Context: an optimization exercise on an open-source flow, tuned for small area and a short achievable clock period. The choices shown serve that exercise and are no tape-out recipe. Where RTL was checked, it was by simulation tests only, not by an equivalence proof against the original. Not every run is shown, and edits may drop behaviour that the tests do not exercise. No functional check of the RTL was part of runs 9 and 10.

[design/flow/run.sh]
#!/bin/bash
# synth_recipe.tcl (not shown) runs the flow's synth.tcl, then flattens the netlist and writes it again
# the make line also repeats each setting of config.mk as NAME=value (left out here)
make -C /OpenROAD-flow-scripts/flow DESIGN_CONFIG=/design/flow/config.mk WORK_HOME=/design/flow/orfs CLKGATE_MAP_FILE= SYNTH_SCRIPT=/design/flow/synth_recipe.tcl finish
[design/flow/config.mk]
export PLATFORM = sky130hd
export DESIGN_NAME = guitar_hero
export DESIGN_NICKNAME = guitar_hero
export VERILOG_FILES = /design/flow/design.v
export SDC_FILE = /design/flow/constraint.sdc
export NUM_CORES = 4
export LEC_CHECK = 0
export ABC_CLOCK_PERIOD_IN_PS = 50000
export CAP_MARGIN = 20
export CORE_MARGIN = 2
export CORE_UTILIZATION = 40
export SLEW_MARGIN = 20
[design/flow/constraint.sdc]
create_clock -name core_clock -period 90.0 [get_ports {clk}]
set_input_delay 18.0000 -clock core_clock [delete_from_list [all_inputs] [get_ports {clk}]]
set_output_delay 18.0000 -clock core_clock [all_outputs]
set_load 0.01 [all_outputs]
[design/flow/design.v]
module clock_divider #(parameter DIV = 2)(in_clk, sys_rst, rst, out_clk, rise);
	input in_clk;
    input sys_rst;
    input rst;
	output reg out_clk;
    output rise;
	reg [31:0] counter;
    assign rise = ~sys_rst & ~out_clk & (counter == (DIV/2) - 1);
	always @ (posedge in_clk) begin
        if (sys_rst) begin
            out_clk <= 0;
            counter <= 0;
        end
        else begin
        if(rst) begin
            out_clk <= 0;
            counter <= 0; 
        end
		if (counter == (DIV/2) - 1) begin
			out_clk <= ~out_clk;
			counter <= 0;
		end
		else begin
			counter <= counter + 1;
        end
        end
	end
endmodule
module note #(parameter H_MIDDLE = 320, WIDTH = 40, HEIGHT0 = 100, HEIGHT1 = 100)(clk, sys_rst, gameclk, in_reset, o_xlow, o_xhigh, o_ylow, o_yhigh);
   input clk, sys_rst;
   input gameclk, in_reset;
   output [9:0] o_xlow, o_xhigh, o_ylow;
   output reg [9:0] o_yhigh;
   wire [8:0] height;
   reg heightState;
   localparam SCREEN = 479;
   assign o_xlow = H_MIDDLE - WIDTH;
   assign o_xhigh = H_MIDDLE + WIDTH;
   assign o_ylow = o_yhigh - height;
   assign height = heightState ? HEIGHT0 : HEIGHT1;
   always @(posedge clk) begin
        if(sys_rst) begin
            o_yhigh <= 0;
            heightState <= 0;
        end
        else if(!gameclk) begin
        end
        else if(in_reset) begin
            o_yhigh <= 0;
            heightState <= 0;
        end
        else if(o_yhigh > SCREEN + height) begin
            o_yhigh <= 0;
            heightState <= ~heightState;
        end
        else begin
          o_yhigh <= o_yhigh + 1;
        end
    end
endmodule
module display (clk, sys_rst, switchClk, rst, score, segval, whichseg);
    input clk, sys_rst;
    input switchClk;
    input rst;
    input [13:0] score;
    output reg [6:0] segval;
    output reg [3:0] whichseg;
    reg [1:0] cntr;
    wire [6:0] digitval [3:0];
    assign digitval[0] = score % 10;
    assign digitval[1] = (score / 10) % 10;
    assign digitval[2] = (score / 100) % 10;
    assign digitval[3] = (score / 1000) % 10;
    always @ (*) begin
        case(cntr)
            0: begin whichseg = 4'b0111; end
            1: begin whichseg = 4'b1011; end
            2: begin whichseg = 4'b1101; end
            3: begin whichseg = 4'b1110; end
            default:  begin whichseg = 4'b0111; end
        endcase
    end
    always @ (*) begin
        case(digitval[cntr])
            0: segval = 7'b0000001;  
            1: segval = 7'b1001111;  
            2: segval = 7'b0010010;  
            3: segval = 7'b0000110;  
            4: segval = 7'b1001100;  
            5: segval = 7'b0100100;  
            6: segval = 7'b0100000;  
            7: segval = 7'b0001111;  
            8: segval = 7'b0000000;  
            9: segval = 7'b0000100;  
            default: segval = 7'b0000001;  
        endcase
    end
    always @(posedge clk) begin
        if (sys_rst) begin
            cntr <= 0;
        end
        else if (!switchClk) begin
        end
        else if (rst) begin
            cntr <= 0;
        end
        else begin
            cntr <= cntr + 1;
        end
    end
endmodule
module vga_controller(clk, sys_rst, VGAclk, reset, hsync, vsync, o_x, o_y);
    input clk, sys_rst;
    input VGAclk, reset;
    output hsync, vsync;
    output wire [9:0] o_x, o_y;
    reg [9:0] hcount, vcount;
    localparam HMAX = 799;
    localparam HACTIVE_START = 0;
    localparam HACTIVE_END = 639;
    localparam HSYNC_START = HACTIVE_END + 16;
    localparam HSYNC_END = HSYNC_START + 96;
    localparam VMAX = 524;
    localparam VACTIVE_START = 0;
    localparam VACTIVE_END = 479;
    localparam VSYNC_START = VACTIVE_END + 10;
    localparam VSYNC_END = VSYNC_START + 2;
    assign o_x = hcount <= HMAX ? hcount : HMAX;
    assign o_y = vcount <= VMAX ? vcount : VMAX;
    assign hsync = o_x < HSYNC_START || o_x > HSYNC_END;
    assign vsync = o_y < VSYNC_START || o_y > VSYNC_END;
    always @ (posedge clk) begin
        if (sys_rst) begin
            vcount <= 0;
            hcount <= 0;
        end
        else if (VGAclk) begin
        if(reset) begin
            vcount <= 0;
            hcount <= 0;
        end
        if (hcount == HMAX && vcount != VMAX) begin
            vcount <= vcount + 1;
            hcount <= 0;
        end
        else if (hcount == HMAX && vcount == VMAX) begin
            vcount <= 0;
            hcount <= 0;
        end
        else begin
            hcount <= hcount + 1;
        end
        end
    end
endmodule
module guitar_hero(clk, rst, btnRst, sw, hsync, vsync, buzzer, r, g, b, o_segval, o_whichseg);
    input clk, rst, btnRst;
    input [4:0] sw;
    output hsync, vsync;
    output reg [2:0] r, g;
    output reg [1:0] b;
    output [3:0] o_whichseg;
    output [6:0] o_segval;
    output reg buzzer;
    wire reset, VGAclk, gameclk, switchClk;
    wire a3, b3, c4, d4, e4;
    wire [9:0] x, y;
    wire [9:0] note1_xl, note1_xh, note1_yl, note1_yh;
    wire [9:0] note2_xl, note2_xh, note2_yl, note2_yh;
    wire [9:0] note3_xl, note3_xh, note3_yl, note3_yh;
    wire [9:0] note4_xl, note4_xh, note4_yl, note4_yh;
    wire [9:0] note5_xl, note5_xh, note5_yl, note5_yh;
    wire [13:0] total_score;
    reg [13:0] note1_score, note2_score, note3_score, note4_score, note5_score;
    reg [3:0] rstHist;
    assign reset = ~rstHist[3] & ~rstHist[2] & rstHist[1] & rstHist[0];
    assign total_score = note1_score + note2_score + note3_score + note4_score + note5_score;
    always @(posedge clk) begin
        if (rst)
            rstHist <= 4'b0000;
        else if (gameclk)
            rstHist <= {rstHist[2], rstHist[1], rstHist[0], btnRst};
    end
    localparam GAME_DIV = 200;
    clock_divider #(4) clock_vga(.in_clk(clk), .sys_rst(rst), .rst(reset), .out_clk(), .rise(VGAclk));
    clock_divider #(GAME_DIV) clock_game (.in_clk(clk), .sys_rst(rst), .rst(reset), .out_clk(), .rise(gameclk));
    clock_divider #(5000) clock_disp (.in_clk(clk), .sys_rst(rst), .rst(reset), .out_clk(), .rise(switchClk)); 
    vga_controller vga (.clk(clk), .sys_rst(rst), .VGAclk(VGAclk), .reset(reset), .hsync(hsync), .vsync(vsync), .o_x(x), .o_y(y));
    display disp(.clk(clk), .sys_rst(rst), .switchClk(switchClk), .rst(reset), .score(total_score), .segval(o_segval), .whichseg(o_whichseg));
    note #(114, 40, 73, 133) note1 (.clk(clk), .sys_rst(rst), .gameclk(gameclk), .in_reset(reset), .o_xlow(note1_xl), .o_xhigh(note1_xh), .o_ylow(note1_yl), .o_yhigh(note1_yh));
    note #(216, 40, 123, 67) note2 (.clk(clk), .sys_rst(rst), .gameclk(gameclk), .in_reset(reset), .o_xlow(note2_xl), .o_xhigh(note2_xh), .o_ylow(note2_yl), .o_yhigh(note2_yh));
    note #(318, 40, 53, 180) note3 (.clk(clk), .sys_rst(rst), .gameclk(gameclk), .in_reset(reset), .o_xlow(note3_xl), .o_xhigh(note3_xh), .o_ylow(note3_yl), .o_yhigh(note3_yh));
    note #(420, 40, 152, 43) note4 (.clk(clk), .sys_rst(rst), .gameclk(gameclk), .in_reset(reset), .o_xlow(note4_xl), .o_xhigh(note4_xh), .o_ylow(note4_yl), .o_yhigh(note4_yh));
    note #(522, 40, 85, 115) note5 (.clk(clk), .sys_rst(rst), .gameclk(gameclk), .in_reset(reset), .o_xlow(note5_xl), .o_xhigh(note5_xh), .o_ylow(note5_yl), .o_yhigh(note5_yh));
    clock_divider #(100000000 / 220) play_a3 (.in_clk(clk), .sys_rst(rst), .rst(reset), .out_clk(a3), .rise());
    clock_divider #(100000000 / 247) play_b3 (.in_clk(clk), .sys_rst(rst), .rst(reset), .out_clk(b3), .rise());
    clock_divider #(100000000 / 262) play_c4 (.in_clk(clk), .sys_rst(rst), .rst(reset), .out_clk(c4), .rise());
    clock_divider #(100000000 / 294) play_d4 (.in_clk(clk), .sys_rst(rst), .rst(reset), .out_clk(d4), .rise());
    clock_divider #(100000000 / 330) play_e4 (.in_clk(clk), .sys_rst(rst), .rst(reset), .out_clk(e4), .rise());
    localparam THICKNESS = 1;
    localparam VERTICAL_END = 431;
    localparam LINEV_1 = 63;
    localparam LINEV_2 = 165;
    localparam LINEV_3 = 267;
    localparam LINEV_4 = 369;
    localparam LINEV_5 = 471;
    localparam LINEV_6 = 573;
    localparam BOTTOM_LINE = 361;
    always @ (*) begin 
        if(x >= LINEV_1 - THICKNESS && x <= LINEV_1 + THICKNESS && y <= VERTICAL_END) begin
            r = 3'b011;
            g = 3'b011;
            b = 2'b01;
        end
        else if(x >= LINEV_2 - THICKNESS && x <= LINEV_2 + THICKNESS && y <= VERTICAL_END) begin
            r = 3'b011;
            g = 3'b011;
            b = 2'b01;
        end
        else if(x >= LINEV_3 - THICKNESS && x <= LINEV_3 + THICKNESS && y <= VERTICAL_END) begin
            r = 3'b011;
            g = 3'b011;
            b = 2'b01;
        end
        else if(x >= LINEV_4 - THICKNESS && x <= LINEV_4 + THICKNESS && y <= VERTICAL_END) begin
            r = 3'b011;
            g = 3'b011;
            b = 2'b01;
        end
        else if(x >= LINEV_5 - THICKNESS && x <= LINEV_5 + THICKNESS && y <= VERTICAL_END) begin
            r = 3'b011;
            g = 3'b011;
            b = 2'b01;
        end
        else if(x >= LINEV_6 - THICKNESS && x <= LINEV_6 + THICKNESS && y <= VERTICAL_END) begin
            r = 3'b011;
            g = 3'b011;
            b = 2'b01;
        end
        else if(x >= LINEV_1 && x <= LINEV_6 && y >= VERTICAL_END - THICKNESS && y <= VERTICAL_END + THICKNESS) begin
            r = 3'b011;
            g = 3'b011;
            b = 2'b01;
        end
        else if(y >= BOTTOM_LINE - THICKNESS && y <= BOTTOM_LINE + THICKNESS) begin
            r = 3'b111;
            g = 3'b111;
            b = 2'b11;
        end
        else if (y > VERTICAL_END + THICKNESS) begin
            r = 3'b000;
            g = 3'b000;
            b = 2'b00;
        end
        else if(x >= note1_xl && x <= note1_xh && y >= note1_yl && y <= note1_yh) begin
            r = 3'b111;
            g = 3'b000;
            b = 2'b00;
        end
        else if(x >= note2_xl && x <= note2_xh && y >= note2_yl && y <= note2_yh) begin
            r = 3'b000;
            g = 3'b000;
            b = 2'b11;
        end
        else if(x >= note3_xl && x <= note3_xh && y >= note3_yl && y <= note3_yh) begin
            r = 3'b000;
            g = 3'b111;
            b = 2'b00;
        end
        else if(x >= note4_xl && x <= note4_xh && y >= note4_yl && y <= note4_yh) begin
            r = 3'b111;
            g = 3'b111;
            b = 2'b00;
        end
        else if(x >= note5_xl && x <= note5_xh && y >= note5_yl && y <= note5_yh) begin
            r = 3'b111;
            g = 3'b000;
            b = 2'b11;
        end
        else begin
            r = 3'b000;
            g = 3'b000;
            b = 2'b00;
        end    
    end
   always @ (posedge clk) begin
    if(rst) begin
        note1_score <= 0;
        note2_score <= 0;
        note3_score <= 0;
        note4_score <= 0;
        note5_score <= 0;
    end
    else if(!gameclk) begin
    end
    else if(reset) begin
        note1_score <= 0;
        note2_score <= 0;
        note3_score <= 0;
        note4_score <= 0;
        note5_score <= 0;
    end
    else begin
        if (sw[4] && note1_yl <= BOTTOM_LINE - THICKNESS && note1_yh >= BOTTOM_LINE + THICKNESS) begin
            note1_score <= note1_score + 1;
        end
        else if (sw[4] && !(note1_yl <= BOTTOM_LINE - THICKNESS && note1_yh >= BOTTOM_LINE + THICKNESS) && note1_score > 0) begin
            note1_score <= note1_score - 1;
        end
        if (sw[3] && note2_yl <= BOTTOM_LINE - THICKNESS && note2_yh >= BOTTOM_LINE + THICKNESS) begin
            note2_score <= note2_score + 1;
        end
        else if (sw[3] && !(note2_yl <= BOTTOM_LINE - THICKNESS && note2_yh >= BOTTOM_LINE + THICKNESS) && note2_score > 0) begin
            note2_score <= note2_score - 1;
        end
        if (sw[2] && note3_yl <= BOTTOM_LINE - THICKNESS && note3_yh >= BOTTOM_LINE + THICKNESS) begin
            note3_score <= note3_score + 1;
        end
        else if (sw[2] && !(note3_yl <= BOTTOM_LINE - THICKNESS && note3_yh >= BOTTOM_LINE + THICKNESS) && note3_score > 0) begin
            note3_score <= note3_score - 1;
        end
        if (sw[1] && note4_yl <= BOTTOM_LINE - THICKNESS && note4_yh >= BOTTOM_LINE + THICKNESS) begin
            note4_score <= note4_score + 1;
        end
        else if (sw[1] && !(note4_yl <= BOTTOM_LINE - THICKNESS && note4_yh >= BOTTOM_LINE + THICKNESS) && note4_score > 0) begin
            note4_score <= note4_score - 1;
        end
        if (sw[0] && note5_yl <= BOTTOM_LINE - THICKNESS && note5_yh >= BOTTOM_LINE + THICKNESS) begin
            note5_score <= note5_score + 1;
        end
        else if (sw[0] && !(note5_yl <= BOTTOM_LINE - THICKNESS && note5_yh >= BOTTOM_LINE + THICKNESS) && note5_score > 0) begin
            note5_score <= note5_score - 1;
        end
    end
   end
   always @ (*) begin
        casex(sw) 
            5'b00000: buzzer = 1'b01;
            5'b1xxxx: buzzer = a3;
            5'b01xxx: buzzer = b3;
            5'b001xx: buzzer = c4;
            5'b0001x: buzzer = d4;
            5'b00001: buzzer = e4;
            default : buzzer = 1'b0;
        endcase
   end
endmodule
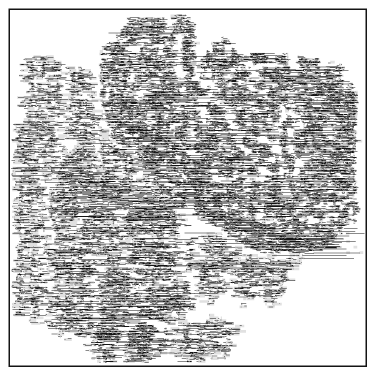
Run 1: signal wires on met1
Drawn at 1 px/um.
6960 nets have wire on it. The longest straight run is 52.4 um. The wires run mostly horizontal. The layer carries 66.4 mm of wire.

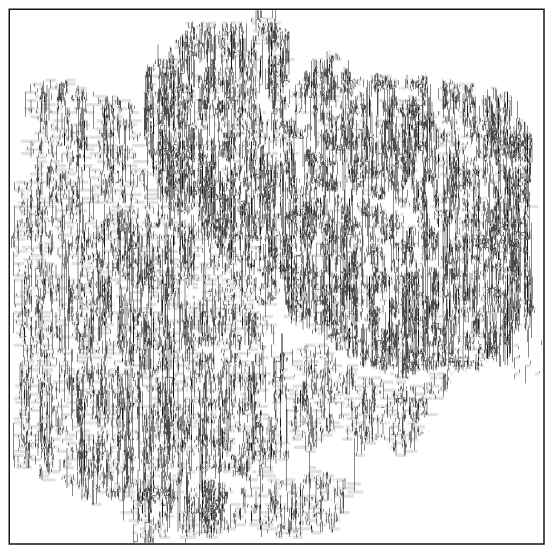
Run 1: signal wires on met2
Drawn at 1.5 px/um.
The wires run mostly vertical. The longest straight run is 106 um. 6010 nets have wire on it. The layer carries 64.9 mm of wire.
routed vias: 48710
met2 global-route usage: 35.96%
WL final: 141300 um

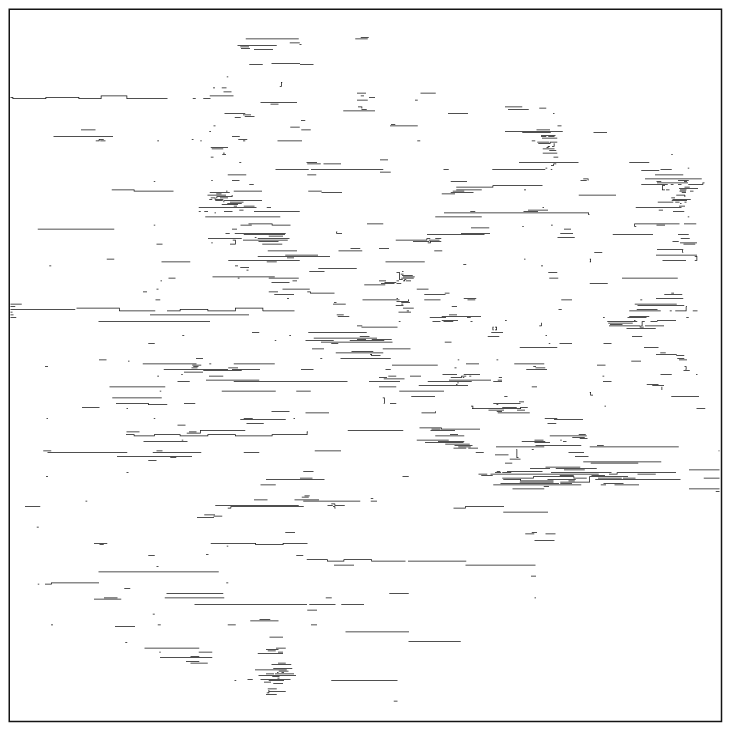
Run 1: signal wires on met3
Drawn at 2 px/um.
The longest straight run is 72.2 um. 498 nets have wire on it.
routing usage on met3: 2.087%

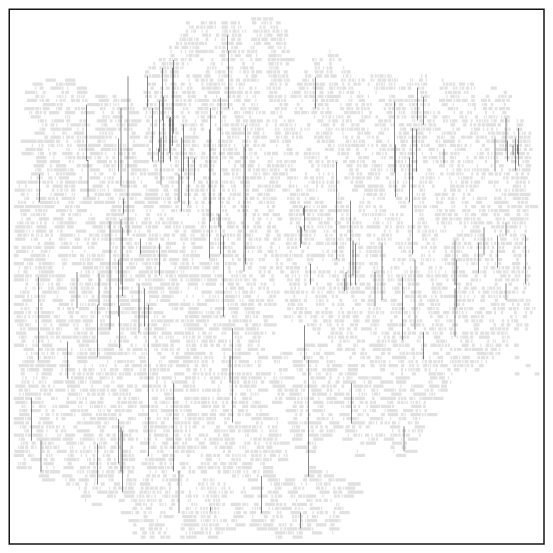
Run 1: M4 wires
Drawn at 1.5 px/um.
The layer holds 2.4% of the routed length. The longest straight run is 106 um.

==> results.yml, run 1 <==
status:
  status: "no timing/DRC/antenna violations"
timing:
  drv_slew: 0
  worst_pin_slew_ps: 1015
  post-route-period-util_pct: 94.66
  setup_slack_ps: 4810
  fin_setup_tns_ps: 0
  timing.fmax_mhz: 11.74
  finalCriticalPeriod_ps: 85190
  finalSetupViolations: 0
  whs_ps: 446.0
  finalHoldViolCount: 0
  skew_ps: 37.87
  slew-limit-headroom_pct: 30.60
place:
  placed_area_um2: 51300
  gp_congestion: 0.9448
  port_buffers: 29
  place.detailed.hpwl_um: 108400
  preCtsSetupSlack_ps: -2970
  dp_cells: 8250
drt:
  drtIter0Drc: 3845
  drt-pass1-iter-count: 6
  wl_met3_um: 6530
  highest_layer: "met4"
  wirelength_met1_um: 66450
  ant_nets: 0
  wire_per_inst_um: 16.87
  viasPerCell: 5.814
  wl_met2_um: 64910
  drc: 0
finish:
  multi_input_area_um2: 39610
  clock_area_share_pct: 3.484
  diodes: 0
  n_all_inverters: 329
  drive_above_1_share_pct: 6.486
  fill_cells: 12360
  fin_util_pct: 44.12
  seq_cells: 415
  buf_share_pct: 1.567
  instances_no_fill: 8378
  nNonClkBuffers: 101
  area_growth_pct: 9.125
  regArea_um2: 8308
  mostFrequentLayoutCells: "nor2_1, nand2_1, a21oi_1"
  clkbuf_count: 65
  final_common_cell: "nor2_1"
  num-multi-input-gates: 5813
  largestClassByArea: "multi-input combinational cells"
  finalNetCount: 7230
  postLayoutCellArea_um2: 53910
  sh_seq_area_pct: 15.41
  multi_input_area_share_pct: 73.47
global_route:
  antenna_found_initial: 0
  track_usage_pct: 21.32
  grt_pass1_vias: 45160
  busiest_layer: "met2"
  grt_use_met1_pct: 28.89
  grt_max_degree: 74
  grt_pass1_wl_um: 229900
  overflow: 0
logic_synthesis:
  syn-mean-instance-area_um2: 7.340
  synth_top_family_by_area: "simple AND/OR/NAND/NOR gates"
  synth_common_cells: "nor2_1, nand2_1, a21oi_1"
  synth_mux_area_share_pct: 2.543
  synth-seq-cells: 415
  synthXorXnorAreaFrac_pct: 10.46
  ys_top_cells_by_area: "dfxtp_1, ha_1, nor2_1"
  synth-async-reset-ratio_pct: 0
  netlist_area_um2: 49400
  synth_top_area_share_pct: 16.82
  synth_most_common_cell: "nor2_1"
  ys.warnings.count: 16
  synth_ff_type: "dfxtp_1"
  netlist_instances: 6730
  synth.largest_area_cell: "dfxtp_1"
  synth-seq-area-share_pct: 16.82
  synth_edf_count: 0
  synth-compound-area-share_pct: 23.43
  synthSimpleGateAreaFrac_pct: 28.86
  synthAdderAreaFrac_pct: 13.67
  ys_types: 136
floorplan:
  die_w_um: 355.4
  taps: 1625
  die_y_um: 355.4
  initial_core_util_pct: 40.43
  io_pins: 30
  coreArea_um2: 122200
  dieArea_um2: 126300
  rows: 128
job:
  drv_cap: 0
clock_network:
  holdBufCountCts: 0
  clock_sinks: 415
  ctsResizeCount: 20
  cts_max_level: 2
  cts-buffers-inserted: 51
  cts_setup_buffers: 8
  insertion_delay_ps: 610
  clk_path_buf_depth: 3
  clockRootBuffer: "clkbuf_16"
  path_clk_slew_ps: 60
  cts_tree: "done"
critical_path:
  crit_type: "reg -> out"
  crit_required_ps: 72000
  cp_slowest_cell: "clkdlybuf4s50_1"
  arrival_ps: 67190
  path_delay_family: "simple AND/OR/NAND/NOR gates"
  cp.depth: 295
  cpMostUsedCell: "ha_1"
  critPathCapture: "o_segval[1]"
  regToRegSetupSlack_ps: 83440
  r2r-start: "note4.heightState"
  start_kind: "flop"
  crit_path_start: "disp.cntr[0]"
  regToRegEndpoint: "note4_score[13]"
  cp-end-kind: "output pin"
  r2r_cells: 28
  max_stage_delay_ps: 550
  path_buf_inv: 16
  worstPathMaxFanout: 21
min_path:
  hold_path.class: "reg -> reg"
  worstHoldPathCells: 1
  min_from: "play_a3.counter[0]"
  min_to: "play_a3.counter[0]"
## Run 2: files that changed since run 1, shown whole
==> design/flow/design.v <==
module clock_divider #(parameter [17:0] TERM = 18'd0)(in_clk, sys_rst, rst, out_clk);
    input in_clk;
    input sys_rst;
    input rst;
    output reg out_clk;
    reg [17:0] lfsr;
    wire term = (lfsr == TERM);
    always @(posedge in_clk) begin
        if (sys_rst | term)
            lfsr <= 18'd0;
        else
            lfsr <= {lfsr[16:0], ~(lfsr[17] ^ lfsr[10])};
        if (sys_rst)
            out_clk <= 1'b0;
        else if (term)
            out_clk <= ~out_clk;
        else if (rst)
            out_clk <= 1'b0;
    end
endmodule
module note #(parameter HEIGHT0 = 100, HEIGHT1 = 100)(clk, sys_rst, gameclk, in_reset, o_yhigh, o_hs);
    input clk, sys_rst;
    input gameclk, in_reset;
    output reg [9:0] o_yhigh;
    output reg o_hs;
    localparam [9:0] END0 = 480 + HEIGHT1;
    localparam [9:0] END1 = 480 + HEIGHT0;
    wire last = o_hs ? ((o_yhigh & END1) == END1) : ((o_yhigh & END0) == END0);
    always @(posedge clk) begin
        if (sys_rst) begin
            o_yhigh <= 0;
            o_hs <= 0;
        end
        else if (gameclk) begin
            if (in_reset) begin
                o_yhigh <= 0;
                o_hs <= 0;
            end
            else if (last) begin
                o_yhigh <= 0;
                o_hs <= ~o_hs;
            end
            else
                o_yhigh <= o_yhigh + 1'b1;
        end
    end
endmodule
module lane_score(clk, clr, up, dn, zero);
    input clk, clr, up, dn;
    output zero;
    reg [13:0] s;
    assign zero = (s == 14'd0);
    wire fwd_fb = s[13] ^ s[4] ^ s[2] ^ s[0] ^ (s[12:0] == 13'd0);
    wire bwd_fb = s[0] ^ s[5] ^ s[3] ^ s[1] ^ (s[13:1] == 13'd0);
    always @(posedge clk) begin
        if (clr)
            s <= 14'd0;
        else if (up)
            s <= {s[12:0], fwd_fb};
        else if (dn)
            s <= {bwd_fb, s[13:1]};
    end
endmodule
module display (clk, sys_rst, switchClk, rst, clr, up, dn, segval, whichseg);
    input clk, sys_rst;
    input switchClk;
    input rst, clr;
    input [4:0] up, dn;
    output reg [6:0] segval;
    output reg [3:0] whichseg;
    reg [1:0] cntr;
    reg [3:0] d0, d1, d2, d3;
    reg top;
    wire [2:0] nup = up[0] + up[1] + up[2] + up[3] + up[4];
    wire [2:0] ndn = dn[0] + dn[1] + dn[2] + dn[3] + dn[4];
    wire [4:0] sum5 = d0 + nup + 5'd5 - ndn;
    reg [3:0] n0, n1, n2, n3;
    reg ntop;
    reg c0p, c0m, c1p, c1m, c2p, c2m, c3p, c3m;
    always @(*) begin
        c0p = (sum5 >= 15);
        c0m = (sum5 < 5);
        n0 = c0p ? sum5 - 5'd15 : c0m ? sum5 + 5'd5 : sum5 - 5'd5;
        c1p = c0p & (d1 == 9); c1m = c0m & (d1 == 0);
        n1 = c0p ? (c1p ? 4'd0 : d1 + 1'b1) : c0m ? (c1m ? 4'd9 : d1 - 1'b1) : d1;
        c2p = c1p & (d2 == 9); c2m = c1m & (d2 == 0);
        n2 = c1p ? (c2p ? 4'd0 : d2 + 1'b1) : c1m ? (c2m ? 4'd9 : d2 - 1'b1) : d2;
        c3p = c2p & (d3 == 9); c3m = c2m & (d3 == 0);
        n3 = c2p ? (c3p ? 4'd0 : d3 + 1'b1) : c2m ? (c3m ? 4'd9 : d3 - 1'b1) : d3;
        ntop = top ^ c3p ^ c3m;
        if (ntop && n3 == 6 && n2 == 3 && n1 == 8 && n0 >= 4) begin
            ntop = 0; n3 = 0; n2 = 0; n1 = 0; n0 = n0 - 4'd4;
        end
        else if (c3m && !top) begin
            ntop = 1; n3 = 6; n2 = 3;
            n1 = (n0 >= 6) ? 4'd8 : 4'd7;
            n0 = (n0 >= 6) ? n0 - 4'd6 : n0 + 4'd4;
        end
    end
    always @(posedge clk) begin
        if (clr) begin
            d0 <= 0; d1 <= 0; d2 <= 0; d3 <= 0; top <= 0;
        end
        else begin
            d0 <= n0; d1 <= n1; d2 <= n2; d3 <= n3; top <= ntop;
        end
    end
    always @(*) begin
        case (cntr)
            2'd0: whichseg = 4'b0111;
            2'd1: whichseg = 4'b1011;
            2'd2: whichseg = 4'b1101;
            default: whichseg = 4'b1110;
        endcase
    end
    reg [3:0] dig;
    always @(*) begin
        case (cntr)
            2'd0: dig = d0;
            2'd1: dig = d1;
            2'd2: dig = d2;
            default: dig = d3;
        endcase
    end
    always @(*) begin
        case (dig)
            4'd0: segval = 7'b0000001;
            4'd1: segval = 7'b1001111;
            4'd2: segval = 7'b0010010;
            4'd3: segval = 7'b0000110;
            4'd4: segval = 7'b1001100;
            4'd5: segval = 7'b0100100;
            4'd6: segval = 7'b0100000;
            4'd7: segval = 7'b0001111;
            4'd8: segval = 7'b0000000;
            4'd9: segval = 7'b0000100;
            default: segval = 7'bxxxxxxx;
        endcase
    end
    always @(posedge clk) begin
        if (sys_rst)
            cntr <= 0;
        else if (switchClk)
            cntr <= rst ? 2'd0 : cntr + 1'b1;
    end
endmodule
module vga_controller(clk, sys_rst, VGAclk, reset, hsync, vsync, o_x, o_y);
    input clk, sys_rst;
    input VGAclk, reset;
    output hsync, vsync;
    output reg [9:0] o_x, o_y;
    wire hlast = o_x[9] & o_x[8] & o_x[4] & o_x[3] & o_x[2] & o_x[1] & o_x[0];  
    wire vlast = o_y[9] & o_y[3] & o_y[2];                                     
    assign hsync = ~(o_x >= 10'd655 && o_x <= 10'd751);
    assign vsync = ~(o_y >= 10'd489 && o_y <= 10'd491);
    always @(posedge clk) begin
        if (sys_rst) begin
            o_x <= 0;
            o_y <= 0;
        end
        else if (VGAclk) begin
            o_x <= hlast ? 10'd0 : o_x + 1'b1;
            if (hlast)
                o_y <= vlast ? 10'd0 : o_y + 1'b1;
            else if (reset)
                o_y <= 0;
        end
    end
endmodule
module guitar_hero(clk, rst, btnRst, sw, hsync, vsync, buzzer, r, g, b, o_segval, o_whichseg);
    input clk, rst, btnRst;
    input [4:0] sw;
    output hsync, vsync;
    output reg [2:0] r, g;
    output reg [1:0] b;
    output [3:0] o_whichseg;
    output [6:0] o_segval;
    output reg buzzer;
    wire reset;
    wire a3, b3, c4, d4, e4;
    wire [9:0] x, y;
    reg [3:0] rstHist;
    assign reset = ~rstHist[3] & ~rstHist[2] & rstHist[1] & rstHist[0];
    reg [6:0] c100;
    reg [4:0] c25;
    reg vga_out, game_out, disp_out;
    wire vga_tc  = c100[0];
    wire game_tc = c100[6] & c100[5] & c100[1] & c100[0];    
    wire disp_tc = game_tc & c25[4] & c25[3];               
    wire VGAclk    = ~vga_out & vga_tc;
    wire gameclk   = ~game_out & game_tc;
    wire switchClk = ~disp_out & disp_tc;
    always @(posedge clk) begin
        if (rst) begin
            c100 <= 0;
            c25 <= 0;
        end
        else begin
            c100 <= game_tc ? 7'd0 : c100 + 1'b1;
            if (game_tc)
                c25 <= (c25[4] & c25[3]) ? 5'd0 : c25 + 1'b1;
        end
    end
    always @(posedge clk) begin
        if (rst) begin
            vga_out <= 0;
            game_out <= 0;
            disp_out <= 0;
        end
        else begin
            vga_out  <= vga_tc  ? ~vga_out  : vga_out  & ~reset;
            game_out <= game_tc ? ~game_out : game_out & ~reset;
            disp_out <= disp_tc ? ~disp_out : disp_out & ~reset;
        end
    end
    always @(posedge clk) begin
        if (rst)
            rstHist <= 4'b0000;
        else if (gameclk)
            rstHist <= {rstHist[2], rstHist[1], rstHist[0], btnRst};
    end
    vga_controller vga (.clk(clk), .sys_rst(rst), .VGAclk(VGAclk), .reset(reset), .hsync(hsync), .vsync(vsync), .o_x(x), .o_y(y));
    wire [9:0] yh1, yh2, yh3, yh4, yh5;
    wire hs1, hs2, hs3, hs4, hs5;
    note #(73, 133)  note1 (.clk(clk), .sys_rst(rst), .gameclk(gameclk), .in_reset(reset), .o_yhigh(yh1), .o_hs(hs1));
    note #(123, 67)  note2 (.clk(clk), .sys_rst(rst), .gameclk(gameclk), .in_reset(reset), .o_yhigh(yh2), .o_hs(hs2));
    note #(53, 180)  note3 (.clk(clk), .sys_rst(rst), .gameclk(gameclk), .in_reset(reset), .o_yhigh(yh3), .o_hs(hs3));
    note #(152, 43)  note4 (.clk(clk), .sys_rst(rst), .gameclk(gameclk), .in_reset(reset), .o_yhigh(yh4), .o_hs(hs4));
    note #(85, 115)  note5 (.clk(clk), .sys_rst(rst), .gameclk(gameclk), .in_reset(reset), .o_yhigh(yh5), .o_hs(hs5));
    clock_divider #(18'h1c37e) play_a3 (.in_clk(clk), .sys_rst(rst), .rst(reset), .out_clk(a3));
    clock_divider #(18'h36a3b) play_b3 (.in_clk(clk), .sys_rst(rst), .rst(reset), .out_clk(b3));
    clock_divider #(18'h07c8d) play_c4 (.in_clk(clk), .sys_rst(rst), .rst(reset), .out_clk(c4));
    clock_divider #(18'h1e197) play_d4 (.in_clk(clk), .sys_rst(rst), .rst(reset), .out_clk(d4));
    clock_divider #(18'h06577) play_e4 (.in_clk(clk), .sys_rst(rst), .rst(reset), .out_clk(e4));
    wire in1 = x >= 74  && x <= 154;
    wire in2 = x >= 176 && x <= 256;
    wire in3 = x >= 278 && x <= 358;
    wire in4 = x >= 380 && x <= 460;
    wire in5 = x >= 482 && x <= 562;
    reg [9:0] syh;
    reg [7:0] sh;
    always @(*) begin
        syh = 10'bx; sh = 8'bx;
        if (in1) begin syh = yh1; sh = hs1 ? 8'd73  : 8'd133; end
        if (in2) begin syh = yh2; sh = hs2 ? 8'd123 : 8'd67;  end
        if (in3) begin syh = yh3; sh = hs3 ? 8'd53  : 8'd180; end
        if (in4) begin syh = yh4; sh = hs4 ? 8'd152 : 8'd43;  end
        if (in5) begin syh = yh5; sh = hs5 ? 8'd85  : 8'd115; end
    end
    wire innote = (in1 | in2 | in3 | in4 | in5) && syh >= {2'b00, sh} && y <= syh && y + {2'b00, sh} >= syh;
    wire vline = (y <= 431) && (
        (x >= 62  && x <= 64)  || (x >= 164 && x <= 166) || (x >= 266 && x <= 268) ||
        (x >= 368 && x <= 370) || (x >= 470 && x <= 472) || (x >= 572 && x <= 574));
    wire hline = x >= 63 && x <= 573 && y >= 430 && y <= 432;
    wire bline = y >= 360 && y <= 362;
    always @ (*) begin
        if (vline || hline) begin
            r = 3'b011; g = 3'b011; b = 2'b01;
        end
        else if (bline) begin
            r = 3'b111; g = 3'b111; b = 2'b11;
        end
        else if (y > 432 || !innote) begin
            r = 3'b000; g = 3'b000; b = 2'b00;
        end
        else if (in1) begin
            r = 3'b111; g = 3'b000; b = 2'b00;
        end
        else if (in2) begin
            r = 3'b000; g = 3'b000; b = 2'b11;
        end
        else if (in3) begin
            r = 3'b000; g = 3'b111; b = 2'b00;
        end
        else if (in4) begin
            r = 3'b111; g = 3'b111; b = 2'b00;
        end
        else begin
            r = 3'b111; g = 3'b000; b = 2'b11;
        end
    end
    wire win1 = yh1 >= 362 && yh1 <= (hs1 ? 360 + 73  : 360 + 133);
    wire win2 = yh2 >= 362 && yh2 <= (hs2 ? 360 + 123 : 360 + 67);
    wire win3 = yh3 >= 362 && yh3 <= (hs3 ? 360 + 53  : 360 + 180);
    wire win4 = yh4 >= 362 && yh4 <= (hs4 ? 360 + 152 : 360 + 43);
    wire win5 = yh5 >= 362 && yh5 <= (hs5 ? 360 + 85  : 360 + 115);
    wire [4:0] win = {win1, win2, win3, win4, win5};
    wire tick = gameclk & ~reset;
    wire sclr = rst | (gameclk & reset);
    wire [4:0] nz;
    wire nz_n1, nz_n2, nz_n3, nz_n4, nz_n5;
    wire [4:0] up = {5{tick}} & sw & win;
    wire [4:0] dn = {5{tick}} & sw & ~win & nz;
    lane_score s1 (.clk(clk), .clr(sclr), .up(up[4]), .dn(dn[4]), .zero(nz_n1));
    lane_score s2 (.clk(clk), .clr(sclr), .up(up[3]), .dn(dn[3]), .zero(nz_n2));
    lane_score s3 (.clk(clk), .clr(sclr), .up(up[2]), .dn(dn[2]), .zero(nz_n3));
    lane_score s4 (.clk(clk), .clr(sclr), .up(up[1]), .dn(dn[1]), .zero(nz_n4));
    lane_score s5 (.clk(clk), .clr(sclr), .up(up[0]), .dn(dn[0]), .zero(nz_n5));
    assign nz = ~{nz_n1, nz_n2, nz_n3, nz_n4, nz_n5};
    display disp(.clk(clk), .sys_rst(rst), .switchClk(switchClk), .rst(reset), .clr(sclr), .up(up), .dn(dn), .segval(o_segval), .whichseg(o_whichseg));
    always @ (*) begin
        casez (sw)
            5'b1????: buzzer = a3;
            5'b01???: buzzer = b3;
            5'b001??: buzzer = c4;
            5'b0001?: buzzer = d4;
            5'b00001: buzzer = e4;
            default : buzzer = 1'b1;
        endcase
    end
endmodule
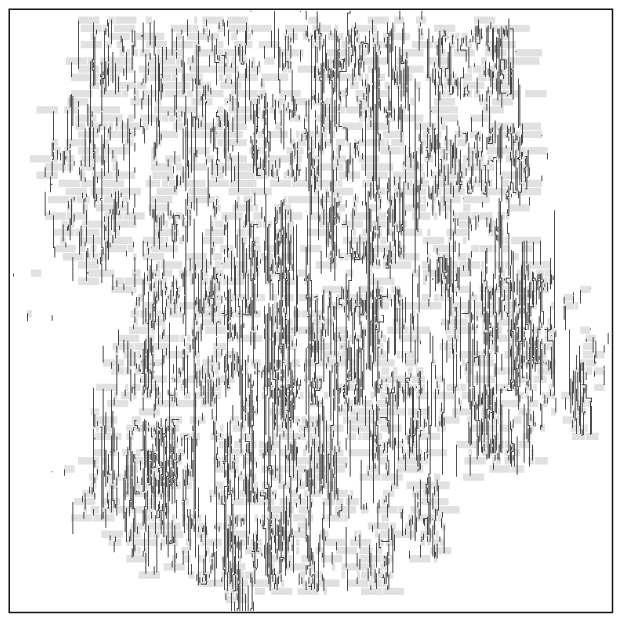
Run 2: signal wires on met2
Drawn at 3 px/um.
WL final: 36660 um
met2 global-route usage: 29.64%
routed vias: 13240

==> run 2 against run 1 <==
First-iteration DRC count decreased by 78%. Count of clock-buffer cells in the layout decreased by 23. Sequential cell count decreased by 137. Global-route usage decreased by 3.2 points. Critical path depth decreased by 289. Synthesized area decreased by 69%. Maximum frequency increased by 130%. Clock skew decreased by 10 ps. Still clean. Largest cell class unchanged. Hold slack got worse by 7.7 ps. Utilization increased by 0.82 points. Routed wire length decreased by 74%.
==> results.yml, run 2 <==
status:
  status: "no timing/DRC/antenna violations"
timing:
  timing.fmax_mhz: 26.49
  whs_ps: 438.3
  post-route-period-util_pct: 41.94
  fin_setup_tns_ps: 0
  finalHoldViolCount: 0
finish:
  num-multi-input-gates: 1428
  clock_area_share_pct: 6.348
  instances_no_fill: 2418
  multi_input_area_share_pct: 53.36
  area_growth_pct: 11.56
  postLayoutCellArea_um2: 17250
  fill_cells: 3808
  final_common_cell: "dfxtp_1"
  diodes: 0
  finalNetCount: 2006
  fin_util_pct: 44.94
  regArea_um2: 5565
  seq_cells: 278
clock_network:
  holdBufCountCts: 0
  insertion_delay_ps: 600
  clockRootBuffer: "clkbuf_16"
  cts_tree: "done"
  path_clk_slew_ps: 60
  ctsResizeCount: 0
logic_synthesis:
  synth.largest_area_cell: "dfxtp_1"
  synth_ff_type: "dfxtp_1"
  synth-async-reset-ratio_pct: 0
  synth_edf_count: 0
  ys_types: 77
  synthXorXnorAreaFrac_pct: 5.382
  synthAdderAreaFrac_pct: 10.36
  ys.warnings.count: 14
  synth-seq-area-share_pct: 36.00
  synth_common_cells: "dfxtp_1, nor2_1, nand2_1"
  ys_top_cells_by_area: "dfxtp_1, ha_1, nor2_1"
  netlist_instances: 1886
  syn-mean-instance-area_um2: 8.196
drt:
  wire_per_inst_um: 15.16
  wirelength_met1_um: 17510
  drt-pass1-iter-count: 5
  drtIter0Drc: 848
min_path:
  hold_path.class: "reg -> reg"
  min_from: "play_c4.lfsr[8]"
place:
  gp_congestion: 0.8836
  preCtsSetupSlack_ps: 52250
  placed_area_um2: 16150
  place.detailed.hpwl_um: 26040
  port_buffers: 29
critical_path:
  cp.depth: 6
  path_buf_inv: 2
  arrival_ps: 19750
  regToRegSetupSlack_ps: 80500
  max_stage_delay_ps: 600
  path_delay_family: "buffers and inverters"
  cp_slowest_cell: "clkdlybuf4s50_1"
global_route:
  busiest_layer: "met2"
  grt_max_degree: 66
  grt_pass1_wl_um: 62380
  overflow: 0
  grt_use_met3_pct: 2.192
  grt_use_met1_pct: 24.85
  antenna_found_initial: 0
floorplan:
  dieArea_um2: 40230
job:
  drv_cap: 0
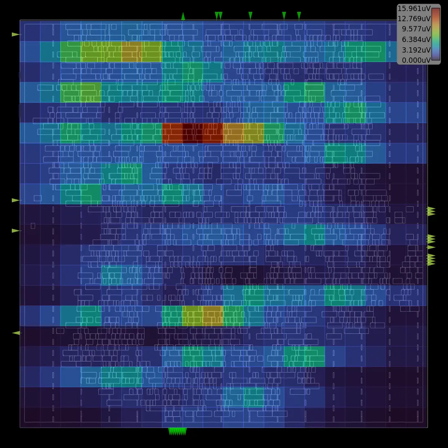
Run 2: IR drop map

--- run 3 (changed files replaced; the others as in run 2) ---
removed: design/flow/run.sh
==> design/flow/design.v <==
module clock_divider #(parameter [17:0] TERM = 18'd0)(in_clk, sys_rst, rst, out_clk);
    input in_clk;
    input sys_rst;
    input rst;
    output reg out_clk;
    localparam [17:0] MASK = 18'h2aaaa;
    reg [17:0] q;
    wire [17:0] lfsr = q ^ MASK;
    wire term = (lfsr == TERM);
    wire [17:0] nxt = {lfsr[16:0], ~(lfsr[17] ^ lfsr[10])};
    always @(posedge in_clk) begin
        if (sys_rst | term)
            q <= MASK;
        else
            q <= nxt ^ MASK;
        if (sys_rst)
            out_clk <= 1'b0;
        else if (term)
            out_clk <= ~out_clk;
        else if (rst)
            out_clk <= 1'b0;
    end
endmodule
module note #(parameter HEIGHT0 = 100, HEIGHT1 = 100)(clk, sys_rst, gameclk, in_reset, o_yhigh, o_hs);
    input clk, sys_rst;
    input gameclk, in_reset;
    output reg [9:0] o_yhigh;
    output reg o_hs;
    function [9:0] inc10;    
        input [9:0] a;
        input c;
        integer i;
        reg k;
        begin
            k = c;
            for (i = 0; i < 10; i = i + 1) begin
                inc10[i] = a[i] ^ k;
                k = k & a[i];
            end
        end
    endfunction
    function le10;           
        input [9:0] a, b;
        integer i;
        reg k;
        begin
            k = 1'b1;
            for (i = 0; i < 10; i = i + 1)
                k = (~a[i] & b[i]) | ((~a[i] | b[i]) & k);
            le10 = k;
        end
    endfunction
    function [9:0] add10;    
        input [9:0] a, b;
        integer i;
        reg k;
        begin
            k = 1'b0;
            for (i = 0; i < 10; i = i + 1) begin
                add10[i] = a[i] ^ b[i] ^ k;
                k = (a[i] & b[i]) | (k & (a[i] | b[i]));
            end
        end
    endfunction
    localparam [9:0] END0 = 480 + HEIGHT1;
    localparam [9:0] END1 = 480 + HEIGHT0;
    wire last = o_hs ? ((o_yhigh & END1) == END1) : ((o_yhigh & END0) == END0);
    wire clr = sys_rst | (gameclk & (in_reset | last));
    always @(posedge clk) begin
        o_yhigh <= clr ? 10'd0 : inc10(o_yhigh, gameclk);
        o_hs <= (sys_rst | (gameclk & in_reset)) ? 1'b0 : o_hs ^ (gameclk & last);
    end
endmodule
module lane_score(clk, clr, up, dn, zero);
    input clk, clr, up, dn;
    output zero;
    reg [13:0] s;
    wire z1 = (s[12:1] == 12'd0);
    assign zero = z1 & ~s[13] & ~s[0];
    wire fwd_fb = s[13] ^ s[4] ^ s[2] ^ s[0] ^ (z1 & ~s[0]);
    wire bwd_fb = s[0] ^ s[5] ^ s[3] ^ s[1] ^ (z1 & ~s[13]);
    wire hold = ~up & ~dn;
    integer i;
    reg [13:0] n;
    always @(*) begin
        for (i = 0; i < 14; i = i + 1)
            n[i] = (up & (i == 0 ? fwd_fb : s[i-1])) | (dn & (i == 13 ? bwd_fb : s[i+1])) | (hold & s[i]);
    end
    always @(posedge clk) s <= clr ? 14'd0 : n;
endmodule
module display (clk, sys_rst, switchClk, rst, clr, up, dn, segval, whichseg);
    input clk, sys_rst;
    input switchClk;
    input rst, clr;
    input [4:0] up, dn;
    output reg [6:0] segval;
    output reg [3:0] whichseg;
    reg [1:0] cntr;
    reg [3:0] d0, d1, d2, d3;
    reg top;
    function [1:0] fa;       
        input a, b, c;
        fa = {(a & b) | (c & (a | b)), a ^ b ^ c};
    endfunction
    function [2:0] pc5;      
        input [4:0] v;
        reg [1:0] x, y;
        begin
            x = fa(v[0], v[1], v[2]);
            y = fa(x[0], v[3], v[4]);
            pc5 = {x[1] & y[1], x[1] ^ y[1], y[0]};
        end
    endfunction
    function [4:0] add4;     
        input [3:0] a, b;
        integer i;
        reg k;
        begin
            k = 1'b0;
            for (i = 0; i < 4; i = i + 1) begin
                add4[i] = a[i] ^ b[i] ^ k;
                k = (a[i] & b[i]) | (k & (a[i] | b[i]));
            end
            add4[4] = k;
        end
    endfunction
    function [3:0] dinc;     
        input [3:0] d;
        dinc = (d[3] & d[0]) ? 4'd0 : {d[3] ^ (d[2] & d[1] & d[0]), d[2] ^ (d[1] & d[0]), d[1] ^ d[0], ~d[0]};
    endfunction
    function [3:0] ddec;     
        input [3:0] d;
        ddec = (d == 4'd0) ? 4'd9 : {d[3] & (d[2] | d[1] | d[0]), d[2] ^ ~(d[1] | d[0]), d[1] ^ ~d[0], ~d[0]};
    endfunction
    wire [2:0] nup = pc5(up);
    wire [2:0] nndn = pc5(~dn);
    wire [4:0] s6 = add4({1'b0, nup}, {1'b0, nndn});
    wire [4:0] sum5 = add4(d0, s6[3:0]);
    reg [3:0] n0, n1, n2, n3;
    reg ntop;
    reg c0p, c0m, c1p, c1m, c2p, c2m, c3p, c3m;
    reg [4:0] t;
    always @(*) begin
        c0p = sum5[4] | (sum5[3] & sum5[2] & sum5[1] & sum5[0]);   
        c0m = ~sum5[4] & ~sum5[3] & ~(sum5[2] & (sum5[1] | sum5[0]));                                     
        t = add4(sum5[3:0], c0p ? 4'd1 : c0m ? 4'd5 : 4'd11);
        n0 = t[3:0];
        c1p = c0p & (d1 == 4'd9); c1m = c0m & (d1 == 4'd0);
        n1 = c0p ? dinc(d1) : c0m ? ddec(d1) : d1;
        c2p = c1p & (d2 == 4'd9); c2m = c1m & (d2 == 4'd0);
        n2 = c1p ? dinc(d2) : c1m ? ddec(d2) : d2;
        c3p = c2p & (d3 == 4'd9); c3m = c2m & (d3 == 4'd0);
        n3 = c2p ? dinc(d3) : c2m ? ddec(d3) : d3;
        ntop = top ^ c3p ^ c3m;
        if (ntop && n3 == 4'd6 && n2 == 4'd3 && n1 == 4'd8 && (n0[3] | n0[2])) begin
            ntop = 0; n3 = 0; n2 = 0; n1 = 0;
            t = add4(n0, 4'd12);
            n0 = t[3:0];
        end
        else if (c3m && !top) begin
            ntop = 1; n3 = 4'd6; n2 = 4'd3;
            n1 = (n0 == 4'd5) ? 4'd7 : 4'd8;
            t = add4(n0, (n0 == 4'd5) ? 4'd4 : 4'd10);
            n0 = t[3:0];
        end
    end
    always @(posedge clk) begin
        if (clr) begin
            d0 <= 0; d1 <= 0; d2 <= 0; d3 <= 0; top <= 0;
        end
        else begin
            d0 <= n0; d1 <= n1; d2 <= n2; d3 <= n3; top <= ntop;
        end
    end
    always @(*) begin
        case (cntr)
            2'd0: whichseg = 4'b0111;
            2'd1: whichseg = 4'b1011;
            2'd2: whichseg = 4'b1101;
            default: whichseg = 4'b1110;
        endcase
    end
    reg [3:0] dig;
    always @(*) begin
        case (cntr)
            2'd0: dig = d0;
            2'd1: dig = d1;
            2'd2: dig = d2;
            default: dig = d3;
        endcase
    end
    always @(*) begin
        case (dig)
            4'd0: segval = 7'b0000001;
            4'd1: segval = 7'b1001111;
            4'd2: segval = 7'b0010010;
            4'd3: segval = 7'b0000110;
            4'd4: segval = 7'b1001100;
            4'd5: segval = 7'b0100100;
            4'd6: segval = 7'b0100000;
            4'd7: segval = 7'b0001111;
            4'd8: segval = 7'b0000000;
            4'd9: segval = 7'b0000100;
            default: segval = 7'bxxxxxxx;
        endcase
    end
    always @(posedge clk) begin
        if (sys_rst)
            cntr <= 0;
        else if (switchClk)
            cntr <= rst ? 2'd0 : {cntr[1] ^ cntr[0], ~cntr[0]};
    end
endmodule
module vga_controller(clk, sys_rst, VGAclk, reset, hsync, vsync, o_q, o_rr, o_y);
    input clk, sys_rst;
    input VGAclk, reset;
    output hsync, vsync;
    output reg [2:0] o_q;
    output reg [6:0] o_rr;
    output reg [9:0] o_y;
    function [9:0] inc10;    
        input [9:0] a;
        input c;
        integer i;
        reg k;
        begin
            k = c;
            for (i = 0; i < 10; i = i + 1) begin
                inc10[i] = a[i] ^ k;
                k = k & a[i];
            end
        end
    endfunction
    function le10;           
        input [9:0] a, b;
        integer i;
        reg k;
        begin
            k = 1'b1;
            for (i = 0; i < 10; i = i + 1)
                k = (~a[i] & b[i]) | ((~a[i] | b[i]) & k);
            le10 = k;
        end
    endfunction
    function [9:0] add10;    
        input [9:0] a, b;
        integer i;
        reg k;
        begin
            k = 1'b0;
            for (i = 0; i < 10; i = i + 1) begin
                add10[i] = a[i] ^ b[i] ^ k;
                k = (a[i] & b[i]) | (k & (a[i] | b[i]));
            end
        end
    endfunction
    wire rlast = o_rr[6] & o_rr[5] & o_rr[2] & o_rr[0];           
    wire hlast = (o_q == 3'd7) && (o_rr == 7'd23);                  
    wire vlast = o_y[9] & o_y[3] & o_y[2];                          
    assign hsync = ~((o_q == 3'd5 && le10(10'd83, {3'b0, o_rr})) || (o_q == 3'd6 && le10({3'b0, o_rr}, 10'd77)));
    assign vsync = ~(le10(10'd489, o_y) && le10(o_y, 10'd491));
    always @(posedge clk) begin
        if (sys_rst) begin
            o_q <= 3'd7;
            o_rr <= 7'd40;
            o_y <= 0;
        end
        else if (VGAclk) begin
            if (hlast)
                o_rr <= 7'd40;
            else if (rlast)
                o_rr <= 7'd0;
            else
                o_rr <= inc10({3'b0, o_rr}, 1'b1);
            if (rlast)
                o_q <= inc10({7'b0, o_q}, 1'b1);
            if (hlast)
                o_y <= vlast ? 10'd0 : inc10(o_y, 1'b1);
            else if (reset)
                o_y <= 0;
        end
    end
endmodule
module guitar_hero(clk, rst, btnRst, sw, hsync, vsync, buzzer, r, g, b, o_segval, o_whichseg);
    input clk, rst, btnRst;
    input [4:0] sw;
    output hsync, vsync;
    output reg [2:0] r, g;
    output reg [1:0] b;
    output [3:0] o_whichseg;
    output [6:0] o_segval;
    output reg buzzer;
    function [9:0] inc10;    
        input [9:0] a;
        input c;
        integer i;
        reg k;
        begin
            k = c;
            for (i = 0; i < 10; i = i + 1) begin
                inc10[i] = a[i] ^ k;
                k = k & a[i];
            end
        end
    endfunction
    function le10;           
        input [9:0] a, b;
        integer i;
        reg k;
        begin
            k = 1'b1;
            for (i = 0; i < 10; i = i + 1)
                k = (~a[i] & b[i]) | ((~a[i] | b[i]) & k);
            le10 = k;
        end
    endfunction
    function [9:0] add10;    
        input [9:0] a, b;
        integer i;
        reg k;
        begin
            k = 1'b0;
            for (i = 0; i < 10; i = i + 1) begin
                add10[i] = a[i] ^ b[i] ^ k;
                k = (a[i] & b[i]) | (k & (a[i] | b[i]));
            end
        end
    endfunction
    wire reset;
    wire a3, b3, c4, d4, e4;
    wire [2:0] q;
    wire [6:0] rr;
    wire [9:0] y;
    reg [3:0] rstHist;
    assign reset = ~rstHist[3] & ~rstHist[2] & rstHist[1] & rstHist[0];
    reg [6:0] c100;
    reg [4:0] c25;
    reg vga_out, game_out, disp_out;
    wire vga_tc  = c100[0];
    wire game_tc = c100[6] & c100[5] & c100[1] & c100[0];    
    wire disp_tc = game_tc & c25[4] & c25[3];               
    wire VGAclk    = ~vga_out & vga_tc;
    wire gameclk   = ~game_out & game_tc;
    wire switchClk = ~disp_out & disp_tc;
    always @(posedge clk) begin
        if (rst) begin
            c100 <= 0;
            c25 <= 0;
        end
        else begin
            c100 <= game_tc ? 7'd0 : inc10({3'b0, c100}, 1'b1);
            if (game_tc)
                c25 <= (c25[4] & c25[3]) ? 5'd0 : inc10({5'b0, c25}, 1'b1);
        end
    end
    always @(posedge clk) begin
        if (rst) begin
            vga_out <= 0;
            game_out <= 0;
            disp_out <= 0;
        end
        else begin
            vga_out  <= vga_tc  ? ~vga_out  : vga_out  & ~reset;
            game_out <= game_tc ? ~game_out : game_out & ~reset;
            disp_out <= disp_tc ? ~disp_out : disp_out & ~reset;
        end
    end
    always @(posedge clk) begin
        if (rst)
            rstHist <= 4'b0000;
        else if (gameclk)
            rstHist <= {rstHist[2], rstHist[1], rstHist[0], btnRst};
    end
    vga_controller vga (.clk(clk), .sys_rst(rst), .VGAclk(VGAclk), .reset(reset), .hsync(hsync), .vsync(vsync), .o_q(q), .o_rr(rr), .o_y(y));
    wire [9:0] yh1, yh2, yh3, yh4, yh5;
    wire hs1, hs2, hs3, hs4, hs5;
    note #(73, 133)  note1 (.clk(clk), .sys_rst(rst), .gameclk(gameclk), .in_reset(reset), .o_yhigh(yh1), .o_hs(hs1));
    note #(123, 67)  note2 (.clk(clk), .sys_rst(rst), .gameclk(gameclk), .in_reset(reset), .o_yhigh(yh2), .o_hs(hs2));
    note #(53, 180)  note3 (.clk(clk), .sys_rst(rst), .gameclk(gameclk), .in_reset(reset), .o_yhigh(yh3), .o_hs(hs3));
    note #(152, 43)  note4 (.clk(clk), .sys_rst(rst), .gameclk(gameclk), .in_reset(reset), .o_yhigh(yh4), .o_hs(hs4));
    note #(85, 115)  note5 (.clk(clk), .sys_rst(rst), .gameclk(gameclk), .in_reset(reset), .o_yhigh(yh5), .o_hs(hs5));
    clock_divider #(18'h1c37e) play_a3 (.in_clk(clk), .sys_rst(rst), .rst(reset), .out_clk(a3));
    clock_divider #(18'h36a3b) play_b3 (.in_clk(clk), .sys_rst(rst), .rst(reset), .out_clk(b3));
    clock_divider #(18'h07c8d) play_c4 (.in_clk(clk), .sys_rst(rst), .rst(reset), .out_clk(c4));
    clock_divider #(18'h1e197) play_d4 (.in_clk(clk), .sys_rst(rst), .rst(reset), .out_clk(d4));
    clock_divider #(18'h06577) play_e4 (.in_clk(clk), .sys_rst(rst), .rst(reset), .out_clk(e4));
    wire noterr = le10(10'd12, {3'b0, rr}) && le10({3'b0, rr}, 10'd92);
    reg [9:0] syh;
    reg [7:0] sh;
    reg inn;
    always @(*) begin
        inn = noterr;
        case (q)
            3'd0: begin syh = yh1; sh = hs1 ? 8'd73  : 8'd133; end
            3'd1: begin syh = yh2; sh = hs2 ? 8'd123 : 8'd67;  end
            3'd2: begin syh = yh3; sh = hs3 ? 8'd53  : 8'd180; end
            3'd3: begin syh = yh4; sh = hs4 ? 8'd152 : 8'd43;  end
            3'd4: begin syh = yh5; sh = hs5 ? 8'd85  : 8'd115; end
            default: begin syh = 10'bx; sh = 8'bx; inn = 1'b0; end
        endcase
    end
    wire innote = inn && le10({2'b00, sh}, syh) && le10(y, syh) && le10(syh, add10(y, {2'b00, sh}));
    wire vline = le10(y, 10'd431) && le10({3'b0, rr}, 10'd2) && (q != 3'd6) && (q != 3'd7);
    wire hline = le10(10'd430, y) && le10(y, 10'd432) && ((q == 3'd0 && rr != 7'd0) || (q != 3'd0 && q != 3'd5 && q != 3'd6 && q != 3'd7) || (q == 3'd5 && rr[6:1] == 6'd0));
    wire bline = le10(10'd360, y) && le10(y, 10'd362);
    always @ (*) begin
        if (vline || hline) begin
            r = 3'b011; g = 3'b011; b = 2'b01;
        end
        else if (bline) begin
            r = 3'b111; g = 3'b111; b = 2'b11;
        end
        else if (!le10(y, 10'd432) || !innote) begin
            r = 3'b000; g = 3'b000; b = 2'b00;
        end
        else begin
            case (q)
                3'd0: begin r = 3'b111; g = 3'b000; b = 2'b00; end
                3'd1: begin r = 3'b000; g = 3'b000; b = 2'b11; end
                3'd2: begin r = 3'b000; g = 3'b111; b = 2'b00; end
                3'd3: begin r = 3'b111; g = 3'b111; b = 2'b00; end
                default: begin r = 3'b111; g = 3'b000; b = 2'b11; end
            endcase
        end
    end
    wire win1 = le10(10'd362, yh1) && (hs1 ? le10(yh1, 10'd433) : le10(yh1, 10'd493));
    wire win2 = le10(10'd362, yh2) && (hs2 ? le10(yh2, 10'd483) : le10(yh2, 10'd427));
    wire win3 = le10(10'd362, yh3) && (hs3 ? le10(yh3, 10'd413) : le10(yh3, 10'd540));
    wire win4 = le10(10'd362, yh4) && (hs4 ? le10(yh4, 10'd512) : le10(yh4, 10'd403));
    wire win5 = le10(10'd362, yh5) && (hs5 ? le10(yh5, 10'd445) : le10(yh5, 10'd475));
    wire [4:0] win = {win1, win2, win3, win4, win5};
    wire tick = gameclk & ~reset;
    wire sclr = rst | (gameclk & reset);
    wire [4:0] nz;
    wire nz_n1, nz_n2, nz_n3, nz_n4, nz_n5;
    wire [4:0] up = {5{tick}} & sw & win;
    wire [4:0] dn = {5{tick}} & sw & ~win & nz;
    lane_score s1 (.clk(clk), .clr(sclr), .up(up[4]), .dn(dn[4]), .zero(nz_n1));
    lane_score s2 (.clk(clk), .clr(sclr), .up(up[3]), .dn(dn[3]), .zero(nz_n2));
    lane_score s3 (.clk(clk), .clr(sclr), .up(up[2]), .dn(dn[2]), .zero(nz_n3));
    lane_score s4 (.clk(clk), .clr(sclr), .up(up[1]), .dn(dn[1]), .zero(nz_n4));
    lane_score s5 (.clk(clk), .clr(sclr), .up(up[0]), .dn(dn[0]), .zero(nz_n5));
    assign nz = ~{nz_n1, nz_n2, nz_n3, nz_n4, nz_n5};
    display disp(.clk(clk), .sys_rst(rst), .switchClk(switchClk), .rst(reset), .clr(sclr), .up(up), .dn(dn), .segval(o_segval), .whichseg(o_whichseg));
    always @ (*) begin
        casez (sw)
            5'b1????: buzzer = a3;
            5'b01???: buzzer = b3;
            5'b001??: buzzer = c4;
            5'b0001?: buzzer = d4;
            5'b00001: buzzer = e4;
            default : buzzer = 1'b1;
        endcase
    end
endmodule
==> design/flow/flow/run.sh <==
#!/bin/bash
# Own layout flow: the standard ORFS flow, with two changes.
#  - Synthesis maps the logic with an area-oriented ABC script
#    (flow/abc_area.script) and without the full/half-adder extraction.
#    Registers are mapped before ABC runs, so they are the standard
#    synthesis's (same names, count and cells).
#  - The ports get buf_4 buffers instead of the flow's default choice.
# Each tool's output goes to a log file of its own in this folder.
set -euo pipefail
HERE=$(pwd)
mkdir -p scripts_shadow
for f in "$FLOW_HOME"/scripts/*; do
    ln -sf "$f" scripts_shadow/
done
rm -f scripts_shadow/abc_speed.script
cp flow/abc_area.script scripts_shadow/abc_speed.script

bash standard.sh SCRIPTS_DIR="$HERE/scripts_shadow" ADDER_MAP_FILE= \
    BUFFER_PORTS_ARGS="-buffer_cell sky130_fd_sc_hd__buf_4" synth > synth.log 2>&1
bash standard.sh SCRIPTS_DIR="$HERE/scripts_shadow" ADDER_MAP_FILE= \
    BUFFER_PORTS_ARGS="-buffer_cell sky130_fd_sc_hd__buf_4" finish > layout.log 2>&1
==> design/flow/flow/abc_area.script <==
&get -n
&st
&syn2
&dch -f
&nf -a -R 1000
&st
&syn2
&dch -f
&nf -a -R 1000
&st
&dch -f
&nf -a -R 1000
&put
==> design/flow/standard.sh <==
#!/bin/bash
# synth_recipe.tcl (not shown) runs the flow's synth.tcl, then flattens the netlist and writes it again
# the make line also repeats each setting of config.mk as NAME=value (left out here)
make -C /OpenROAD-flow-scripts/flow DESIGN_CONFIG=/design/flow/config.mk WORK_HOME=/design/flow/orfs CLKGATE_MAP_FILE= SYNTH_SCRIPT=/design/flow/synth_recipe.tcl "${@:-finish}"
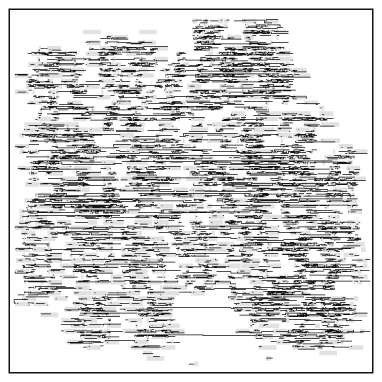
Run 3: signal wires on met1
Drawn at 2 px/um.
The wires run mostly horizontal. The layer carries 14900 um of wire. The layer holds 49% of the routed length. 1528 nets have wire on it.
routed vias: 11370
global-route met1 utilization: 26.29%
WL final: 30250 um

==> run 3 against run 2 <==
Still clean. Cell area decreased by 16%. Count of clock-buffer cells in the layout increased by 3. Register-to-register slack improved by 1200 ps. Worst setup slack improved by 890 ps. Via count decreased by 14%. Utilization increased by 2.1 points. Critical path depth increased by 3. Global-route usage increased by 0.33 points. Critical path type unchanged. Critical endpoint unchanged. Highest routed layer unchanged.
==> results.yml, run 3 <==
status:
  status: "no timing/DRC/antenna violations"
drt:
  highest_layer: "met4"
  wl_met3_um: 1340
  ant_nets: 0
  wirelength_met1_um: 14950
  viasPerCell: 5.650
  drt-pass1-iter-count: 9
  drtIter0Drc: 1081
  wire_per_inst_um: 15.04
  wl_met2_um: 13510
global_route:
  grt_pass1_wl_um: 51690
  grtUsageMet2_pct: 29.57
  overflow: 0
  track_usage_pct: 18.43
  grt_use_met3_pct: 2.661
  antenna_found_initial: 0
  grt_max_degree: 78
  busiest_layer: "met2"
place:
  dp_cells: 1952
  gp_congestion: 0.8244
  port_buffers: 29
  preCtsSetupSlack_ps: 53150
  place.detailed.hpwl_um: 20850
  placed_area_um2: 13320
critical_path:
  critPathCapture: "buzzer"
  max_stage_delay_ps: 150
  regToRegSetupSlack_ps: 81680
  crit_required_ps: 72000
  crit_path_cell_trace: "buf_4 > a21oi_1 > a21oi_1 > nor2_1 > a21oi_1 > nor2_1 > a21oi_1 > o21ai_0 > buf_4"
  r2r_cells: 30
  cpMostUsedCell: "a21oi_1"
  path_delay_family: "compound AO/OA/AOI/OAI gates"
  cp_slowest_cell: "o21ai_0"
  start_kind: "input pin"
  cp.depth: 9
  path_buf_inv: 2
  crit_type: "in -> out"
  arrival_ps: 18860
  crit_path_start: "sw[0]"
  cp-end-kind: "output pin"
finish:
  fill_cells: 3041
  largestClassByArea: "multi-input combinational cells"
  clkbuf_count: 45
  buf_share_pct: 2.075
  sh_seq_area_pct: 38.45
  diodes: 0
  seq_cells: 278
  nNonClkBuffers: 40
  finalNetCount: 1600
  clock_area_share_pct: 7.927
  instances_no_fill: 2012
  n_all_inverters: 32
  multi_input_area_share_pct: 47.29
  mostFrequentLayoutCells: "dfxtp_1, nor2_1, nand2_1"
  regArea_um2: 5565
  postLayoutCellArea_um2: 14470
  final_common_cell: "dfxtp_1"
  num-multi-input-gates: 1206
  fin_util_pct: 47.07
  area_growth_pct: 15.51
logic_synthesis:
  synth-compound-area-share_pct: 21.22
  synthSimpleGateAreaFrac_pct: 26.43
  synthAdderAreaFrac_pct: 0.7988
  synth_common_cells: "dfxtp_1, nor2_1, nand2_1"
  ys.warnings.count: 14
  synth-seq-area-share_pct: 44.41
  synth_most_common_cell: "dfxtp_1"
  synth_top_area_share_pct: 44.41
  ys_types: 58
  netlist_area_um2: 12530
  synth_mux_area_share_pct: 0.3994
  synth_ff_type: "dfxtp_1"
  syn-mean-instance-area_um2: 8.255
  synth_edf_count: 0
  synth-seq-cells: 278
  synth-async-reset-ratio_pct: 0
  synth_top_family_by_area: "simple AND/OR/NAND/NOR gates"
  netlist_instances: 1518
  synthXorXnorAreaFrac_pct: 5.662
  synth.largest_area_cell: "dfxtp_1"
  ys_top_cells_by_area: "dfxtp_1, nor2_1, a21oi_1"
job:
  drv_cap: 0
timing:
  drv_slew: 0
  whs_ps: 374.1
  timing.fmax_mhz: 27.13
  finalSetupViolations: 0
  skew_ps: 22.80
  setup_slack_ps: 53140
  fin_setup_tns_ps: 0
  finalCriticalPeriod_ps: 36860
  finalHoldViolCount: 0
  grt_setup_unrepaired: "false"
  post-route-period-util_pct: 40.95
  slew-limit-headroom_pct: 33.05
  worst_pin_slew_ps: 993.7
clock_network:
  insertion_delay_ps: 530
  clockRootBuffer: "clkbuf_16"
  cts_tree: "done"
  cts_setup_buffers: 0
  clk_path_buf_depth: 3
  cts_max_level: 2
  clock_sinks: 278
  holdBufCountCts: 0
  ctsResizeCount: 0
  path_clk_slew_ps: 60
  cts-buffers-inserted: 34
floorplan:
  dieArea_um2: 32760
  taps: 396
  die_y_um: 181.0
  initial_core_util_pct: 40.75
  coreArea_um2: 30750
  io_pins: 30
  die_w_um: 181.0
min_path:
  min_from: "play_a3.q[14]"
  min_to: "play_a3.q[15]"
  hold_path.class: "reg -> reg"
  worstHoldPathCells: 1
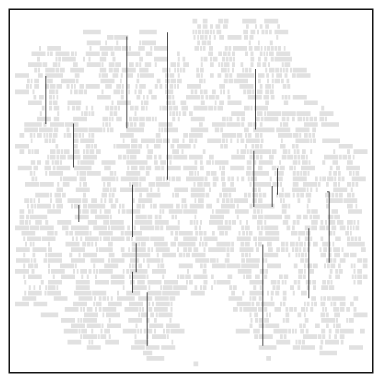
Run 3: M4 wires
Drawn at 2 px/um.

## Run 4: what changed since run 3
==> design/flow/run.sh (new file) <==
#!/bin/bash
# synth_recipe.tcl (not shown) runs the flow's synth.tcl, then flattens the netlist and writes it again
# the make line also repeats each setting of config.mk as NAME=value (left out here)
make -C /OpenROAD-flow-scripts/flow DESIGN_CONFIG=/design/flow/config.mk WORK_HOME=/design/flow/orfs CLKGATE_MAP_FILE= SYNTH_SCRIPT=/design/flow/synth_recipe.tcl finish
removed: design/flow/flow/run.sh
removed: design/flow/flow/abc_area.script
removed: design/flow/standard.sh
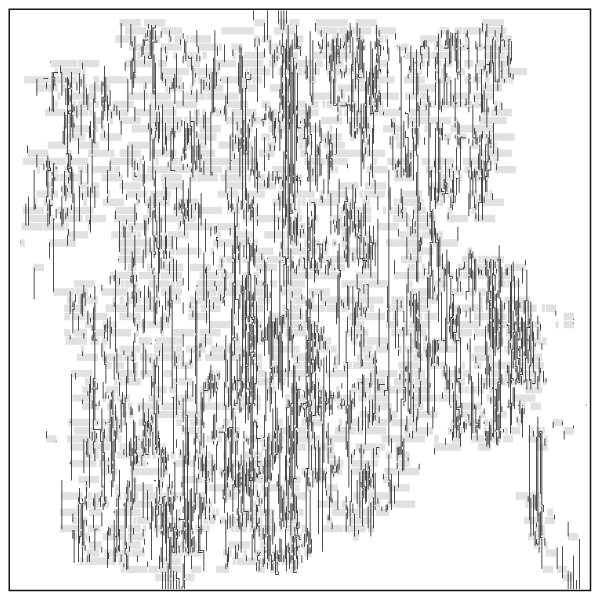
Run 4: signal wires on met2
Drawn at 3 px/um.
1414 nets have wire on it. The longest straight run is 91.8 um. The layer holds 46% of the routed length. The layer carries 15100 um of wire. The wires run mostly vertical.

==> run 4 against run 3 <==
Largest cell class unchanged. Global-route usage decreased by 1.5 points. Cell count increased by 5.5%. Cell area increased by 12%. Utilization decreased by 1.5 points.
==> results.yml, run 4 <==
critical_path:
  crit_required_ps: 72000
  crit_path_cell_trace: "clkdlybuf4s50_1 > a21oi_1 > a21oi_1 > o21ai_0 > mux2i_1 > o21ai_0 > clkdlybuf4s50_1"
  cp-end-kind: "output pin"
  critPathCapture: "buzzer"
  start_kind: "input pin"
  crit_type: "in -> out"
  regToRegSetupSlack_ps: 80470
  path_buf_inv: 2
clock_network:
  ctsResizeCount: 0
  cts_setup_buffers: 0
  cts_tree: "done"
  cts-buffers-inserted: 31
  clock_sinks: 278
  insertion_delay_ps: 570
  clockRootBuffer: "clkbuf_16"
  holdBufCountCts: 0
timing:
  finalHoldViolCount: 0
  post-route-period-util_pct: 41.79
  finalCriticalPeriod_ps: 37610
  whs_ps: 374.3
  worst_pin_slew_ps: 1043
  drv_slew: 0
  setup_slack_ps: 52390
logic_synthesis:
  synth_ff_type: "dfxtp_1"
  synthXorXnorAreaFrac_pct: 2.873
  synth_mux_area_share_pct: 1.153
  synth-async-reset-ratio_pct: 0
  synth_top_area_share_pct: 38.84
  ys_types: 87
  synth_top_family_by_area: "simple AND/OR/NAND/NOR gates"
  syn-mean-instance-area_um2: 8.748
  synth_edf_count: 0
  netlist_area_um2: 14330
min_path:
  min_from: "play_e4.q[0]"
  worstHoldPathCells: 1
  min_to: "play_e4.q[1]"
global_route:
  grt_use_met3_pct: 2.284
  grt_use_met1_pct: 22.98
  antenna_found_initial: 0
  grtUsageMet2_pct: 28.31
  grt_pass1_wl_um: 54680
  track_usage_pct: 16.93
drt:
  wl_met3_um: 1267
  wl_met2_um: 15050
  drtIter0Drc: 809
  viasPerCell: 5.512
  wire_per_inst_um: 15.34
finish:
  postLayoutCellArea_um2: 16140
  fill_cells: 3467
  n_all_inverters: 84
  regArea_um2: 5565
  area_growth_pct: 12.66
  clkbuf_count: 41
floorplan:
  io_pins: 30
  initial_core_util_pct: 40.48
  die_w_um: 193.3
  coreArea_um2: 35400
  dieArea_um2: 37360
  die_y_um: 193.3
  taps: 461
place:
  port_buffers: 29
  dp_cells: 2067
status:
  status: "no timing/DRC/antenna violations"
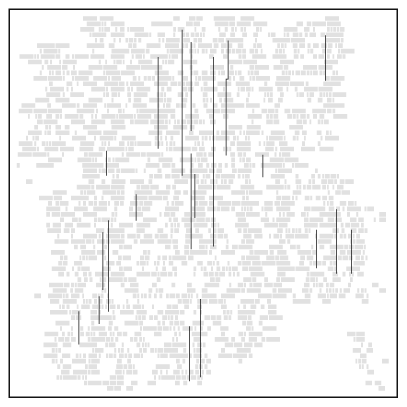
Run 4: M4 wires
Drawn at 2 px/um.
12 nets have wire on it. The longest straight run is 94.5 um. The wires run mostly vertical.
routed vias: 11700
WL final: 32560 um

## Run 5: what changed since run 4
--- a/design/flow/design.v
+++ b/design/flow/design.v
@@ -71,22 +71,62 @@
         o_hs <= (sys_rst | (gameclk & in_reset)) ? 1'b0 : o_hs ^ (gameclk & last);
     end
 endmodule
-module lane_score(clk, clr, up, dn, zero);
-    input clk, clr, up, dn;
-    output zero;
-    reg [13:0] s;
-    wire z1 = (s[12:1] == 12'd0);
-    assign zero = z1 & ~s[13] & ~s[0];
-    wire fwd_fb = s[13] ^ s[4] ^ s[2] ^ s[0] ^ (z1 & ~s[0]);
-    wire bwd_fb = s[0] ^ s[5] ^ s[3] ^ s[1] ^ (z1 & ~s[13]);
-    wire hold = ~up & ~dn;
-    integer i;
-    reg [13:0] n;
+module lane_ring(clk, sys_rst, clr, up, dn, nz);
+    input clk, sys_rst, clr;
+    input [4:0] up, dn;
+    output reg [4:0] nz;
+    reg [69:0] ring;
+    reg [3:0] b;             
+    reg [2:0] l;             
+    reg [9:0] op;            
+    reg [1:0] act;           
+    reg c;                   
+    reg nzacc;               
+    wire first = (b == 4'd0);
+    wire last = b[3] & b[2] & b[0];      
+    wire llast = l[2];                   
+    reg [1:0] opl;
     always @(*) begin
-        for (i = 0; i < 14; i = i + 1)
-            n[i] = (up & (i == 0 ? fwd_fb : s[i-1])) | (dn & (i == 13 ? bwd_fb : s[i+1])) | (hold & s[i]);
+        case (l)
+            3'd0: opl = op[1:0];
+            3'd1: opl = op[3:2];
+            3'd2: opl = op[5:4];
+            3'd3: opl = op[7:6];
+            default: opl = op[9:8];
+        endcase
+    end
+    wire [1:0] cur = first ? opl : act;
+    wire cin = first ? (opl[0] ^ opl[1]) : c;
+    wire h = ring[69];
+    wire out = ~(cur[1] & cur[0]) & (h ^ cin);
+    integer j;
+    always @(posedge clk) begin
+        ring <= {ring[68:0], out};
+        act <= cur;
+        c <= cin & (h ^ cur[1]);
+        nzacc <= out | (nzacc & ~first);
+        if (sys_rst) begin
+            b <= 4'd0;
+            l <= 3'd0;
+        end
+        else begin
+            b <= last ? 4'd0 : {b[3] ^ (b[2] & b[1] & b[0]), b[2] ^ (b[1] & b[0]), b[1] ^ b[0], ~b[0]};
+            if (last)
+                l <= llast ? 3'd0 : {l[1] & l[0], l[1] ^ l[0], ~l[0]};
+        end
+        for (j = 0; j < 5; j = j + 1) begin
+            if (clr)
+                op[2*j +: 2] <= 2'b11;
+            else if (up[j] | dn[j])
+                op[2*j +: 2] <= {dn[j], up[j]};
+            else if (first && l == j)
+                op[2*j +: 2] <= 2'b00;
+            if (clr)
+                nz[j] <= 1'b0;
+            else if (last && l == j)
+                nz[j] <= nzacc | out;
+        end
     end
-    always @(posedge clk) s <= clr ? 14'd0 : n;
 endmodule
 module display (clk, sys_rst, switchClk, rst, clr, up, dn, segval, whichseg);
     input clk, sys_rst;
@@ -429,18 +469,12 @@
     wire win4 = le10(10'd362, yh4) && (hs4 ? le10(yh4, 10'd512) : le10(yh4, 10'd403));
     wire win5 = le10(10'd362, yh5) && (hs5 ? le10(yh5, 10'd445) : le10(yh5, 10'd475));
     wire [4:0] win = {win1, win2, win3, win4, win5};
+    wire [4:0] nz;
     wire tick = gameclk & ~reset;
     wire sclr = rst | (gameclk & reset);
-    wire [4:0] nz;
-    wire nz_n1, nz_n2, nz_n3, nz_n4, nz_n5;
     wire [4:0] up = {5{tick}} & sw & win;
     wire [4:0] dn = {5{tick}} & sw & ~win & nz;
-    lane_score s1 (.clk(clk), .clr(sclr), .up(up[4]), .dn(dn[4]), .zero(nz_n1));
-    lane_score s2 (.clk(clk), .clr(sclr), .up(up[3]), .dn(dn[3]), .zero(nz_n2));
-    lane_score s3 (.clk(clk), .clr(sclr), .up(up[2]), .dn(dn[2]), .zero(nz_n3));
-    lane_score s4 (.clk(clk), .clr(sclr), .up(up[1]), .dn(dn[1]), .zero(nz_n4));
-    lane_score s5 (.clk(clk), .clr(sclr), .up(up[0]), .dn(dn[0]), .zero(nz_n5));
-    assign nz = ~{nz_n1, nz_n2, nz_n3, nz_n4, nz_n5};
+    lane_ring lanes (.clk(clk), .sys_rst(rst), .clr(sclr), .up(up), .dn(dn), .nz(nz));
     display disp(.clk(clk), .sys_rst(rst), .switchClk(switchClk), .rst(reset), .clr(sclr), .up(up), .dn(dn), .segval(o_segval), .whichseg(o_whichseg));
     always @ (*) begin
         casez (sw)
==> design/flow/flow/run.sh (new file) <==
#!/bin/bash
# Own layout flow: the standard ORFS flow, with two changes.
#  - Synthesis maps the logic with an area-oriented ABC script
#    (flow/abc_area.script) and without the full/half-adder extraction.
#    Registers are mapped before ABC runs, so they are the standard
#    synthesis's (same names, count and cells).
#  - The ports get buf_4 buffers instead of the flow's default choice.
#  - Timing repair aims at a setup slack of 60 ns: only the path from sw to
#    buzzer (input and output delays 18 ns each) is below that, so only its
#    cells are resized.
# Each tool's output goes to a log file of its own in this folder.
set -euo pipefail
HERE=$(pwd)
mkdir -p scripts_shadow
for f in "$FLOW_HOME"/scripts/*; do
    ln -sf "$f" scripts_shadow/
done
rm -f scripts_shadow/abc_speed.script
cp flow/abc_area.script scripts_shadow/abc_speed.script

bash standard.sh SCRIPTS_DIR="$HERE/scripts_shadow" ADDER_MAP_FILE= SETUP_SLACK_MARGIN=60 \
    BUFFER_PORTS_ARGS="-buffer_cell sky130_fd_sc_hd__buf_4" synth > synth.log 2>&1
bash standard.sh SCRIPTS_DIR="$HERE/scripts_shadow" ADDER_MAP_FILE= SETUP_SLACK_MARGIN=60 \
    BUFFER_PORTS_ARGS="-buffer_cell sky130_fd_sc_hd__buf_4" finish > layout.log 2>&1
==> design/flow/flow/abc_area.script (new file) <==
&get -n
&st
&syn2
&dch -f
&nf -a -R 1000
&st
&syn2
&dch -f
&nf -a -R 1000
&st
&dch -f
&nf -a -R 1000
&put
==> design/flow/standard.sh (new file) <==
#!/bin/bash
# synth_recipe.tcl (not shown) runs the flow's synth.tcl, then flattens the netlist and writes it again
# the make line also repeats each setting of config.mk as NAME=value (left out here)
make -C /OpenROAD-flow-scripts/flow DESIGN_CONFIG=/design/flow/config.mk WORK_HOME=/design/flow/orfs CLKGATE_MAP_FILE= SYNTH_SCRIPT=/design/flow/synth_recipe.tcl "${@:-finish}"
removed: design/flow/run.sh
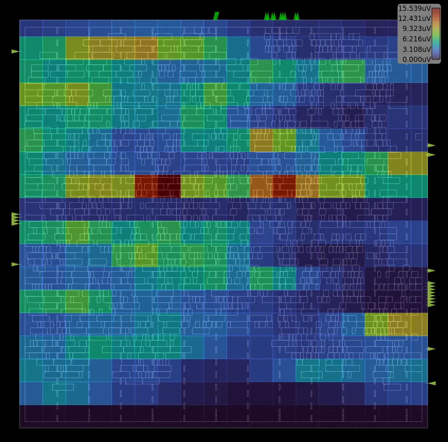
Run 5: IR drop map

==> run 5 against run 4 <==
Critical endpoint unchanged. Count of clock-buffer cells in the layout is 2 lower.
==> results.yml, run 5 <==
finish:
  fin_util_pct: 46.88
  clock_area_share_pct: 7.900
  final_common_cell: "dfxtp_1"
  diodes: 0
  clkbuf_count: 39
  num-multi-input-gates: 1064
  sh_seq_area_pct: 43.91
  drive_above_1_share_pct: 6.250
  area_growth_pct: 15.50
  instances_no_fill: 1878
  finalNetCount: 1472
  buf_share_pct: 1.950
  n_all_inverters: 28
  regArea_um2: 6086
  multi_input_area_um2: 5814
  largest_reg_flops: 70
  mostFrequentLayoutCells: "dfxtp_1, nor2_1, nand2_1"
  largestClassByArea: "sequential cells"
  multi_input_area_share_pct: 41.96
  fill_cells: 2884
  seq_cells: 304
  nNonClkBuffers: 35
  postLayoutCellArea_um2: 13860
  largest-register: "lanes.ring"
floorplan:
  die_y_um: 177.2
  coreArea_um2: 29560
  dieArea_um2: 31400
  taps: 390
  initial_core_util_pct: 40.59
  rows: 63
  die_w_um: 177.2
  io_pins: 30
critical_path:
  crit_path_cell_trace: "buf_8 > nor2_4 > a221oi_2 > a21oi_1 > nor2_1 > a21oi_2 > o21ai_2 > buf_4"
  start_kind: "input pin"
  regToRegEndpoint: "disp.d1[2]"
  crit_path_start: "sw[1]"
  max_stage_delay_ps: 250
  crit_type: "in -> out"
  path_buf_inv: 2
  r2r_cells: 28
  cp.depth: 8
  cp-end-kind: "output pin"
  path_delay_family: "compound AO/OA/AOI/OAI gates"
  regToRegSetupSlack_ps: 81620
  cp_slowest_cell: "a21oi_2"
  arrival_ps: 18910
  critPathCapture: "buzzer"
  crit_required_ps: 72000
  r2r-start: "c100[0]"
  worstPathMaxFanout: 3
place:
  preCtsSetupSlack_ps: 52830
  dp_cells: 1820
  gp_congestion: 0.8302
  port_buffers: 29
  place.detailed.hpwl_um: 19660
  placed_area_um2: 12740
global_route:
  grt_max_degree: 37
  grt_use_met1_pct: 25.44
  grt_pass1_vias: 9381
  grt_use_met3_pct: 2.771
  grt_pass1_wl_um: 46600
  grtUsageMet2_pct: 28.73
  busiest_layer: "met2"
  antenna_found_initial: 0
  overflow: 0
  track_usage_pct: 17.93
drt:
  dr_total_vias: 10170
  wire_per_inst_um: 14.91
  wirelength_met1_um: 13960
  drt-pass1-iter-count: 5
  ant_nets: 0
  drtIter0Drc: 737
  wl_met3_um: 1304
  viasPerCell: 5.415
  wl_um: 28000
  highest_layer: "met4"
  wl_met2_um: 12170
  drc: 0
logic_synthesis:
  synth_most_common_cell: "dfxtp_1"
  ys_types: 62
  netlist_instances: 1398
  synth-async-reset-ratio_pct: 0
  synth_top_family_by_area: "simple AND/OR/NAND/NOR gates"
  synthSimpleGateAreaFrac_pct: 26.92
  ys.warnings.count: 14
  ys_top_cells_by_area: "dfxtp_1, nor2_1, nand2_1"
  synthXorXnorAreaFrac_pct: 3.942
  synthAdderAreaFrac_pct: 0.7508
  synth-seq-area-share_pct: 50.72
  synth_top_area_share_pct: 50.72
  synth_edf_count: 0
  synth_mux_area_share_pct: 0.3337
  syn-mean-instance-area_um2: 8.583
  netlist_area_um2: 12000
  synth_common_cells: "dfxtp_1, nor2_1, nand2_1"
  synth-seq-cells: 304
  synth_ff_type: "dfxtp_1"
  synth.largest_area_cell: "dfxtp_1"
  synth-compound-area-share_pct: 16.33
clock_network:
  cts_max_level: 1
  clk_path_buf_depth: 3
  cts_tree: "done"
  cts_setup_buffers: 1
  insertion_delay_ps: 570
  clockRootBuffer: "clkbuf_16"
  holdBufCountCts: 0
  path_clk_slew_ps: 60
  ctsResizeCount: 5
  cts-buffers-inserted: 31
  clock_sinks: 304
min_path:
  min_from: "lanes.ring[54]"
  hold_path.class: "reg -> reg"
  worstHoldPathCells: 0
  min_to: "lanes.ring[55]"
timing:
  finalCriticalPeriod_ps: 36910
  timing.fmax_mhz: 27.09
  finalSetupViolations: 0
  setup_slack_ps: 53090
  fin_setup_tns_ps: 0
  whs_ps: 320.3
  post-route-period-util_pct: 41.01
  skew_ps: 13.80
  slew-limit-headroom_pct: 36.03
  grt_setup_unrepaired: "true"
  finalHoldViolCount: 0
  worst_pin_slew_ps: 956.0
  drv_slew: 0
job:
  drv_cap: 0
status:
  status: "no timing/DRC/antenna violations"
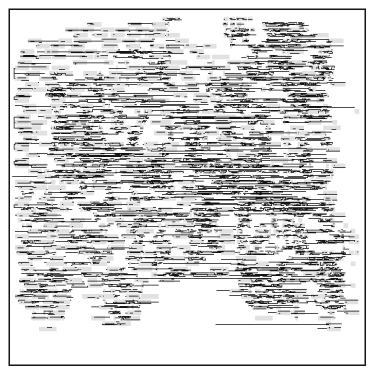
Run 5: signal wires on met1
Drawn at 2 px/um.
1413 nets have wire on it. The longest straight run is 78.2 um. The wires run mostly horizontal.

## Run 6: what changed since run 5
--- a/design/flow/flow/run.sh
+++ b/design/flow/flow/run.sh
@@ -1,5 +1,5 @@
 #!/bin/bash
-# Own layout flow: the standard ORFS flow, with two changes.
+# Own layout flow: the standard ORFS flow, with three changes.
 #  - Synthesis maps the logic with an area-oriented ABC script
 #    (flow/abc_area.script) and without the full/half-adder extraction.
 #    Registers are mapped before ABC runs, so they are the standard
==> design/flow/flow/abc_area.script (replaced) <==
strash
dch -f
amap
strash
dch -f
amap
strash
dch -f
amap
topo
--- a/design/flow/config.mk
+++ b/design/flow/config.mk
@@ -9,4 +9,6 @@
 export CAP_MARGIN = 20
 export CORE_MARGIN = 2
 export CORE_UTILIZATION = 40
+export CTS_BUF_LIST = sky130_fd_sc_hd__clkbuf_4
+export CTS_CLUSTER_SIZE = 20
 export SLEW_MARGIN = 20
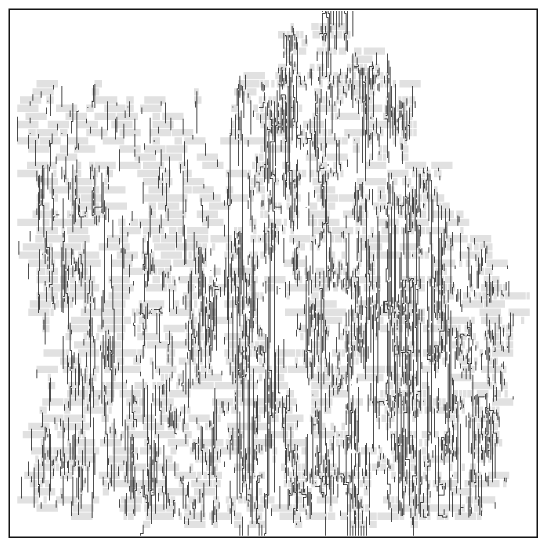
Run 6: signal wires on met2
Drawn at 3 px/um.
The longest straight run is 93.7 um. The wires run mostly vertical. The layer holds 45% of the routed length.

==> run 6 against run 5 <==
Maximum frequency grew 0.29%. Die area is 1.9% lower. Largest cell class unchanged. Highest routed layer unchanged. Still clean on timing, DRC and antenna. Clock skew grew 32 ps. Synthesized area shrank 1.9%. Critical path type unchanged.
==> results.yml, run 6 <==
finish:
  largest-register: "lanes.ring"
  nNonClkBuffers: 34
  drive_above_1_share_pct: 9.471
  n_all_inverters: 181
  diodes: 2
  regArea_um2: 6086
  postLayoutCellArea_um2: 13420
  clkbuf_count: 111
  largest_reg_flops: 70
  instances_no_fill: 2012
  num-multi-input-gates: 982
  mostFrequentLayoutCells: "nor2_1, dfxtp_1, clkinv_1"
  buf_share_pct: 1.902
  largestClassByArea: "sequential cells"
  final_common_cell: "nor2_1"
  multi_input_area_share_pct: 37.24
  clock_area_share_pct: 6.834
  fill_cells: 2933
  area_growth_pct: 14.02
  seq_cells: 304
  multi_input_area_um2: 4997
  sh_seq_area_pct: 45.35
  finalNetCount: 1589
  fin_util_pct: 46.51
global_route:
  grt_max_degree: 31
  overflow: 0
  grtUsageMet2_pct: 28.33
  antenna_found_initial: 2
  grt_use_met1_pct: 23.69
  grt_pass1_vias: 9633
  grt_pass1_wl_um: 46300
  busiest_layer: "met2"
  grt_use_met3_pct: 4.459
  track_usage_pct: 18.15
place:
  dp_cells: 1885
  port_buffers: 29
  place.detailed.hpwl_um: 19610
  gp_congestion: 0.8525
  placed_area_um2: 12490
  preCtsSetupSlack_ps: 53160
logic_synthesis:
  synth-async-reset-ratio_pct: 0
  synth-seq-area-share_pct: 51.71
  synth_top_area_share_pct: 51.71
  synth-compound-area-share_pct: 18.55
  netlist_instances: 1469
  netlist_area_um2: 11770
  synth.largest_area_cell: "dfxtp_1"
  synthAdderAreaFrac_pct: 0
  synthXorXnorAreaFrac_pct: 0.07441
  ys_types: 47
  synth-seq-cells: 304
  synth_mux_area_share_pct: 0
  synth_common_cells: "nor2_1, dfxtp_1, clkinv_1"
  synth_ff_type: "dfxtp_1"
  synth_top_family_by_area: "simple AND/OR/NAND/NOR gates"
  ys.warnings.count: 14
  synth_most_common_cell: "nor2_1"
  synthSimpleGateAreaFrac_pct: 23.77
  synth_edf_count: 0
  ys_top_cells_by_area: "dfxtp_1, nor2_1, clkinv_1"
  syn-mean-instance-area_um2: 8.012
job:
  drv_cap: 0
clock_network:
  cts_max_level: 3
  cts_setup_buffers: 0
  clk_path_buf_depth: 3
  clock_sinks: 304
  insertion_delay_ps: 700
  cts_tree: "done"
  ctsResizeCount: 1
  cts-buffers-inserted: 78
  holdBufCountCts: 0
  clockRootBuffer: "clkbuf_4"
  path_clk_slew_ps: 60
drt:
  dr_total_vias: 10360
  wire_per_inst_um: 13.51
  wl_met3_um: 1245
  drtIter0Drc: 669
  wl_um: 27180
  highest_layer: "met4"
  drt-pass1-iter-count: 5
  wirelength_met1_um: 12870
  drc: 0
  ant_nets: 0
  wl_met2_um: 12170
  viasPerCell: 5.149
critical_path:
  crit_path_cell_trace: "buf_4 > o32ai_2 > o22ai_1 > o22ai_1 > o21ai_1 > buf_4"
  worstPathMaxFanout: 4
  arrival_ps: 18810
  regToRegEndpoint: "disp.d1[3]"
  cp.depth: 6
  crit_path_start: "sw[1]"
  max_stage_delay_ps: 230
  regToRegSetupSlack_ps: 82010
  r2r-start: "note3.o_yhigh[2]"
  start_kind: "input pin"
  crit_required_ps: 72000
  path_delay_family: "compound AO/OA/AOI/OAI gates"
  crit_type: "in -> out"
  cp-end-kind: "output pin"
  critPathCapture: "buzzer"
  path_buf_inv: 2
  cp_slowest_cell: "o32ai_2"
  r2r_cells: 37
timing:
  finalHoldViolCount: 0
  fin_setup_tns_ps: 0
  skew_ps: 45.92
  setup_slack_ps: 53190
  drv_slew: 0
  whs_ps: 313.7
  grt_setup_unrepaired: "true"
  finalSetupViolations: 0
  worst_pin_slew_ps: 1034
  finalCriticalPeriod_ps: 36810
  post-route-period-util_pct: 40.90
  slew-limit-headroom_pct: 30.22
  timing.fmax_mhz: 27.17
min_path:
  min_to: "lanes.ring[16]"
  hold_path.class: "reg -> reg"
  worstHoldPathCells: 0
  min_from: "lanes.ring[15]"
floorplan:
  initial_core_util_pct: 40.79
  die_y_um: 175.5
  rows: 62
  io_pins: 30
  die_w_um: 175.5
  coreArea_um2: 28860
  dieArea_um2: 30810
  taps: 384
status:
  status: "no timing/DRC/antenna violations"
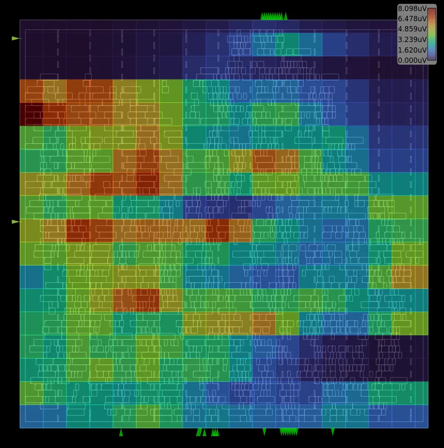
Run 6: IR drop map

## Run 7: what changed since run 6
--- a/design/flow/config.mk
+++ b/design/flow/config.mk
@@ -9,6 +9,5 @@
 export CAP_MARGIN = 20
 export CORE_MARGIN = 2
 export CORE_UTILIZATION = 40
-export CTS_BUF_LIST = sky130_fd_sc_hd__clkbuf_4
-export CTS_CLUSTER_SIZE = 20
+export CTS_BUF_LIST = sky130_fd_sc_hd__clkbuf_4 sky130_fd_sc_hd__clkbuf_8
 export SLEW_MARGIN = 20
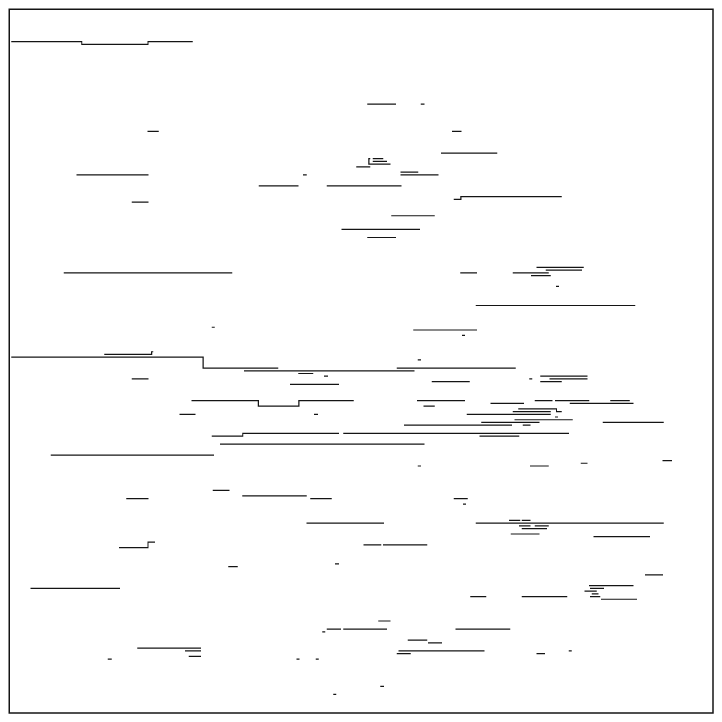
Run 7: signal wires on met3
Drawn at 4 px/um.
The layer carries 1300 um of wire. The layer holds 4.8% of the routed length.
routing usage on met3: 3.506%
WL final: 26970 um
routed vias: 10210

==> run 7 against run 6 <==
Worst setup slack improved by 2.0 ps. Largest cell class unchanged. Register-to-register slack better by 60 ps. Hold slack gained 6.8 ps. Critical endpoint unchanged. Critical path depth unchanged.
==> results.yml, run 7 <==
status:
  status: "no timing/DRC/antenna violations"
drt:
  highest_layer: "met4"
  drc: 0
  wirelength_met1_um: 12700
  wire_per_inst_um: 13.67
  wl_met2_um: 12130
  wl_met3_um: 1295
  drt-pass1-iter-count: 8
  ant_nets: 0
  drtIter0Drc: 658
finish:
  final_common_cell: "nor2_1"
  seq_cells: 304
  largestClassByArea: "sequential cells"
  sh_seq_area_pct: 44.97
  clock_area_share_pct: 7.619
  multi_input_area_share_pct: 36.93
  fill_cells: 2905
  clkbuf_count: 75
  multi_input_area_um2: 4997
  diodes: 1
  largest_reg_flops: 70
  regArea_um2: 6086
  buf_share_pct: 1.886
  area_growth_pct: 14.97
  instances_no_fill: 1973
  postLayoutCellArea_um2: 13530
  num-multi-input-gates: 982
  largest-register: "lanes.ring"
  n_all_inverters: 181
  drive_above_1_share_pct: 7.683
  mostFrequentLayoutCells: "nor2_1, dfxtp_1, clkinv_1"
  finalNetCount: 1560
logic_synthesis:
  synth.largest_area_cell: "dfxtp_1"
  synth-seq-area-share_pct: 51.71
  synth_top_area_share_pct: 51.71
  synth_common_cells: "nor2_1, dfxtp_1, clkinv_1"
  ys.warnings.count: 14
  synthSimpleGateAreaFrac_pct: 23.77
  syn-mean-instance-area_um2: 8.012
  ys_types: 47
  synth-seq-cells: 304
  synth-async-reset-ratio_pct: 0
  netlist_instances: 1469
  synthXorXnorAreaFrac_pct: 0.07441
  synth_mux_area_share_pct: 0
  netlist_area_um2: 11770
  synth_top_family_by_area: "simple AND/OR/NAND/NOR gates"
  ys_top_cells_by_area: "dfxtp_1, nor2_1, clkinv_1"
  synth_ff_type: "dfxtp_1"
  synth_edf_count: 0
  synthAdderAreaFrac_pct: 0
  synth-compound-area-share_pct: 18.55
floorplan:
  initial_core_util_pct: 40.79
  coreArea_um2: 28860
  dieArea_um2: 30810
  rows: 62
  die_w_um: 175.5
  taps: 384
  die_y_um: 175.5
critical_path:
  start_kind: "input pin"
  crit_path_start: "sw[1]"
  critPathCapture: "buzzer"
  worstPathMaxFanout: 4
  regToRegEndpoint: "disp.d1[3]"
  r2r_cells: 37
  path_buf_inv: 2
  crit_required_ps: 72000
  path_delay_family: "compound AO/OA/AOI/OAI gates"
  r2r-start: "note3.o_yhigh[2]"
  crit_path_cell_trace: "buf_4 > o32ai_2 > o22ai_1 > o22ai_1 > o21ai_1 > buf_4"
  regToRegSetupSlack_ps: 82070
  arrival_ps: 18800
  cp.depth: 6
  crit_type: "in -> out"
  max_stage_delay_ps: 230
  cp-end-kind: "output pin"
timing:
  post-route-period-util_pct: 40.89
  finalSetupViolations: 0
  timing.fmax_mhz: 27.17
  whs_ps: 320.5
  skew_ps: 40.87
  grt_setup_unrepaired: "true"
  finalHoldViolCount: 0
  worst_pin_slew_ps: 1007
  setup_slack_ps: 53200
  finalCriticalPeriod_ps: 36800
  drv_slew: 0
  slew-limit-headroom_pct: 32.03
min_path:
  min_from: "lanes.ring[0]"
  hold_path.class: "reg -> reg"
  worstHoldPathCells: 0
  min_to: "lanes.ring[1]"
global_route:
  grt_pass1_wl_um: 45820
  grt_pass1_vias: 9450
  overflow: 0
  track_usage_pct: 17.80
  busiest_layer: "met2"
  grtUsageMet2_pct: 28.59
  grt_max_degree: 31
place:
  port_buffers: 29
  place.detailed.hpwl_um: 19610
  placed_area_um2: 12490
  preCtsSetupSlack_ps: 53160
  dp_cells: 1885
clock_network:
  cts_setup_buffers: 0
  ctsResizeCount: 1
  cts-buffers-inserted: 49
  cts_max_level: 2
  cts_tree: "done"
  clockRootBuffer: "clkbuf_8"
  path_clk_slew_ps: 60
  holdBufCountCts: 0
  clock_sinks: 304
  insertion_delay_ps: 590
  clk_path_buf_depth: 3
job:
  drv_cap: 0
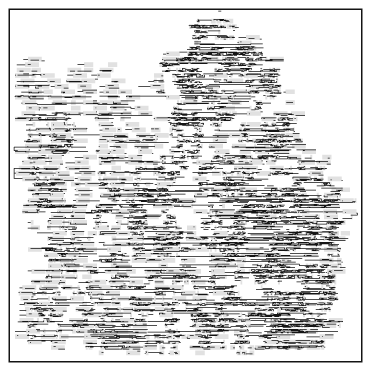
Run 7: signal wires on met1
Drawn at 2 px/um.
The layer carries 12700 um of wire. The longest straight run is 62.6 um.
global-route met1 utilization: 23.59%

## Run 8: what changed since run 7
==> design/flow/flow/run.sh (replaced) <==
#!/bin/bash
# Own layout flow: the standard ORFS flow, with two changes.
#  - Synthesis maps the logic with an area-oriented ABC script
#    (flow/abc_area.script) and without the full/half-adder extraction.
#    Registers are mapped before ABC runs, so they are the standard
#    synthesis's (same names, count and cells).
#  - The ports get buf_4 buffers instead of the flow's default choice.
# Each tool's output goes to a log file of its own in this folder.
set -euo pipefail
HERE=$(pwd)
mkdir -p scripts_shadow
for f in "$FLOW_HOME"/scripts/*; do
    ln -sf "$f" scripts_shadow/
done
rm -f scripts_shadow/abc_speed.script
cp flow/abc_area.script scripts_shadow/abc_speed.script

bash standard.sh SCRIPTS_DIR="$HERE/scripts_shadow" ADDER_MAP_FILE= \
    BUFFER_PORTS_ARGS="-buffer_cell sky130_fd_sc_hd__buf_4" synth > synth.log 2>&1
bash standard.sh SCRIPTS_DIR="$HERE/scripts_shadow" ADDER_MAP_FILE= \
    BUFFER_PORTS_ARGS="-buffer_cell sky130_fd_sc_hd__buf_4" finish > layout.log 2>&1
==> design/flow/flow/abc_area.script (replaced) <==
&get -n
&st
&syn2
&dch -f
&nf -a -R 1000
&st
&syn2
&dch -f
&nf -a -R 1000
&st
&dch -f
&nf -a -R 1000
&put
--- a/design/flow/config.mk
+++ b/design/flow/config.mk
@@ -9,5 +9,4 @@
 export CAP_MARGIN = 20
 export CORE_MARGIN = 2
 export CORE_UTILIZATION = 40
-export CTS_BUF_LIST = sky130_fd_sc_hd__clkbuf_4 sky130_fd_sc_hd__clkbuf_8
 export SLEW_MARGIN = 20
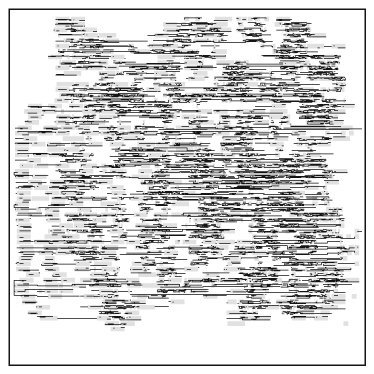
Run 8: signal wires on met1
Drawn at 2 px/um.
The layer carries 13600 um of wire. The wires run mostly horizontal.
global-route met1 utilization: 25.31%
WL final: 27140 um
routed vias: 10090

==> run 8 against run 7 <==
Global-route usage shrank 0.39 points. Still clean. Die area is 1.9% higher. Cell count down 4.9%. Largest cell class unchanged. Sequential share of layout area decreased by 0.95 points. Hold slack gained 1.8 ps. Via count down 1.2%. Worst setup slack got worse by 260 ps. First-iteration DRC count up 23%.
==> results.yml, run 8 <==
status:
  status: "no timing/DRC/antenna violations"
drt:
  ant_nets: 0
  wl_met2_um: 11460
  drc: 0
  wl_met3_um: 1485
  wirelength_met1_um: 13630
  drtIter0Drc: 807
  drt-pass1-iter-count: 6
  viasPerCell: 5.376
  wire_per_inst_um: 14.46
timing:
  finalHoldViolCount: 0
  whs_ps: 322.3
  drv_slew: 0
  finalSetupViolations: 0
  grt_setup_unrepaired: "false"
  skew_ps: 26.88
  worst_pin_slew_ps: 897.2
  post-route-period-util_pct: 41.19
  setup_slack_ps: 52930
  timing.fmax_mhz: 26.98
  finalCriticalPeriod_ps: 37070
global_route:
  track_usage_pct: 17.41
  grt_pass1_vias: 9215
  grtUsageMet2_pct: 26.75
  overflow: 0
  grt_max_degree: 53
  antenna_found_initial: 0
  grt_use_met3_pct: 2.706
  busiest_layer: "met2"
critical_path:
  arrival_ps: 19070
  start_kind: "input pin"
  path_delay_family: "compound AO/OA/AOI/OAI gates"
  cp-end-kind: "output pin"
  r2r-start: "c100[0]"
  crit_path_cell_trace: "buf_4 > a221oi_1 > a21oi_1 > nor2_1 > a21oi_1 > o21ai_0 > buf_4"
  max_stage_delay_ps: 270
  crit_path_start: "sw[1]"
  r2r_cells: 28
  path_buf_inv: 2
  regToRegSetupSlack_ps: 81570
  crit_type: "in -> out"
  regToRegEndpoint: "disp.d1[1]"
  worstPathMaxFanout: 4
  cp.depth: 7
  cp_slowest_cell: "a221oi_1"
  critPathCapture: "buzzer"
  crit_required_ps: 72000
place:
  placed_area_um2: 12730
  dp_cells: 1821
  port_buffers: 29
  preCtsSetupSlack_ps: 52930
  place.detailed.hpwl_um: 18950
clock_network:
  clk_path_buf_depth: 3
  cts_setup_buffers: 0
  cts-buffers-inserted: 31
  insertion_delay_ps: 590
  ctsResizeCount: 0
  path_clk_slew_ps: 60
  holdBufCountCts: 0
  clock_sinks: 304
  clockRootBuffer: "clkbuf_16"
min_path:
  hold_path.class: "reg -> reg"
  min_to: "lanes.ring[22]"
  min_from: "lanes.ring[21]"
  worstHoldPathCells: 0
finish:
  diodes: 0
  clkbuf_count: 45
  postLayoutCellArea_um2: 13820
  instances_no_fill: 1877
  seq_cells: 304
  finalNetCount: 1472
  regArea_um2: 6086
  multi_input_area_share_pct: 41.90
  area_growth_pct: 15.21
  n_all_inverters: 28
  largest_reg_flops: 70
  largest-register: "lanes.ring"
  final_common_cell: "dfxtp_1"
  drive_above_1_share_pct: 5.918
  sh_seq_area_pct: 44.02
  buf_share_pct: 1.901
  largestClassByArea: "sequential cells"
  fill_cells: 2894
  num-multi-input-gates: 1064
  multi_input_area_um2: 5793
  clock_area_share_pct: 7.883
  mostFrequentLayoutCells: "dfxtp_1, nor2_1, nand2_1"
floorplan:
  coreArea_um2: 29560
  die_w_um: 177.2
  rows: 63
  taps: 390
  initial_core_util_pct: 40.59
  die_y_um: 177.2
  dieArea_um2: 31400
logic_synthesis:
  synth-compound-area-share_pct: 16.33
  synth_ff_type: "dfxtp_1"
  synth_top_area_share_pct: 50.72
  synth_top_family_by_area: "simple AND/OR/NAND/NOR gates"
  synthXorXnorAreaFrac_pct: 3.942
  synth.largest_area_cell: "dfxtp_1"
  synth_mux_area_share_pct: 0.3337
  synthAdderAreaFrac_pct: 0.7508
  netlist_instances: 1398
  ys.warnings.count: 14
  ys_types: 62
  netlist_area_um2: 12000
  synthSimpleGateAreaFrac_pct: 26.92
  synth-seq-cells: 304
  syn-mean-instance-area_um2: 8.583
  synth_common_cells: "dfxtp_1, nor2_1, nand2_1"
job:
  drv_cap: 0
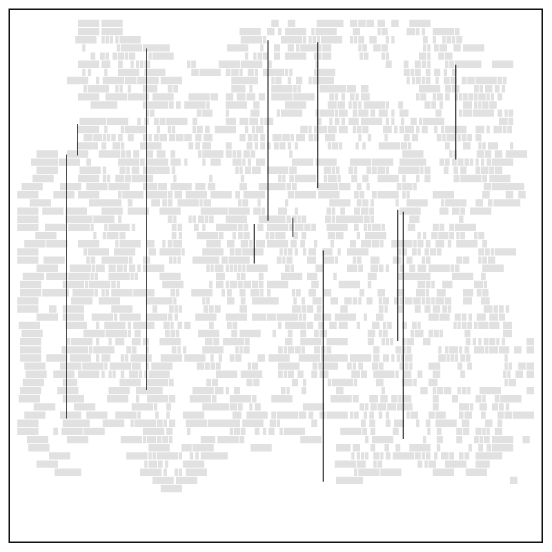
Run 8: M4 wires
Drawn at 3 px/um.
The longest straight run is 114 um. The layer carries 566 um of wire. 6 nets have wire on it.

## Run 9: what changed since run 8
--- a/design/flow/design.v
+++ b/design/flow/design.v
@@ -3,16 +3,13 @@
     input sys_rst;
     input rst;
     output reg out_clk;
-    localparam [17:0] MASK = 18'h2aaaa;
     reg [17:0] q;
-    wire [17:0] lfsr = q ^ MASK;
-    wire term = (lfsr == TERM);
-    wire [17:0] nxt = {lfsr[16:0], ~(lfsr[17] ^ lfsr[10])};
+    wire term = (q == TERM);
     always @(posedge in_clk) begin
         if (sys_rst | term)
-            q <= MASK;
+            q <= 18'd0;
         else
-            q <= nxt ^ MASK;
+            q <= {~q[16:0], q[17] ^ q[10]};
         if (sys_rst)
             out_clk <= 1'b0;
         else if (term)
@@ -419,11 +416,11 @@
     note #(53, 180)  note3 (.clk(clk), .sys_rst(rst), .gameclk(gameclk), .in_reset(reset), .o_yhigh(yh3), .o_hs(hs3));
     note #(152, 43)  note4 (.clk(clk), .sys_rst(rst), .gameclk(gameclk), .in_reset(reset), .o_yhigh(yh4), .o_hs(hs4));
     note #(85, 115)  note5 (.clk(clk), .sys_rst(rst), .gameclk(gameclk), .in_reset(reset), .o_yhigh(yh5), .o_hs(hs5));
-    clock_divider #(18'h1c37e) play_a3 (.in_clk(clk), .sys_rst(rst), .rst(reset), .out_clk(a3));
-    clock_divider #(18'h36a3b) play_b3 (.in_clk(clk), .sys_rst(rst), .rst(reset), .out_clk(b3));
-    clock_divider #(18'h07c8d) play_c4 (.in_clk(clk), .sys_rst(rst), .rst(reset), .out_clk(c4));
-    clock_divider #(18'h1e197) play_d4 (.in_clk(clk), .sys_rst(rst), .rst(reset), .out_clk(d4));
-    clock_divider #(18'h06577) play_e4 (.in_clk(clk), .sys_rst(rst), .rst(reset), .out_clk(e4));
+    clock_divider #(18'h17dab) play_a3 (.in_clk(clk), .sys_rst(rst), .rst(reset), .out_clk(a3));
+    clock_divider #(18'h24c2d) play_b3 (.in_clk(clk), .sys_rst(rst), .rst(reset), .out_clk(b3));
+    clock_divider #(18'h3a8f6) play_c4 (.in_clk(clk), .sys_rst(rst), .rst(reset), .out_clk(c4));
+    clock_divider #(18'h1411a) play_d4 (.in_clk(clk), .sys_rst(rst), .rst(reset), .out_clk(d4));
+    clock_divider #(18'h0465a) play_e4 (.in_clk(clk), .sys_rst(rst), .rst(reset), .out_clk(e4));
     wire noterr = le10(10'd12, {3'b0, rr}) && le10({3'b0, rr}, 10'd92);
     reg [9:0] syh;
     reg [7:0] sh;
==> design/flow/flow/run.sh (replaced) <==
#!/bin/bash
# Own layout flow: the standard ORFS flow, with three changes.
#  - Synthesis maps the logic with an area-oriented ABC script
#    (flow/abc_area.script) and without the full/half-adder extraction.
#    Registers are mapped before ABC runs, so they are the standard
#    synthesis's (same names, count and cells).
#  - The ports get buf_4 buffers instead of the flow's default choice.
#  - Timing repair aims at a setup slack of 60 ns: only the path from sw to
#    buzzer (input and output delays 18 ns each) is below that, so only its
#    cells are resized.
# Each tool's output goes to a log file of its own in this folder.
set -euo pipefail
HERE=$(pwd)
mkdir -p scripts_shadow
for f in "$FLOW_HOME"/scripts/*; do
    ln -sf "$f" scripts_shadow/
done
rm -f scripts_shadow/abc_speed.script
cp flow/abc_area.script scripts_shadow/abc_speed.script

bash standard.sh SCRIPTS_DIR="$HERE/scripts_shadow" ADDER_MAP_FILE= SETUP_SLACK_MARGIN=60 \
    BUFFER_PORTS_ARGS="-buffer_cell sky130_fd_sc_hd__buf_4" synth > synth.log 2>&1
bash standard.sh SCRIPTS_DIR="$HERE/scripts_shadow" ADDER_MAP_FILE= SETUP_SLACK_MARGIN=60 \
    BUFFER_PORTS_ARGS="-buffer_cell sky130_fd_sc_hd__buf_4" finish > layout.log 2>&1
==> design/flow/flow/abc_area.script (replaced) <==
strash
dch -f
amap
strash
dch -f
amap
strash
dch -f
amap
topo
--- a/design/flow/config.mk
+++ b/design/flow/config.mk
@@ -9,4 +9,7 @@
 export CAP_MARGIN = 20
 export CORE_MARGIN = 2
 export CORE_UTILIZATION = 40
+export CTS_BUF_LIST = sky130_fd_sc_hd__clkbuf_8
+export CTS_CLUSTER_DIAMETER = 50
+export CTS_CLUSTER_SIZE = 18
 export SLEW_MARGIN = 20
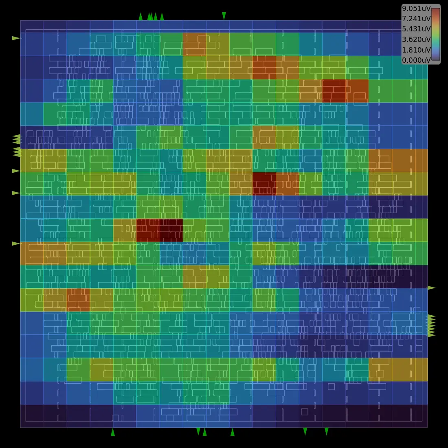
Run 9: IR drop map

==> run 9 against run 8 <==
Sequential cell count stayed put. Utilization is 0.86 points lower. Sequential share of layout area is 2.0 points higher. Routed wire length is 1.7% lower. Worst setup slack better by 190 ps. Critical path type unchanged.
==> results.yml, run 9 <==
finish:
  drive_above_1_share_pct: 5.988
  n_all_inverters: 169
  seq_cells: 304
  clock_area_share_pct: 5.417
  num-multi-input-gates: 994
  largestClassByArea: "sequential cells"
  largest_reg_flops: 70
  area_growth_pct: 12.57
  mostFrequentLayoutCells: "nor2_1, dfxtp_1, clkinv_1"
  multi_input_area_share_pct: 38.05
  multi_input_area_um2: 5027
  regArea_um2: 6086
  instances_no_fill: 1937
  postLayoutCellArea_um2: 13210
  finalNetCount: 1540
timing:
  timing.fmax_mhz: 27.12
  whs_ps: 310.6
  skew_ps: 25.46
  finalCriticalPeriod_ps: 36870
  finalSetupViolations: 0
  drv_slew: 0
  finalHoldViolCount: 0
  post-route-period-util_pct: 40.97
  grt_setup_unrepaired: "true"
global_route:
  grt_pass1_vias: 9155
  busiest_layer: "met2"
  grt_use_met1_pct: 23.09
  grtUsageMet2_pct: 28.17
  overflow: 0
  grt_max_degree: 28
clock_network:
  insertion_delay_ps: 590
  path_clk_slew_ps: 100
  clk_path_buf_depth: 3
  cts-buffers-inserted: 30
  ctsResizeCount: 10
drt:
  dr_total_vias: 10180
  wirelength_met1_um: 12560
  wire_per_inst_um: 13.78
  viasPerCell: 5.253
  drt-pass1-iter-count: 7
critical_path:
  crit_path_start: "sw[0]"
  crit_type: "in -> out"
  cp-end-kind: "output pin"
  start_kind: "input pin"
  cp.depth: 9
  arrival_ps: 18870
  crit_required_ps: 72000
  path_buf_inv: 3
  regToRegEndpoint: "disp.d0[3]"
  path_delay_family: "compound AO/OA/AOI/OAI gates"
  crit_path_cell_trace: "buf_8 > clkinv_4 > o21ai_2 > a21oi_2 > a21oi_2 > nor2_1 > a211oi_2 > a21oi_2 > buf_4"
  cp_slowest_cell: "a211oi_2"
  r2r_cells: 38
  regToRegSetupSlack_ps: 81500
place:
  port_buffers: 29
  place.detailed.hpwl_um: 19790
  placed_area_um2: 12450
  preCtsSetupSlack_ps: 52950
min_path:
  worstHoldPathCells: 0
  min_to: "lanes.ring[1]"
  min_from: "lanes.ring[0]"
  hold_path.class: "reg -> reg"
logic_synthesis:
  synth_common_cells: "nor2_1, dfxtp_1, clkinv_1"
  synth_top_area_share_pct: 51.85
  ys_types: 48
  synth_top_family_by_area: "simple AND/OR/NAND/NOR gates"
  synthSimpleGateAreaFrac_pct: 24.23
  syn-mean-instance-area_um2: 7.990
  synth-seq-cells: 304
  ys.warnings.count: 14
  synth-compound-area-share_pct: 18.31
job:
  drv_cap: 0
status:
  status: "no timing/DRC/antenna violations"
floorplan:
  coreArea_um2: 28780
  rows: 62
  die_w_um: 175.3
  dieArea_um2: 30730
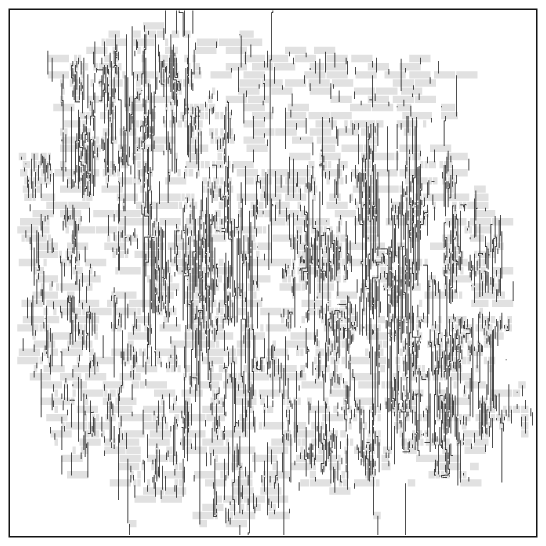
Run 9: signal wires on met2
Drawn at 3 px/um.
The longest straight run is 64.6 um. The wires run mostly vertical.

## Run 10: what changed since run 9
--- a/design/flow/config.mk
+++ b/design/flow/config.mk
@@ -9,7 +9,7 @@
 export CAP_MARGIN = 20
 export CORE_MARGIN = 2
 export CORE_UTILIZATION = 40
-export CTS_BUF_LIST = sky130_fd_sc_hd__clkbuf_8
-export CTS_CLUSTER_DIAMETER = 50
-export CTS_CLUSTER_SIZE = 18
+export CTS_BUF_LIST = sky130_fd_sc_hd__clkbuf_16
+export CTS_CLUSTER_DIAMETER = 80
+export CTS_CLUSTER_SIZE = 30
 export SLEW_MARGIN = 20
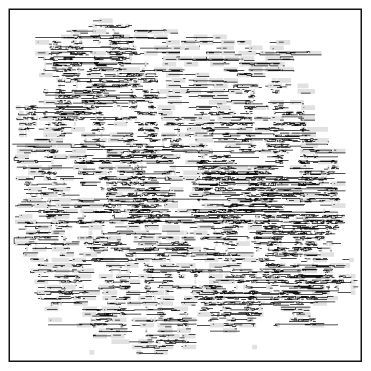
Run 10: signal wires on met1
Drawn at 2 px/um.
The longest straight run is 36.8 um. The layer holds 48% of the routed length.

==> run 10 against run 9 <==
Cell area is 0.47% lower. Register-to-register slack hardly changed. Maximum frequency hardly changed. Non-clock buffer count stayed put. Synthesized cell count stayed put. Sequential cell count stayed put. First-iteration DRC count is 11% higher. Die area stayed put. Critical path depth stayed put. Cell count is 1.2% lower. Largest cell class unchanged.
==> results.yml, run 10 <==
timing:
  finalHoldViolCount: 0
  setup_slack_ps: 53130
  worst_pin_slew_ps: 1160
  drv_slew: 0
  finalSetupViolations: 0
  post-route-period-util_pct: 40.97
  timing.fmax_mhz: 27.12
  finalCriticalPeriod_ps: 36870
  grt_setup_unrepaired: "true"
  skew_ps: 17.29
  fin_setup_tns_ps: 0
  whs_ps: 314.8
  slew-limit-headroom_pct: 20.64
critical_path:
  r2r_cells: 38
  path_delay_family: "compound AO/OA/AOI/OAI gates"
  cp-end-kind: "output pin"
  crit_type: "in -> out"
  regToRegEndpoint: "disp.d0[3]"
  cp_slowest_cell: "a211oi_2"
  path_buf_inv: 3
  critPathCapture: "buzzer"
  max_stage_delay_ps: 170
  regToRegSetupSlack_ps: 81510
  cpMostUsedCell: "a21oi_2"
  cp.depth: 9
  start_kind: "input pin"
  crit_path_cell_trace: "buf_8 > clkinv_4 > o21ai_2 > a21oi_2 > a21oi_2 > nor2_1 > a211oi_2 > a21oi_2 > buf_4"
  r2r-start: "note5.o_yhigh[5]"
  worstPathMaxFanout: 2
  crit_path_start: "sw[0]"
  crit_required_ps: 72000
  arrival_ps: 18870
logic_synthesis:
  synth-async-reset-ratio_pct: 0
  ys_top_cells_by_area: "dfxtp_1, nor2_1, clkinv_1"
  synth_top_family_by_area: "simple AND/OR/NAND/NOR gates"
  ys.warnings.count: 14
  synthAdderAreaFrac_pct: 0
  synthXorXnorAreaFrac_pct: 0.07462
  netlist_area_um2: 11740
  synth_mux_area_share_pct: 0
  synth_most_common_cell: "nor2_1"
  synth_top_area_share_pct: 51.85
  synth_edf_count: 0
  synth_ff_type: "dfxtp_1"
  synth-compound-area-share_pct: 18.31
  synth.largest_area_cell: "dfxtp_1"
  ys_types: 48
  netlist_instances: 1469
  synth_common_cells: "nor2_1, dfxtp_1, clkinv_1"
  synth-seq-area-share_pct: 51.85
  syn-mean-instance-area_um2: 7.990
  synthSimpleGateAreaFrac_pct: 24.23
  synth-seq-cells: 304
place:
  gp_congestion: 0.8867
  placed_area_um2: 12450
  port_buffers: 29
  preCtsSetupSlack_ps: 52950
  place.detailed.hpwl_um: 19790
  dp_cells: 1884
floorplan:
  io_pins: 30
  coreArea_um2: 28780
  initial_core_util_pct: 40.78
  taps: 384
  rows: 62
  die_w_um: 175.3
  dieArea_um2: 30730
  die_y_um: 175.3
finish:
  fill_cells: 2856
  area_growth_pct: 12.03
  final_common_cell: "nor2_1"
  postLayoutCellArea_um2: 13150
  mostFrequentLayoutCells: "nor2_1, dfxtp_1, clkinv_1"
  seq_cells: 304
  multi_input_area_um2: 5029
  buf_share_pct: 1.970
  largest-register: "lanes.ring"
  fin_util_pct: 45.69
  nNonClkBuffers: 33
  drive_above_1_share_pct: 4.641
  clock_area_share_pct: 4.957
  diodes: 0
  largestClassByArea: "sequential cells"
  clkbuf_count: 19
  multi_input_area_share_pct: 38.24
  n_all_inverters: 169
  sh_seq_area_pct: 46.28
  largest_reg_flops: 70
  instances_no_fill: 1914
  finalNetCount: 1528
  num-multi-input-gates: 994
  regArea_um2: 6086
global_route:
  grt_max_degree: 31
  grt_pass1_wl_um: 44220
  overflow: 0
  grt_use_met3_pct: 2.987
  grt_pass1_vias: 9131
  grtUsageMet2_pct: 28.63
  grt_use_met1_pct: 23.00
  busiest_layer: "met2"
  track_usage_pct: 17.17
  antenna_found_initial: 0
clock_network:
  path_clk_slew_ps: 110
  cts_tree: "done"
  ctsResizeCount: 9
  cts_setup_buffers: 0
  clk_path_buf_depth: 3
  insertion_delay_ps: 520
  holdBufCountCts: 0
  cts_max_level: 1
  clockRootBuffer: "clkbuf_16"
  clock_sinks: 304
  cts-buffers-inserted: 18
min_path:
  worstHoldPathCells: 0
  min_to: "lanes.ring[4]"
  min_from: "lanes.ring[3]"
  hold_path.class: "reg -> reg"
drt:
  viasPerCell: 5.280
  drtIter0Drc: 684
  wirelength_met1_um: 12790
  ant_nets: 0
  highest_layer: "met4"
  wl_met3_um: 1422
  drc: 0
  drt-pass1-iter-count: 5
  wire_per_inst_um: 13.98
  wl_met2_um: 11990
job:
  drv_cap: 0
status:
  status: "no timing/DRC/antenna violations"
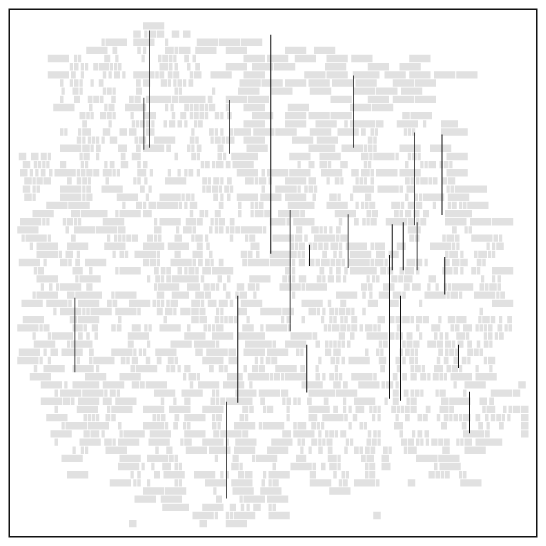
Run 10: M4 wires
Drawn at 3 px/um.
routed vias: 10110
WL final: 26760 um

## Run 11: what changed since run 10
--- a/design/flow/design.v
+++ b/design/flow/design.v
@@ -68,60 +68,53 @@
         o_hs <= (sys_rst | (gameclk & in_reset)) ? 1'b0 : o_hs ^ (gameclk & last);
     end
 endmodule
-module lane_ring(clk, sys_rst, clr, up, dn, nz);
-    input clk, sys_rst, clr;
+module lane_ring(clk, clr, ph, hi, up, dn, nz);
+    input clk, clr;
+    input [2:0] ph;
+    input hi;
     input [4:0] up, dn;
     output reg [4:0] nz;
-    reg [69:0] ring;
-    reg [3:0] b;             
-    reg [2:0] l;             
-    reg [9:0] op;            
-    reg [1:0] act;           
-    reg c;                   
-    reg nzacc;               
-    wire first = (b == 4'd0);
-    wire last = b[3] & b[2] & b[0];      
-    wire llast = l[2];                   
-    reg [1:0] opl;
+    reg [6:0] w0, w1, w2, w3, w4, w5, w6, w7, w8, w9;   
+    reg [9:0] op;                    
+    reg c;                           
+    reg nzlo;                        
+    reg [1:0] oph;
     always @(*) begin
-        case (l)
-            3'd0: opl = op[1:0];
-            3'd1: opl = op[3:2];
-            3'd2: opl = op[5:4];
-            3'd3: opl = op[7:6];
-            default: opl = op[9:8];
+        case (ph)
+            3'd0: oph = op[1:0];
+            3'd1: oph = op[3:2];
+            3'd2: oph = op[5:4];
+            3'd3: oph = op[7:6];
+            default: oph = op[9:8];
         endcase
     end
-    wire [1:0] cur = first ? opl : act;
-    wire cin = first ? (opl[0] ^ opl[1]) : c;
-    wire h = ring[69];
-    wire out = ~(cur[1] & cur[0]) & (h ^ cin);
-    integer j;
-    always @(posedge clk) begin
-        ring <= {ring[68:0], out};
-        act <= cur;
-        c <= cin & (h ^ cur[1]);
-        nzacc <= out | (nzacc & ~first);
-        if (sys_rst) begin
-            b <= 4'd0;
-            l <= 3'd0;
-        end
-        else begin
-            b <= last ? 4'd0 : {b[3] ^ (b[2] & b[1] & b[0]), b[2] ^ (b[1] & b[0]), b[1] ^ b[0], ~b[0]};
-            if (last)
-                l <= llast ? 3'd0 : {l[1] & l[0], l[1] ^ l[0], ~l[0]};
+    reg [6:0] nw;
+    reg k;
+    integer i, j;
+    always @(*) begin
+        k = hi ? c : (oph[0] ^ oph[1]);
+        for (i = 0; i < 7; i = i + 1) begin
+            nw[i] = ~(oph[1] & oph[0]) & (w9[i] ^ k);
+            k = k & (w9[i] ^ oph[1]);
         end
+    end
+    always @(posedge clk) begin
+        w0 <= nw;
+        w1 <= w0; w2 <= w1; w3 <= w2; w4 <= w3;
+        w5 <= w4; w6 <= w5; w7 <= w6; w8 <= w7; w9 <= w8;
+        c <= k;
+        nzlo <= |nw;
         for (j = 0; j < 5; j = j + 1) begin
             if (clr)
                 op[2*j +: 2] <= 2'b11;
             else if (up[j] | dn[j])
                 op[2*j +: 2] <= {dn[j], up[j]};
-            else if (first && l == j)
+            else if (hi && ph == j)
                 op[2*j +: 2] <= 2'b00;
             if (clr)
                 nz[j] <= 1'b0;
-            else if (last && l == j)
-                nz[j] <= nzacc | out;
+            else if (hi && ph == j)
+                nz[j] <= nzlo | (|nw);
         end
     end
 endmodule
@@ -370,22 +363,32 @@
     wire [9:0] y;
     reg [3:0] rstHist;
     assign reset = ~rstHist[3] & ~rstHist[2] & rstHist[1] & rstHist[0];
-    reg [6:0] c100;
+    reg c2;
+    reg [2:0] c5;
+    reg [3:0] c10;
     reg [4:0] c25;
     reg vga_out, game_out, disp_out;
-    wire vga_tc  = c100[0];
-    wire game_tc = c100[6] & c100[5] & c100[1] & c100[0];    
+    wire c5_last  = c5[2];                                   
+    wire c10_last = c10[3] & c10[0];                         
+    wire vga_tc  = c2;
+    wire game_tc = c2 & c5_last & c10_last;
     wire disp_tc = game_tc & c25[4] & c25[3];               
     wire VGAclk    = ~vga_out & vga_tc;
     wire gameclk   = ~game_out & game_tc;
     wire switchClk = ~disp_out & disp_tc;
     always @(posedge clk) begin
         if (rst) begin
-            c100 <= 0;
+            c2 <= 0;
+            c5 <= 0;
+            c10 <= 0;
             c25 <= 0;
         end
         else begin
-            c100 <= game_tc ? 7'd0 : inc10({3'b0, c100}, 1'b1);
+            c2 <= ~c2;
+            if (c2)
+                c5 <= c5_last ? 3'd0 : {c5[1] & c5[0], c5[1] ^ c5[0], ~c5[0]};
+            if (c2 & c5_last)
+                c10 <= c10_last ? 4'd0 : inc10({6'b0, c10}, 1'b1);
             if (game_tc)
                 c25 <= (c25[4] & c25[3]) ? 5'd0 : inc10({5'b0, c25}, 1'b1);
         end
@@ -471,7 +474,7 @@
     wire sclr = rst | (gameclk & reset);
     wire [4:0] up = {5{tick}} & sw & win;
     wire [4:0] dn = {5{tick}} & sw & ~win & nz;
-    lane_ring lanes (.clk(clk), .sys_rst(rst), .clr(sclr), .up(up), .dn(dn), .nz(nz));
+    lane_ring lanes (.clk(clk), .clr(sclr), .ph(c5), .hi(c2), .up(up), .dn(dn), .nz(nz));
     display disp(.clk(clk), .sys_rst(rst), .switchClk(switchClk), .rst(reset), .clr(sclr), .up(up), .dn(dn), .segval(o_segval), .whichseg(o_whichseg));
     always @ (*) begin
         casez (sw)
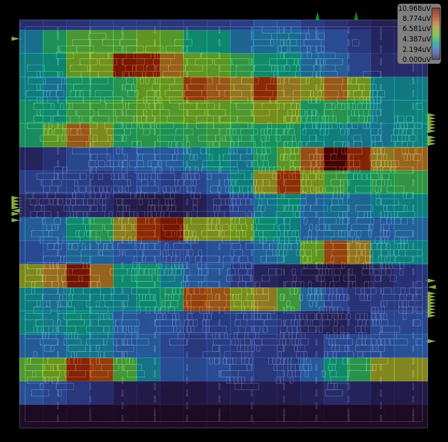
Run 11: IR drop map

==> run 11 against run 10 <==
Routed wire length fell by 0.66%. Maximum frequency rose by 0.15%. Highest routed layer unchanged. Clock skew rose by 16 ps. Global-route usage rose by 0.21 points. Hold slack improved by 17 ps. Cell count fell by 1.6%.
==> results.yml, run 11 <==
finish:
  clock_area_share_pct: 4.105
  nNonClkBuffers: 36
  num-multi-input-gates: 949
  sh_seq_area_pct: 45.96
  largestClassByArea: "sequential cells"
  postLayoutCellArea_um2: 12890
  diodes: 0
  fin_util_pct: 45.04
  regArea_um2: 5926
  clkbuf_count: 17
  area_growth_pct: 11.14
  buf_share_pct: 2.154
  fill_cells: 2804
  drive_above_1_share_pct: 4.203
  mostFrequentLayoutCells: "nor2_1, dfxtp_1, clkinv_1"
  finalNetCount: 1501
  n_all_inverters: 194
drt:
  wl_um: 26580
  wirelength_met1_um: 13410
  highest_layer: "met4"
  ant_nets: 0
  drtIter0Drc: 726
logic_synthesis:
  synth-seq-cells: 296
  synth-seq-area-share_pct: 51.08
  synthSimpleGateAreaFrac_pct: 22.86
  netlist_area_um2: 11600
  synth_edf_count: 0
  synth_common_cells: "nor2_1, dfxtp_1, clkinv_1"
  synth_mux_area_share_pct: 0
  syn-mean-instance-area_um2: 8.050
  synth_ff_type: "dfxtp_1"
  synth_top_family_by_area: "simple AND/OR/NAND/NOR gates"
  synth-compound-area-share_pct: 19.58
  ys.warnings.count: 14
  synth_most_common_cell: "nor2_1"
  synthAdderAreaFrac_pct: 0
  ys_top_cells_by_area: "dfxtp_1, nor2_1, clkinv_1"
timing:
  worst_pin_slew_ps: 1039
  grt_setup_unrepaired: "true"
  timing.fmax_mhz: 27.16
  finalCriticalPeriod_ps: 36820
  skew_ps: 33.19
  fin_setup_tns_ps: 0
  drv_slew: 0
  slew-limit-headroom_pct: 29.97
  post-route-period-util_pct: 40.91
critical_path:
  max_stage_delay_ps: 230
  crit_path_start: "sw[1]"
  cp-end-kind: "output pin"
  r2r_cells: 37
  regToRegEndpoint: "disp.d1[3]"
  path_buf_inv: 2
  crit_type: "in -> out"
  r2r-start: "note3.o_yhigh[2]"
  crit_required_ps: 72000
  arrival_ps: 18820
  worstPathMaxFanout: 3
  cp.depth: 7
global_route:
  antenna_found_initial: 1
  grt_pass1_wl_um: 44210
  grt_use_met3_pct: 2.428
  busiest_layer: "met2"
  track_usage_pct: 17.38
  grt_max_degree: 31
clock_network:
  cts_tree: "done"
  cts_max_level: 1
  clk_path_buf_depth: 3
  holdBufCountCts: 0
  insertion_delay_ps: 520
  clockRootBuffer: "clkbuf_16"
  cts_setup_buffers: 0
job:
  drv_cap: 0
min_path:
  worstHoldPathCells: 0
  hold_path.class: "reg -> reg"
  min_to: "lanes.w6[6]"
floorplan:
  dieArea_um2: 30380
  initial_core_util_pct: 40.52
  io_pins: 30
  rows: 62
  taps: 384
  coreArea_um2: 28630
status:
  status: "no timing/DRC/antenna violations"
place:
  port_buffers: 29
  dp_cells: 1858
  place.detailed.hpwl_um: 20080
  preCtsSetupSlack_ps: 53160
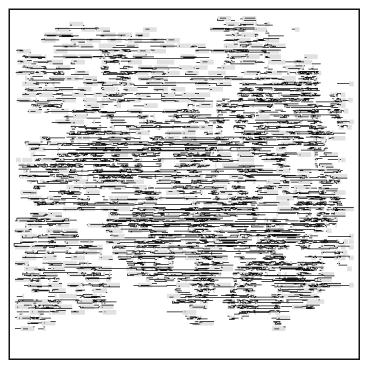
Run 11: signal wires on met1
Drawn at 2 px/um.
global-route met1 utilization: 25.45%
routed vias: 10070

[static timing again, ports no longer ideal]
Ports are ideal in the flow. The routed layouts listed here were re-timed in OpenROAD. Step 1 sets driving cells, clkbuf_16 on the clock port and buf_2 on the other inputs (assumed; they add their load-dependent delay and slew). Step 2 moves the port delays by t, midway between the first and last clock arrival at a register: inputs arrive t later, outputs are due t later. That takes back most of the time a late clock gives input paths. Three values: ideal ports, drivers, drivers and shift; two values: the first two.
| run | t (ns) | setup WS [ns] | hold WS [ns] | pins driven straight from the clock port |
|---|---|---|---|---|
| run 1 | 0.662 | 4.810 / 4.740 / 5.402 | 0.446 / 0.446 / 0.446 | 1 |
| run 2 | 0.642 | 52.253 / 52.231 / 52.231 | 0.438 / 0.438 / 0.438 | 1 |
| run 3 | 0.567 | 53.143 / 53.121 / 53.121 | 0.374 / 0.374 / 0.374 | 1 |
| run 4 | 0.612 | 52.393 / 52.372 / 52.372 | 0.374 / 0.374 / 0.374 | 1 |
| run 5 | 0.616 | 53.087 / 53.045 / 53.045 | 0.320 / 0.320 / 0.320 | 1 |
| run 6 | 0.720 | 53.194 / 53.172 / 53.172 | 0.314 / 0.314 / 0.314 | 1 |
| run 7 | 0.617 | 53.196 / 53.174 / 53.174 | 0.320 / 0.320 / 0.320 | 1 |
| run 8 | 0.621 | 52.933 / 52.878 / 52.878 | 0.322 / 0.322 / 0.322 | 1 |
| run 9 | 0.622 | 53.126 / 53.041 / 53.041 | 0.311 / 0.311 / 0.311 | 1 |
| run 10 | 0.562 | 53.129 / 53.042 / 53.042 | 0.315 / 0.315 / 0.315 | 1 |
| run 11 | 0.555 | 53.184 / 53.145 / 53.145 | 0.332 / 0.332 / 0.332 | 1 |
After both steps setup and hold are still met in every run listed. The setup slack of run 10, which loses most, moves by -0.087 ns with the drivers and by -0.087 ns with both steps.
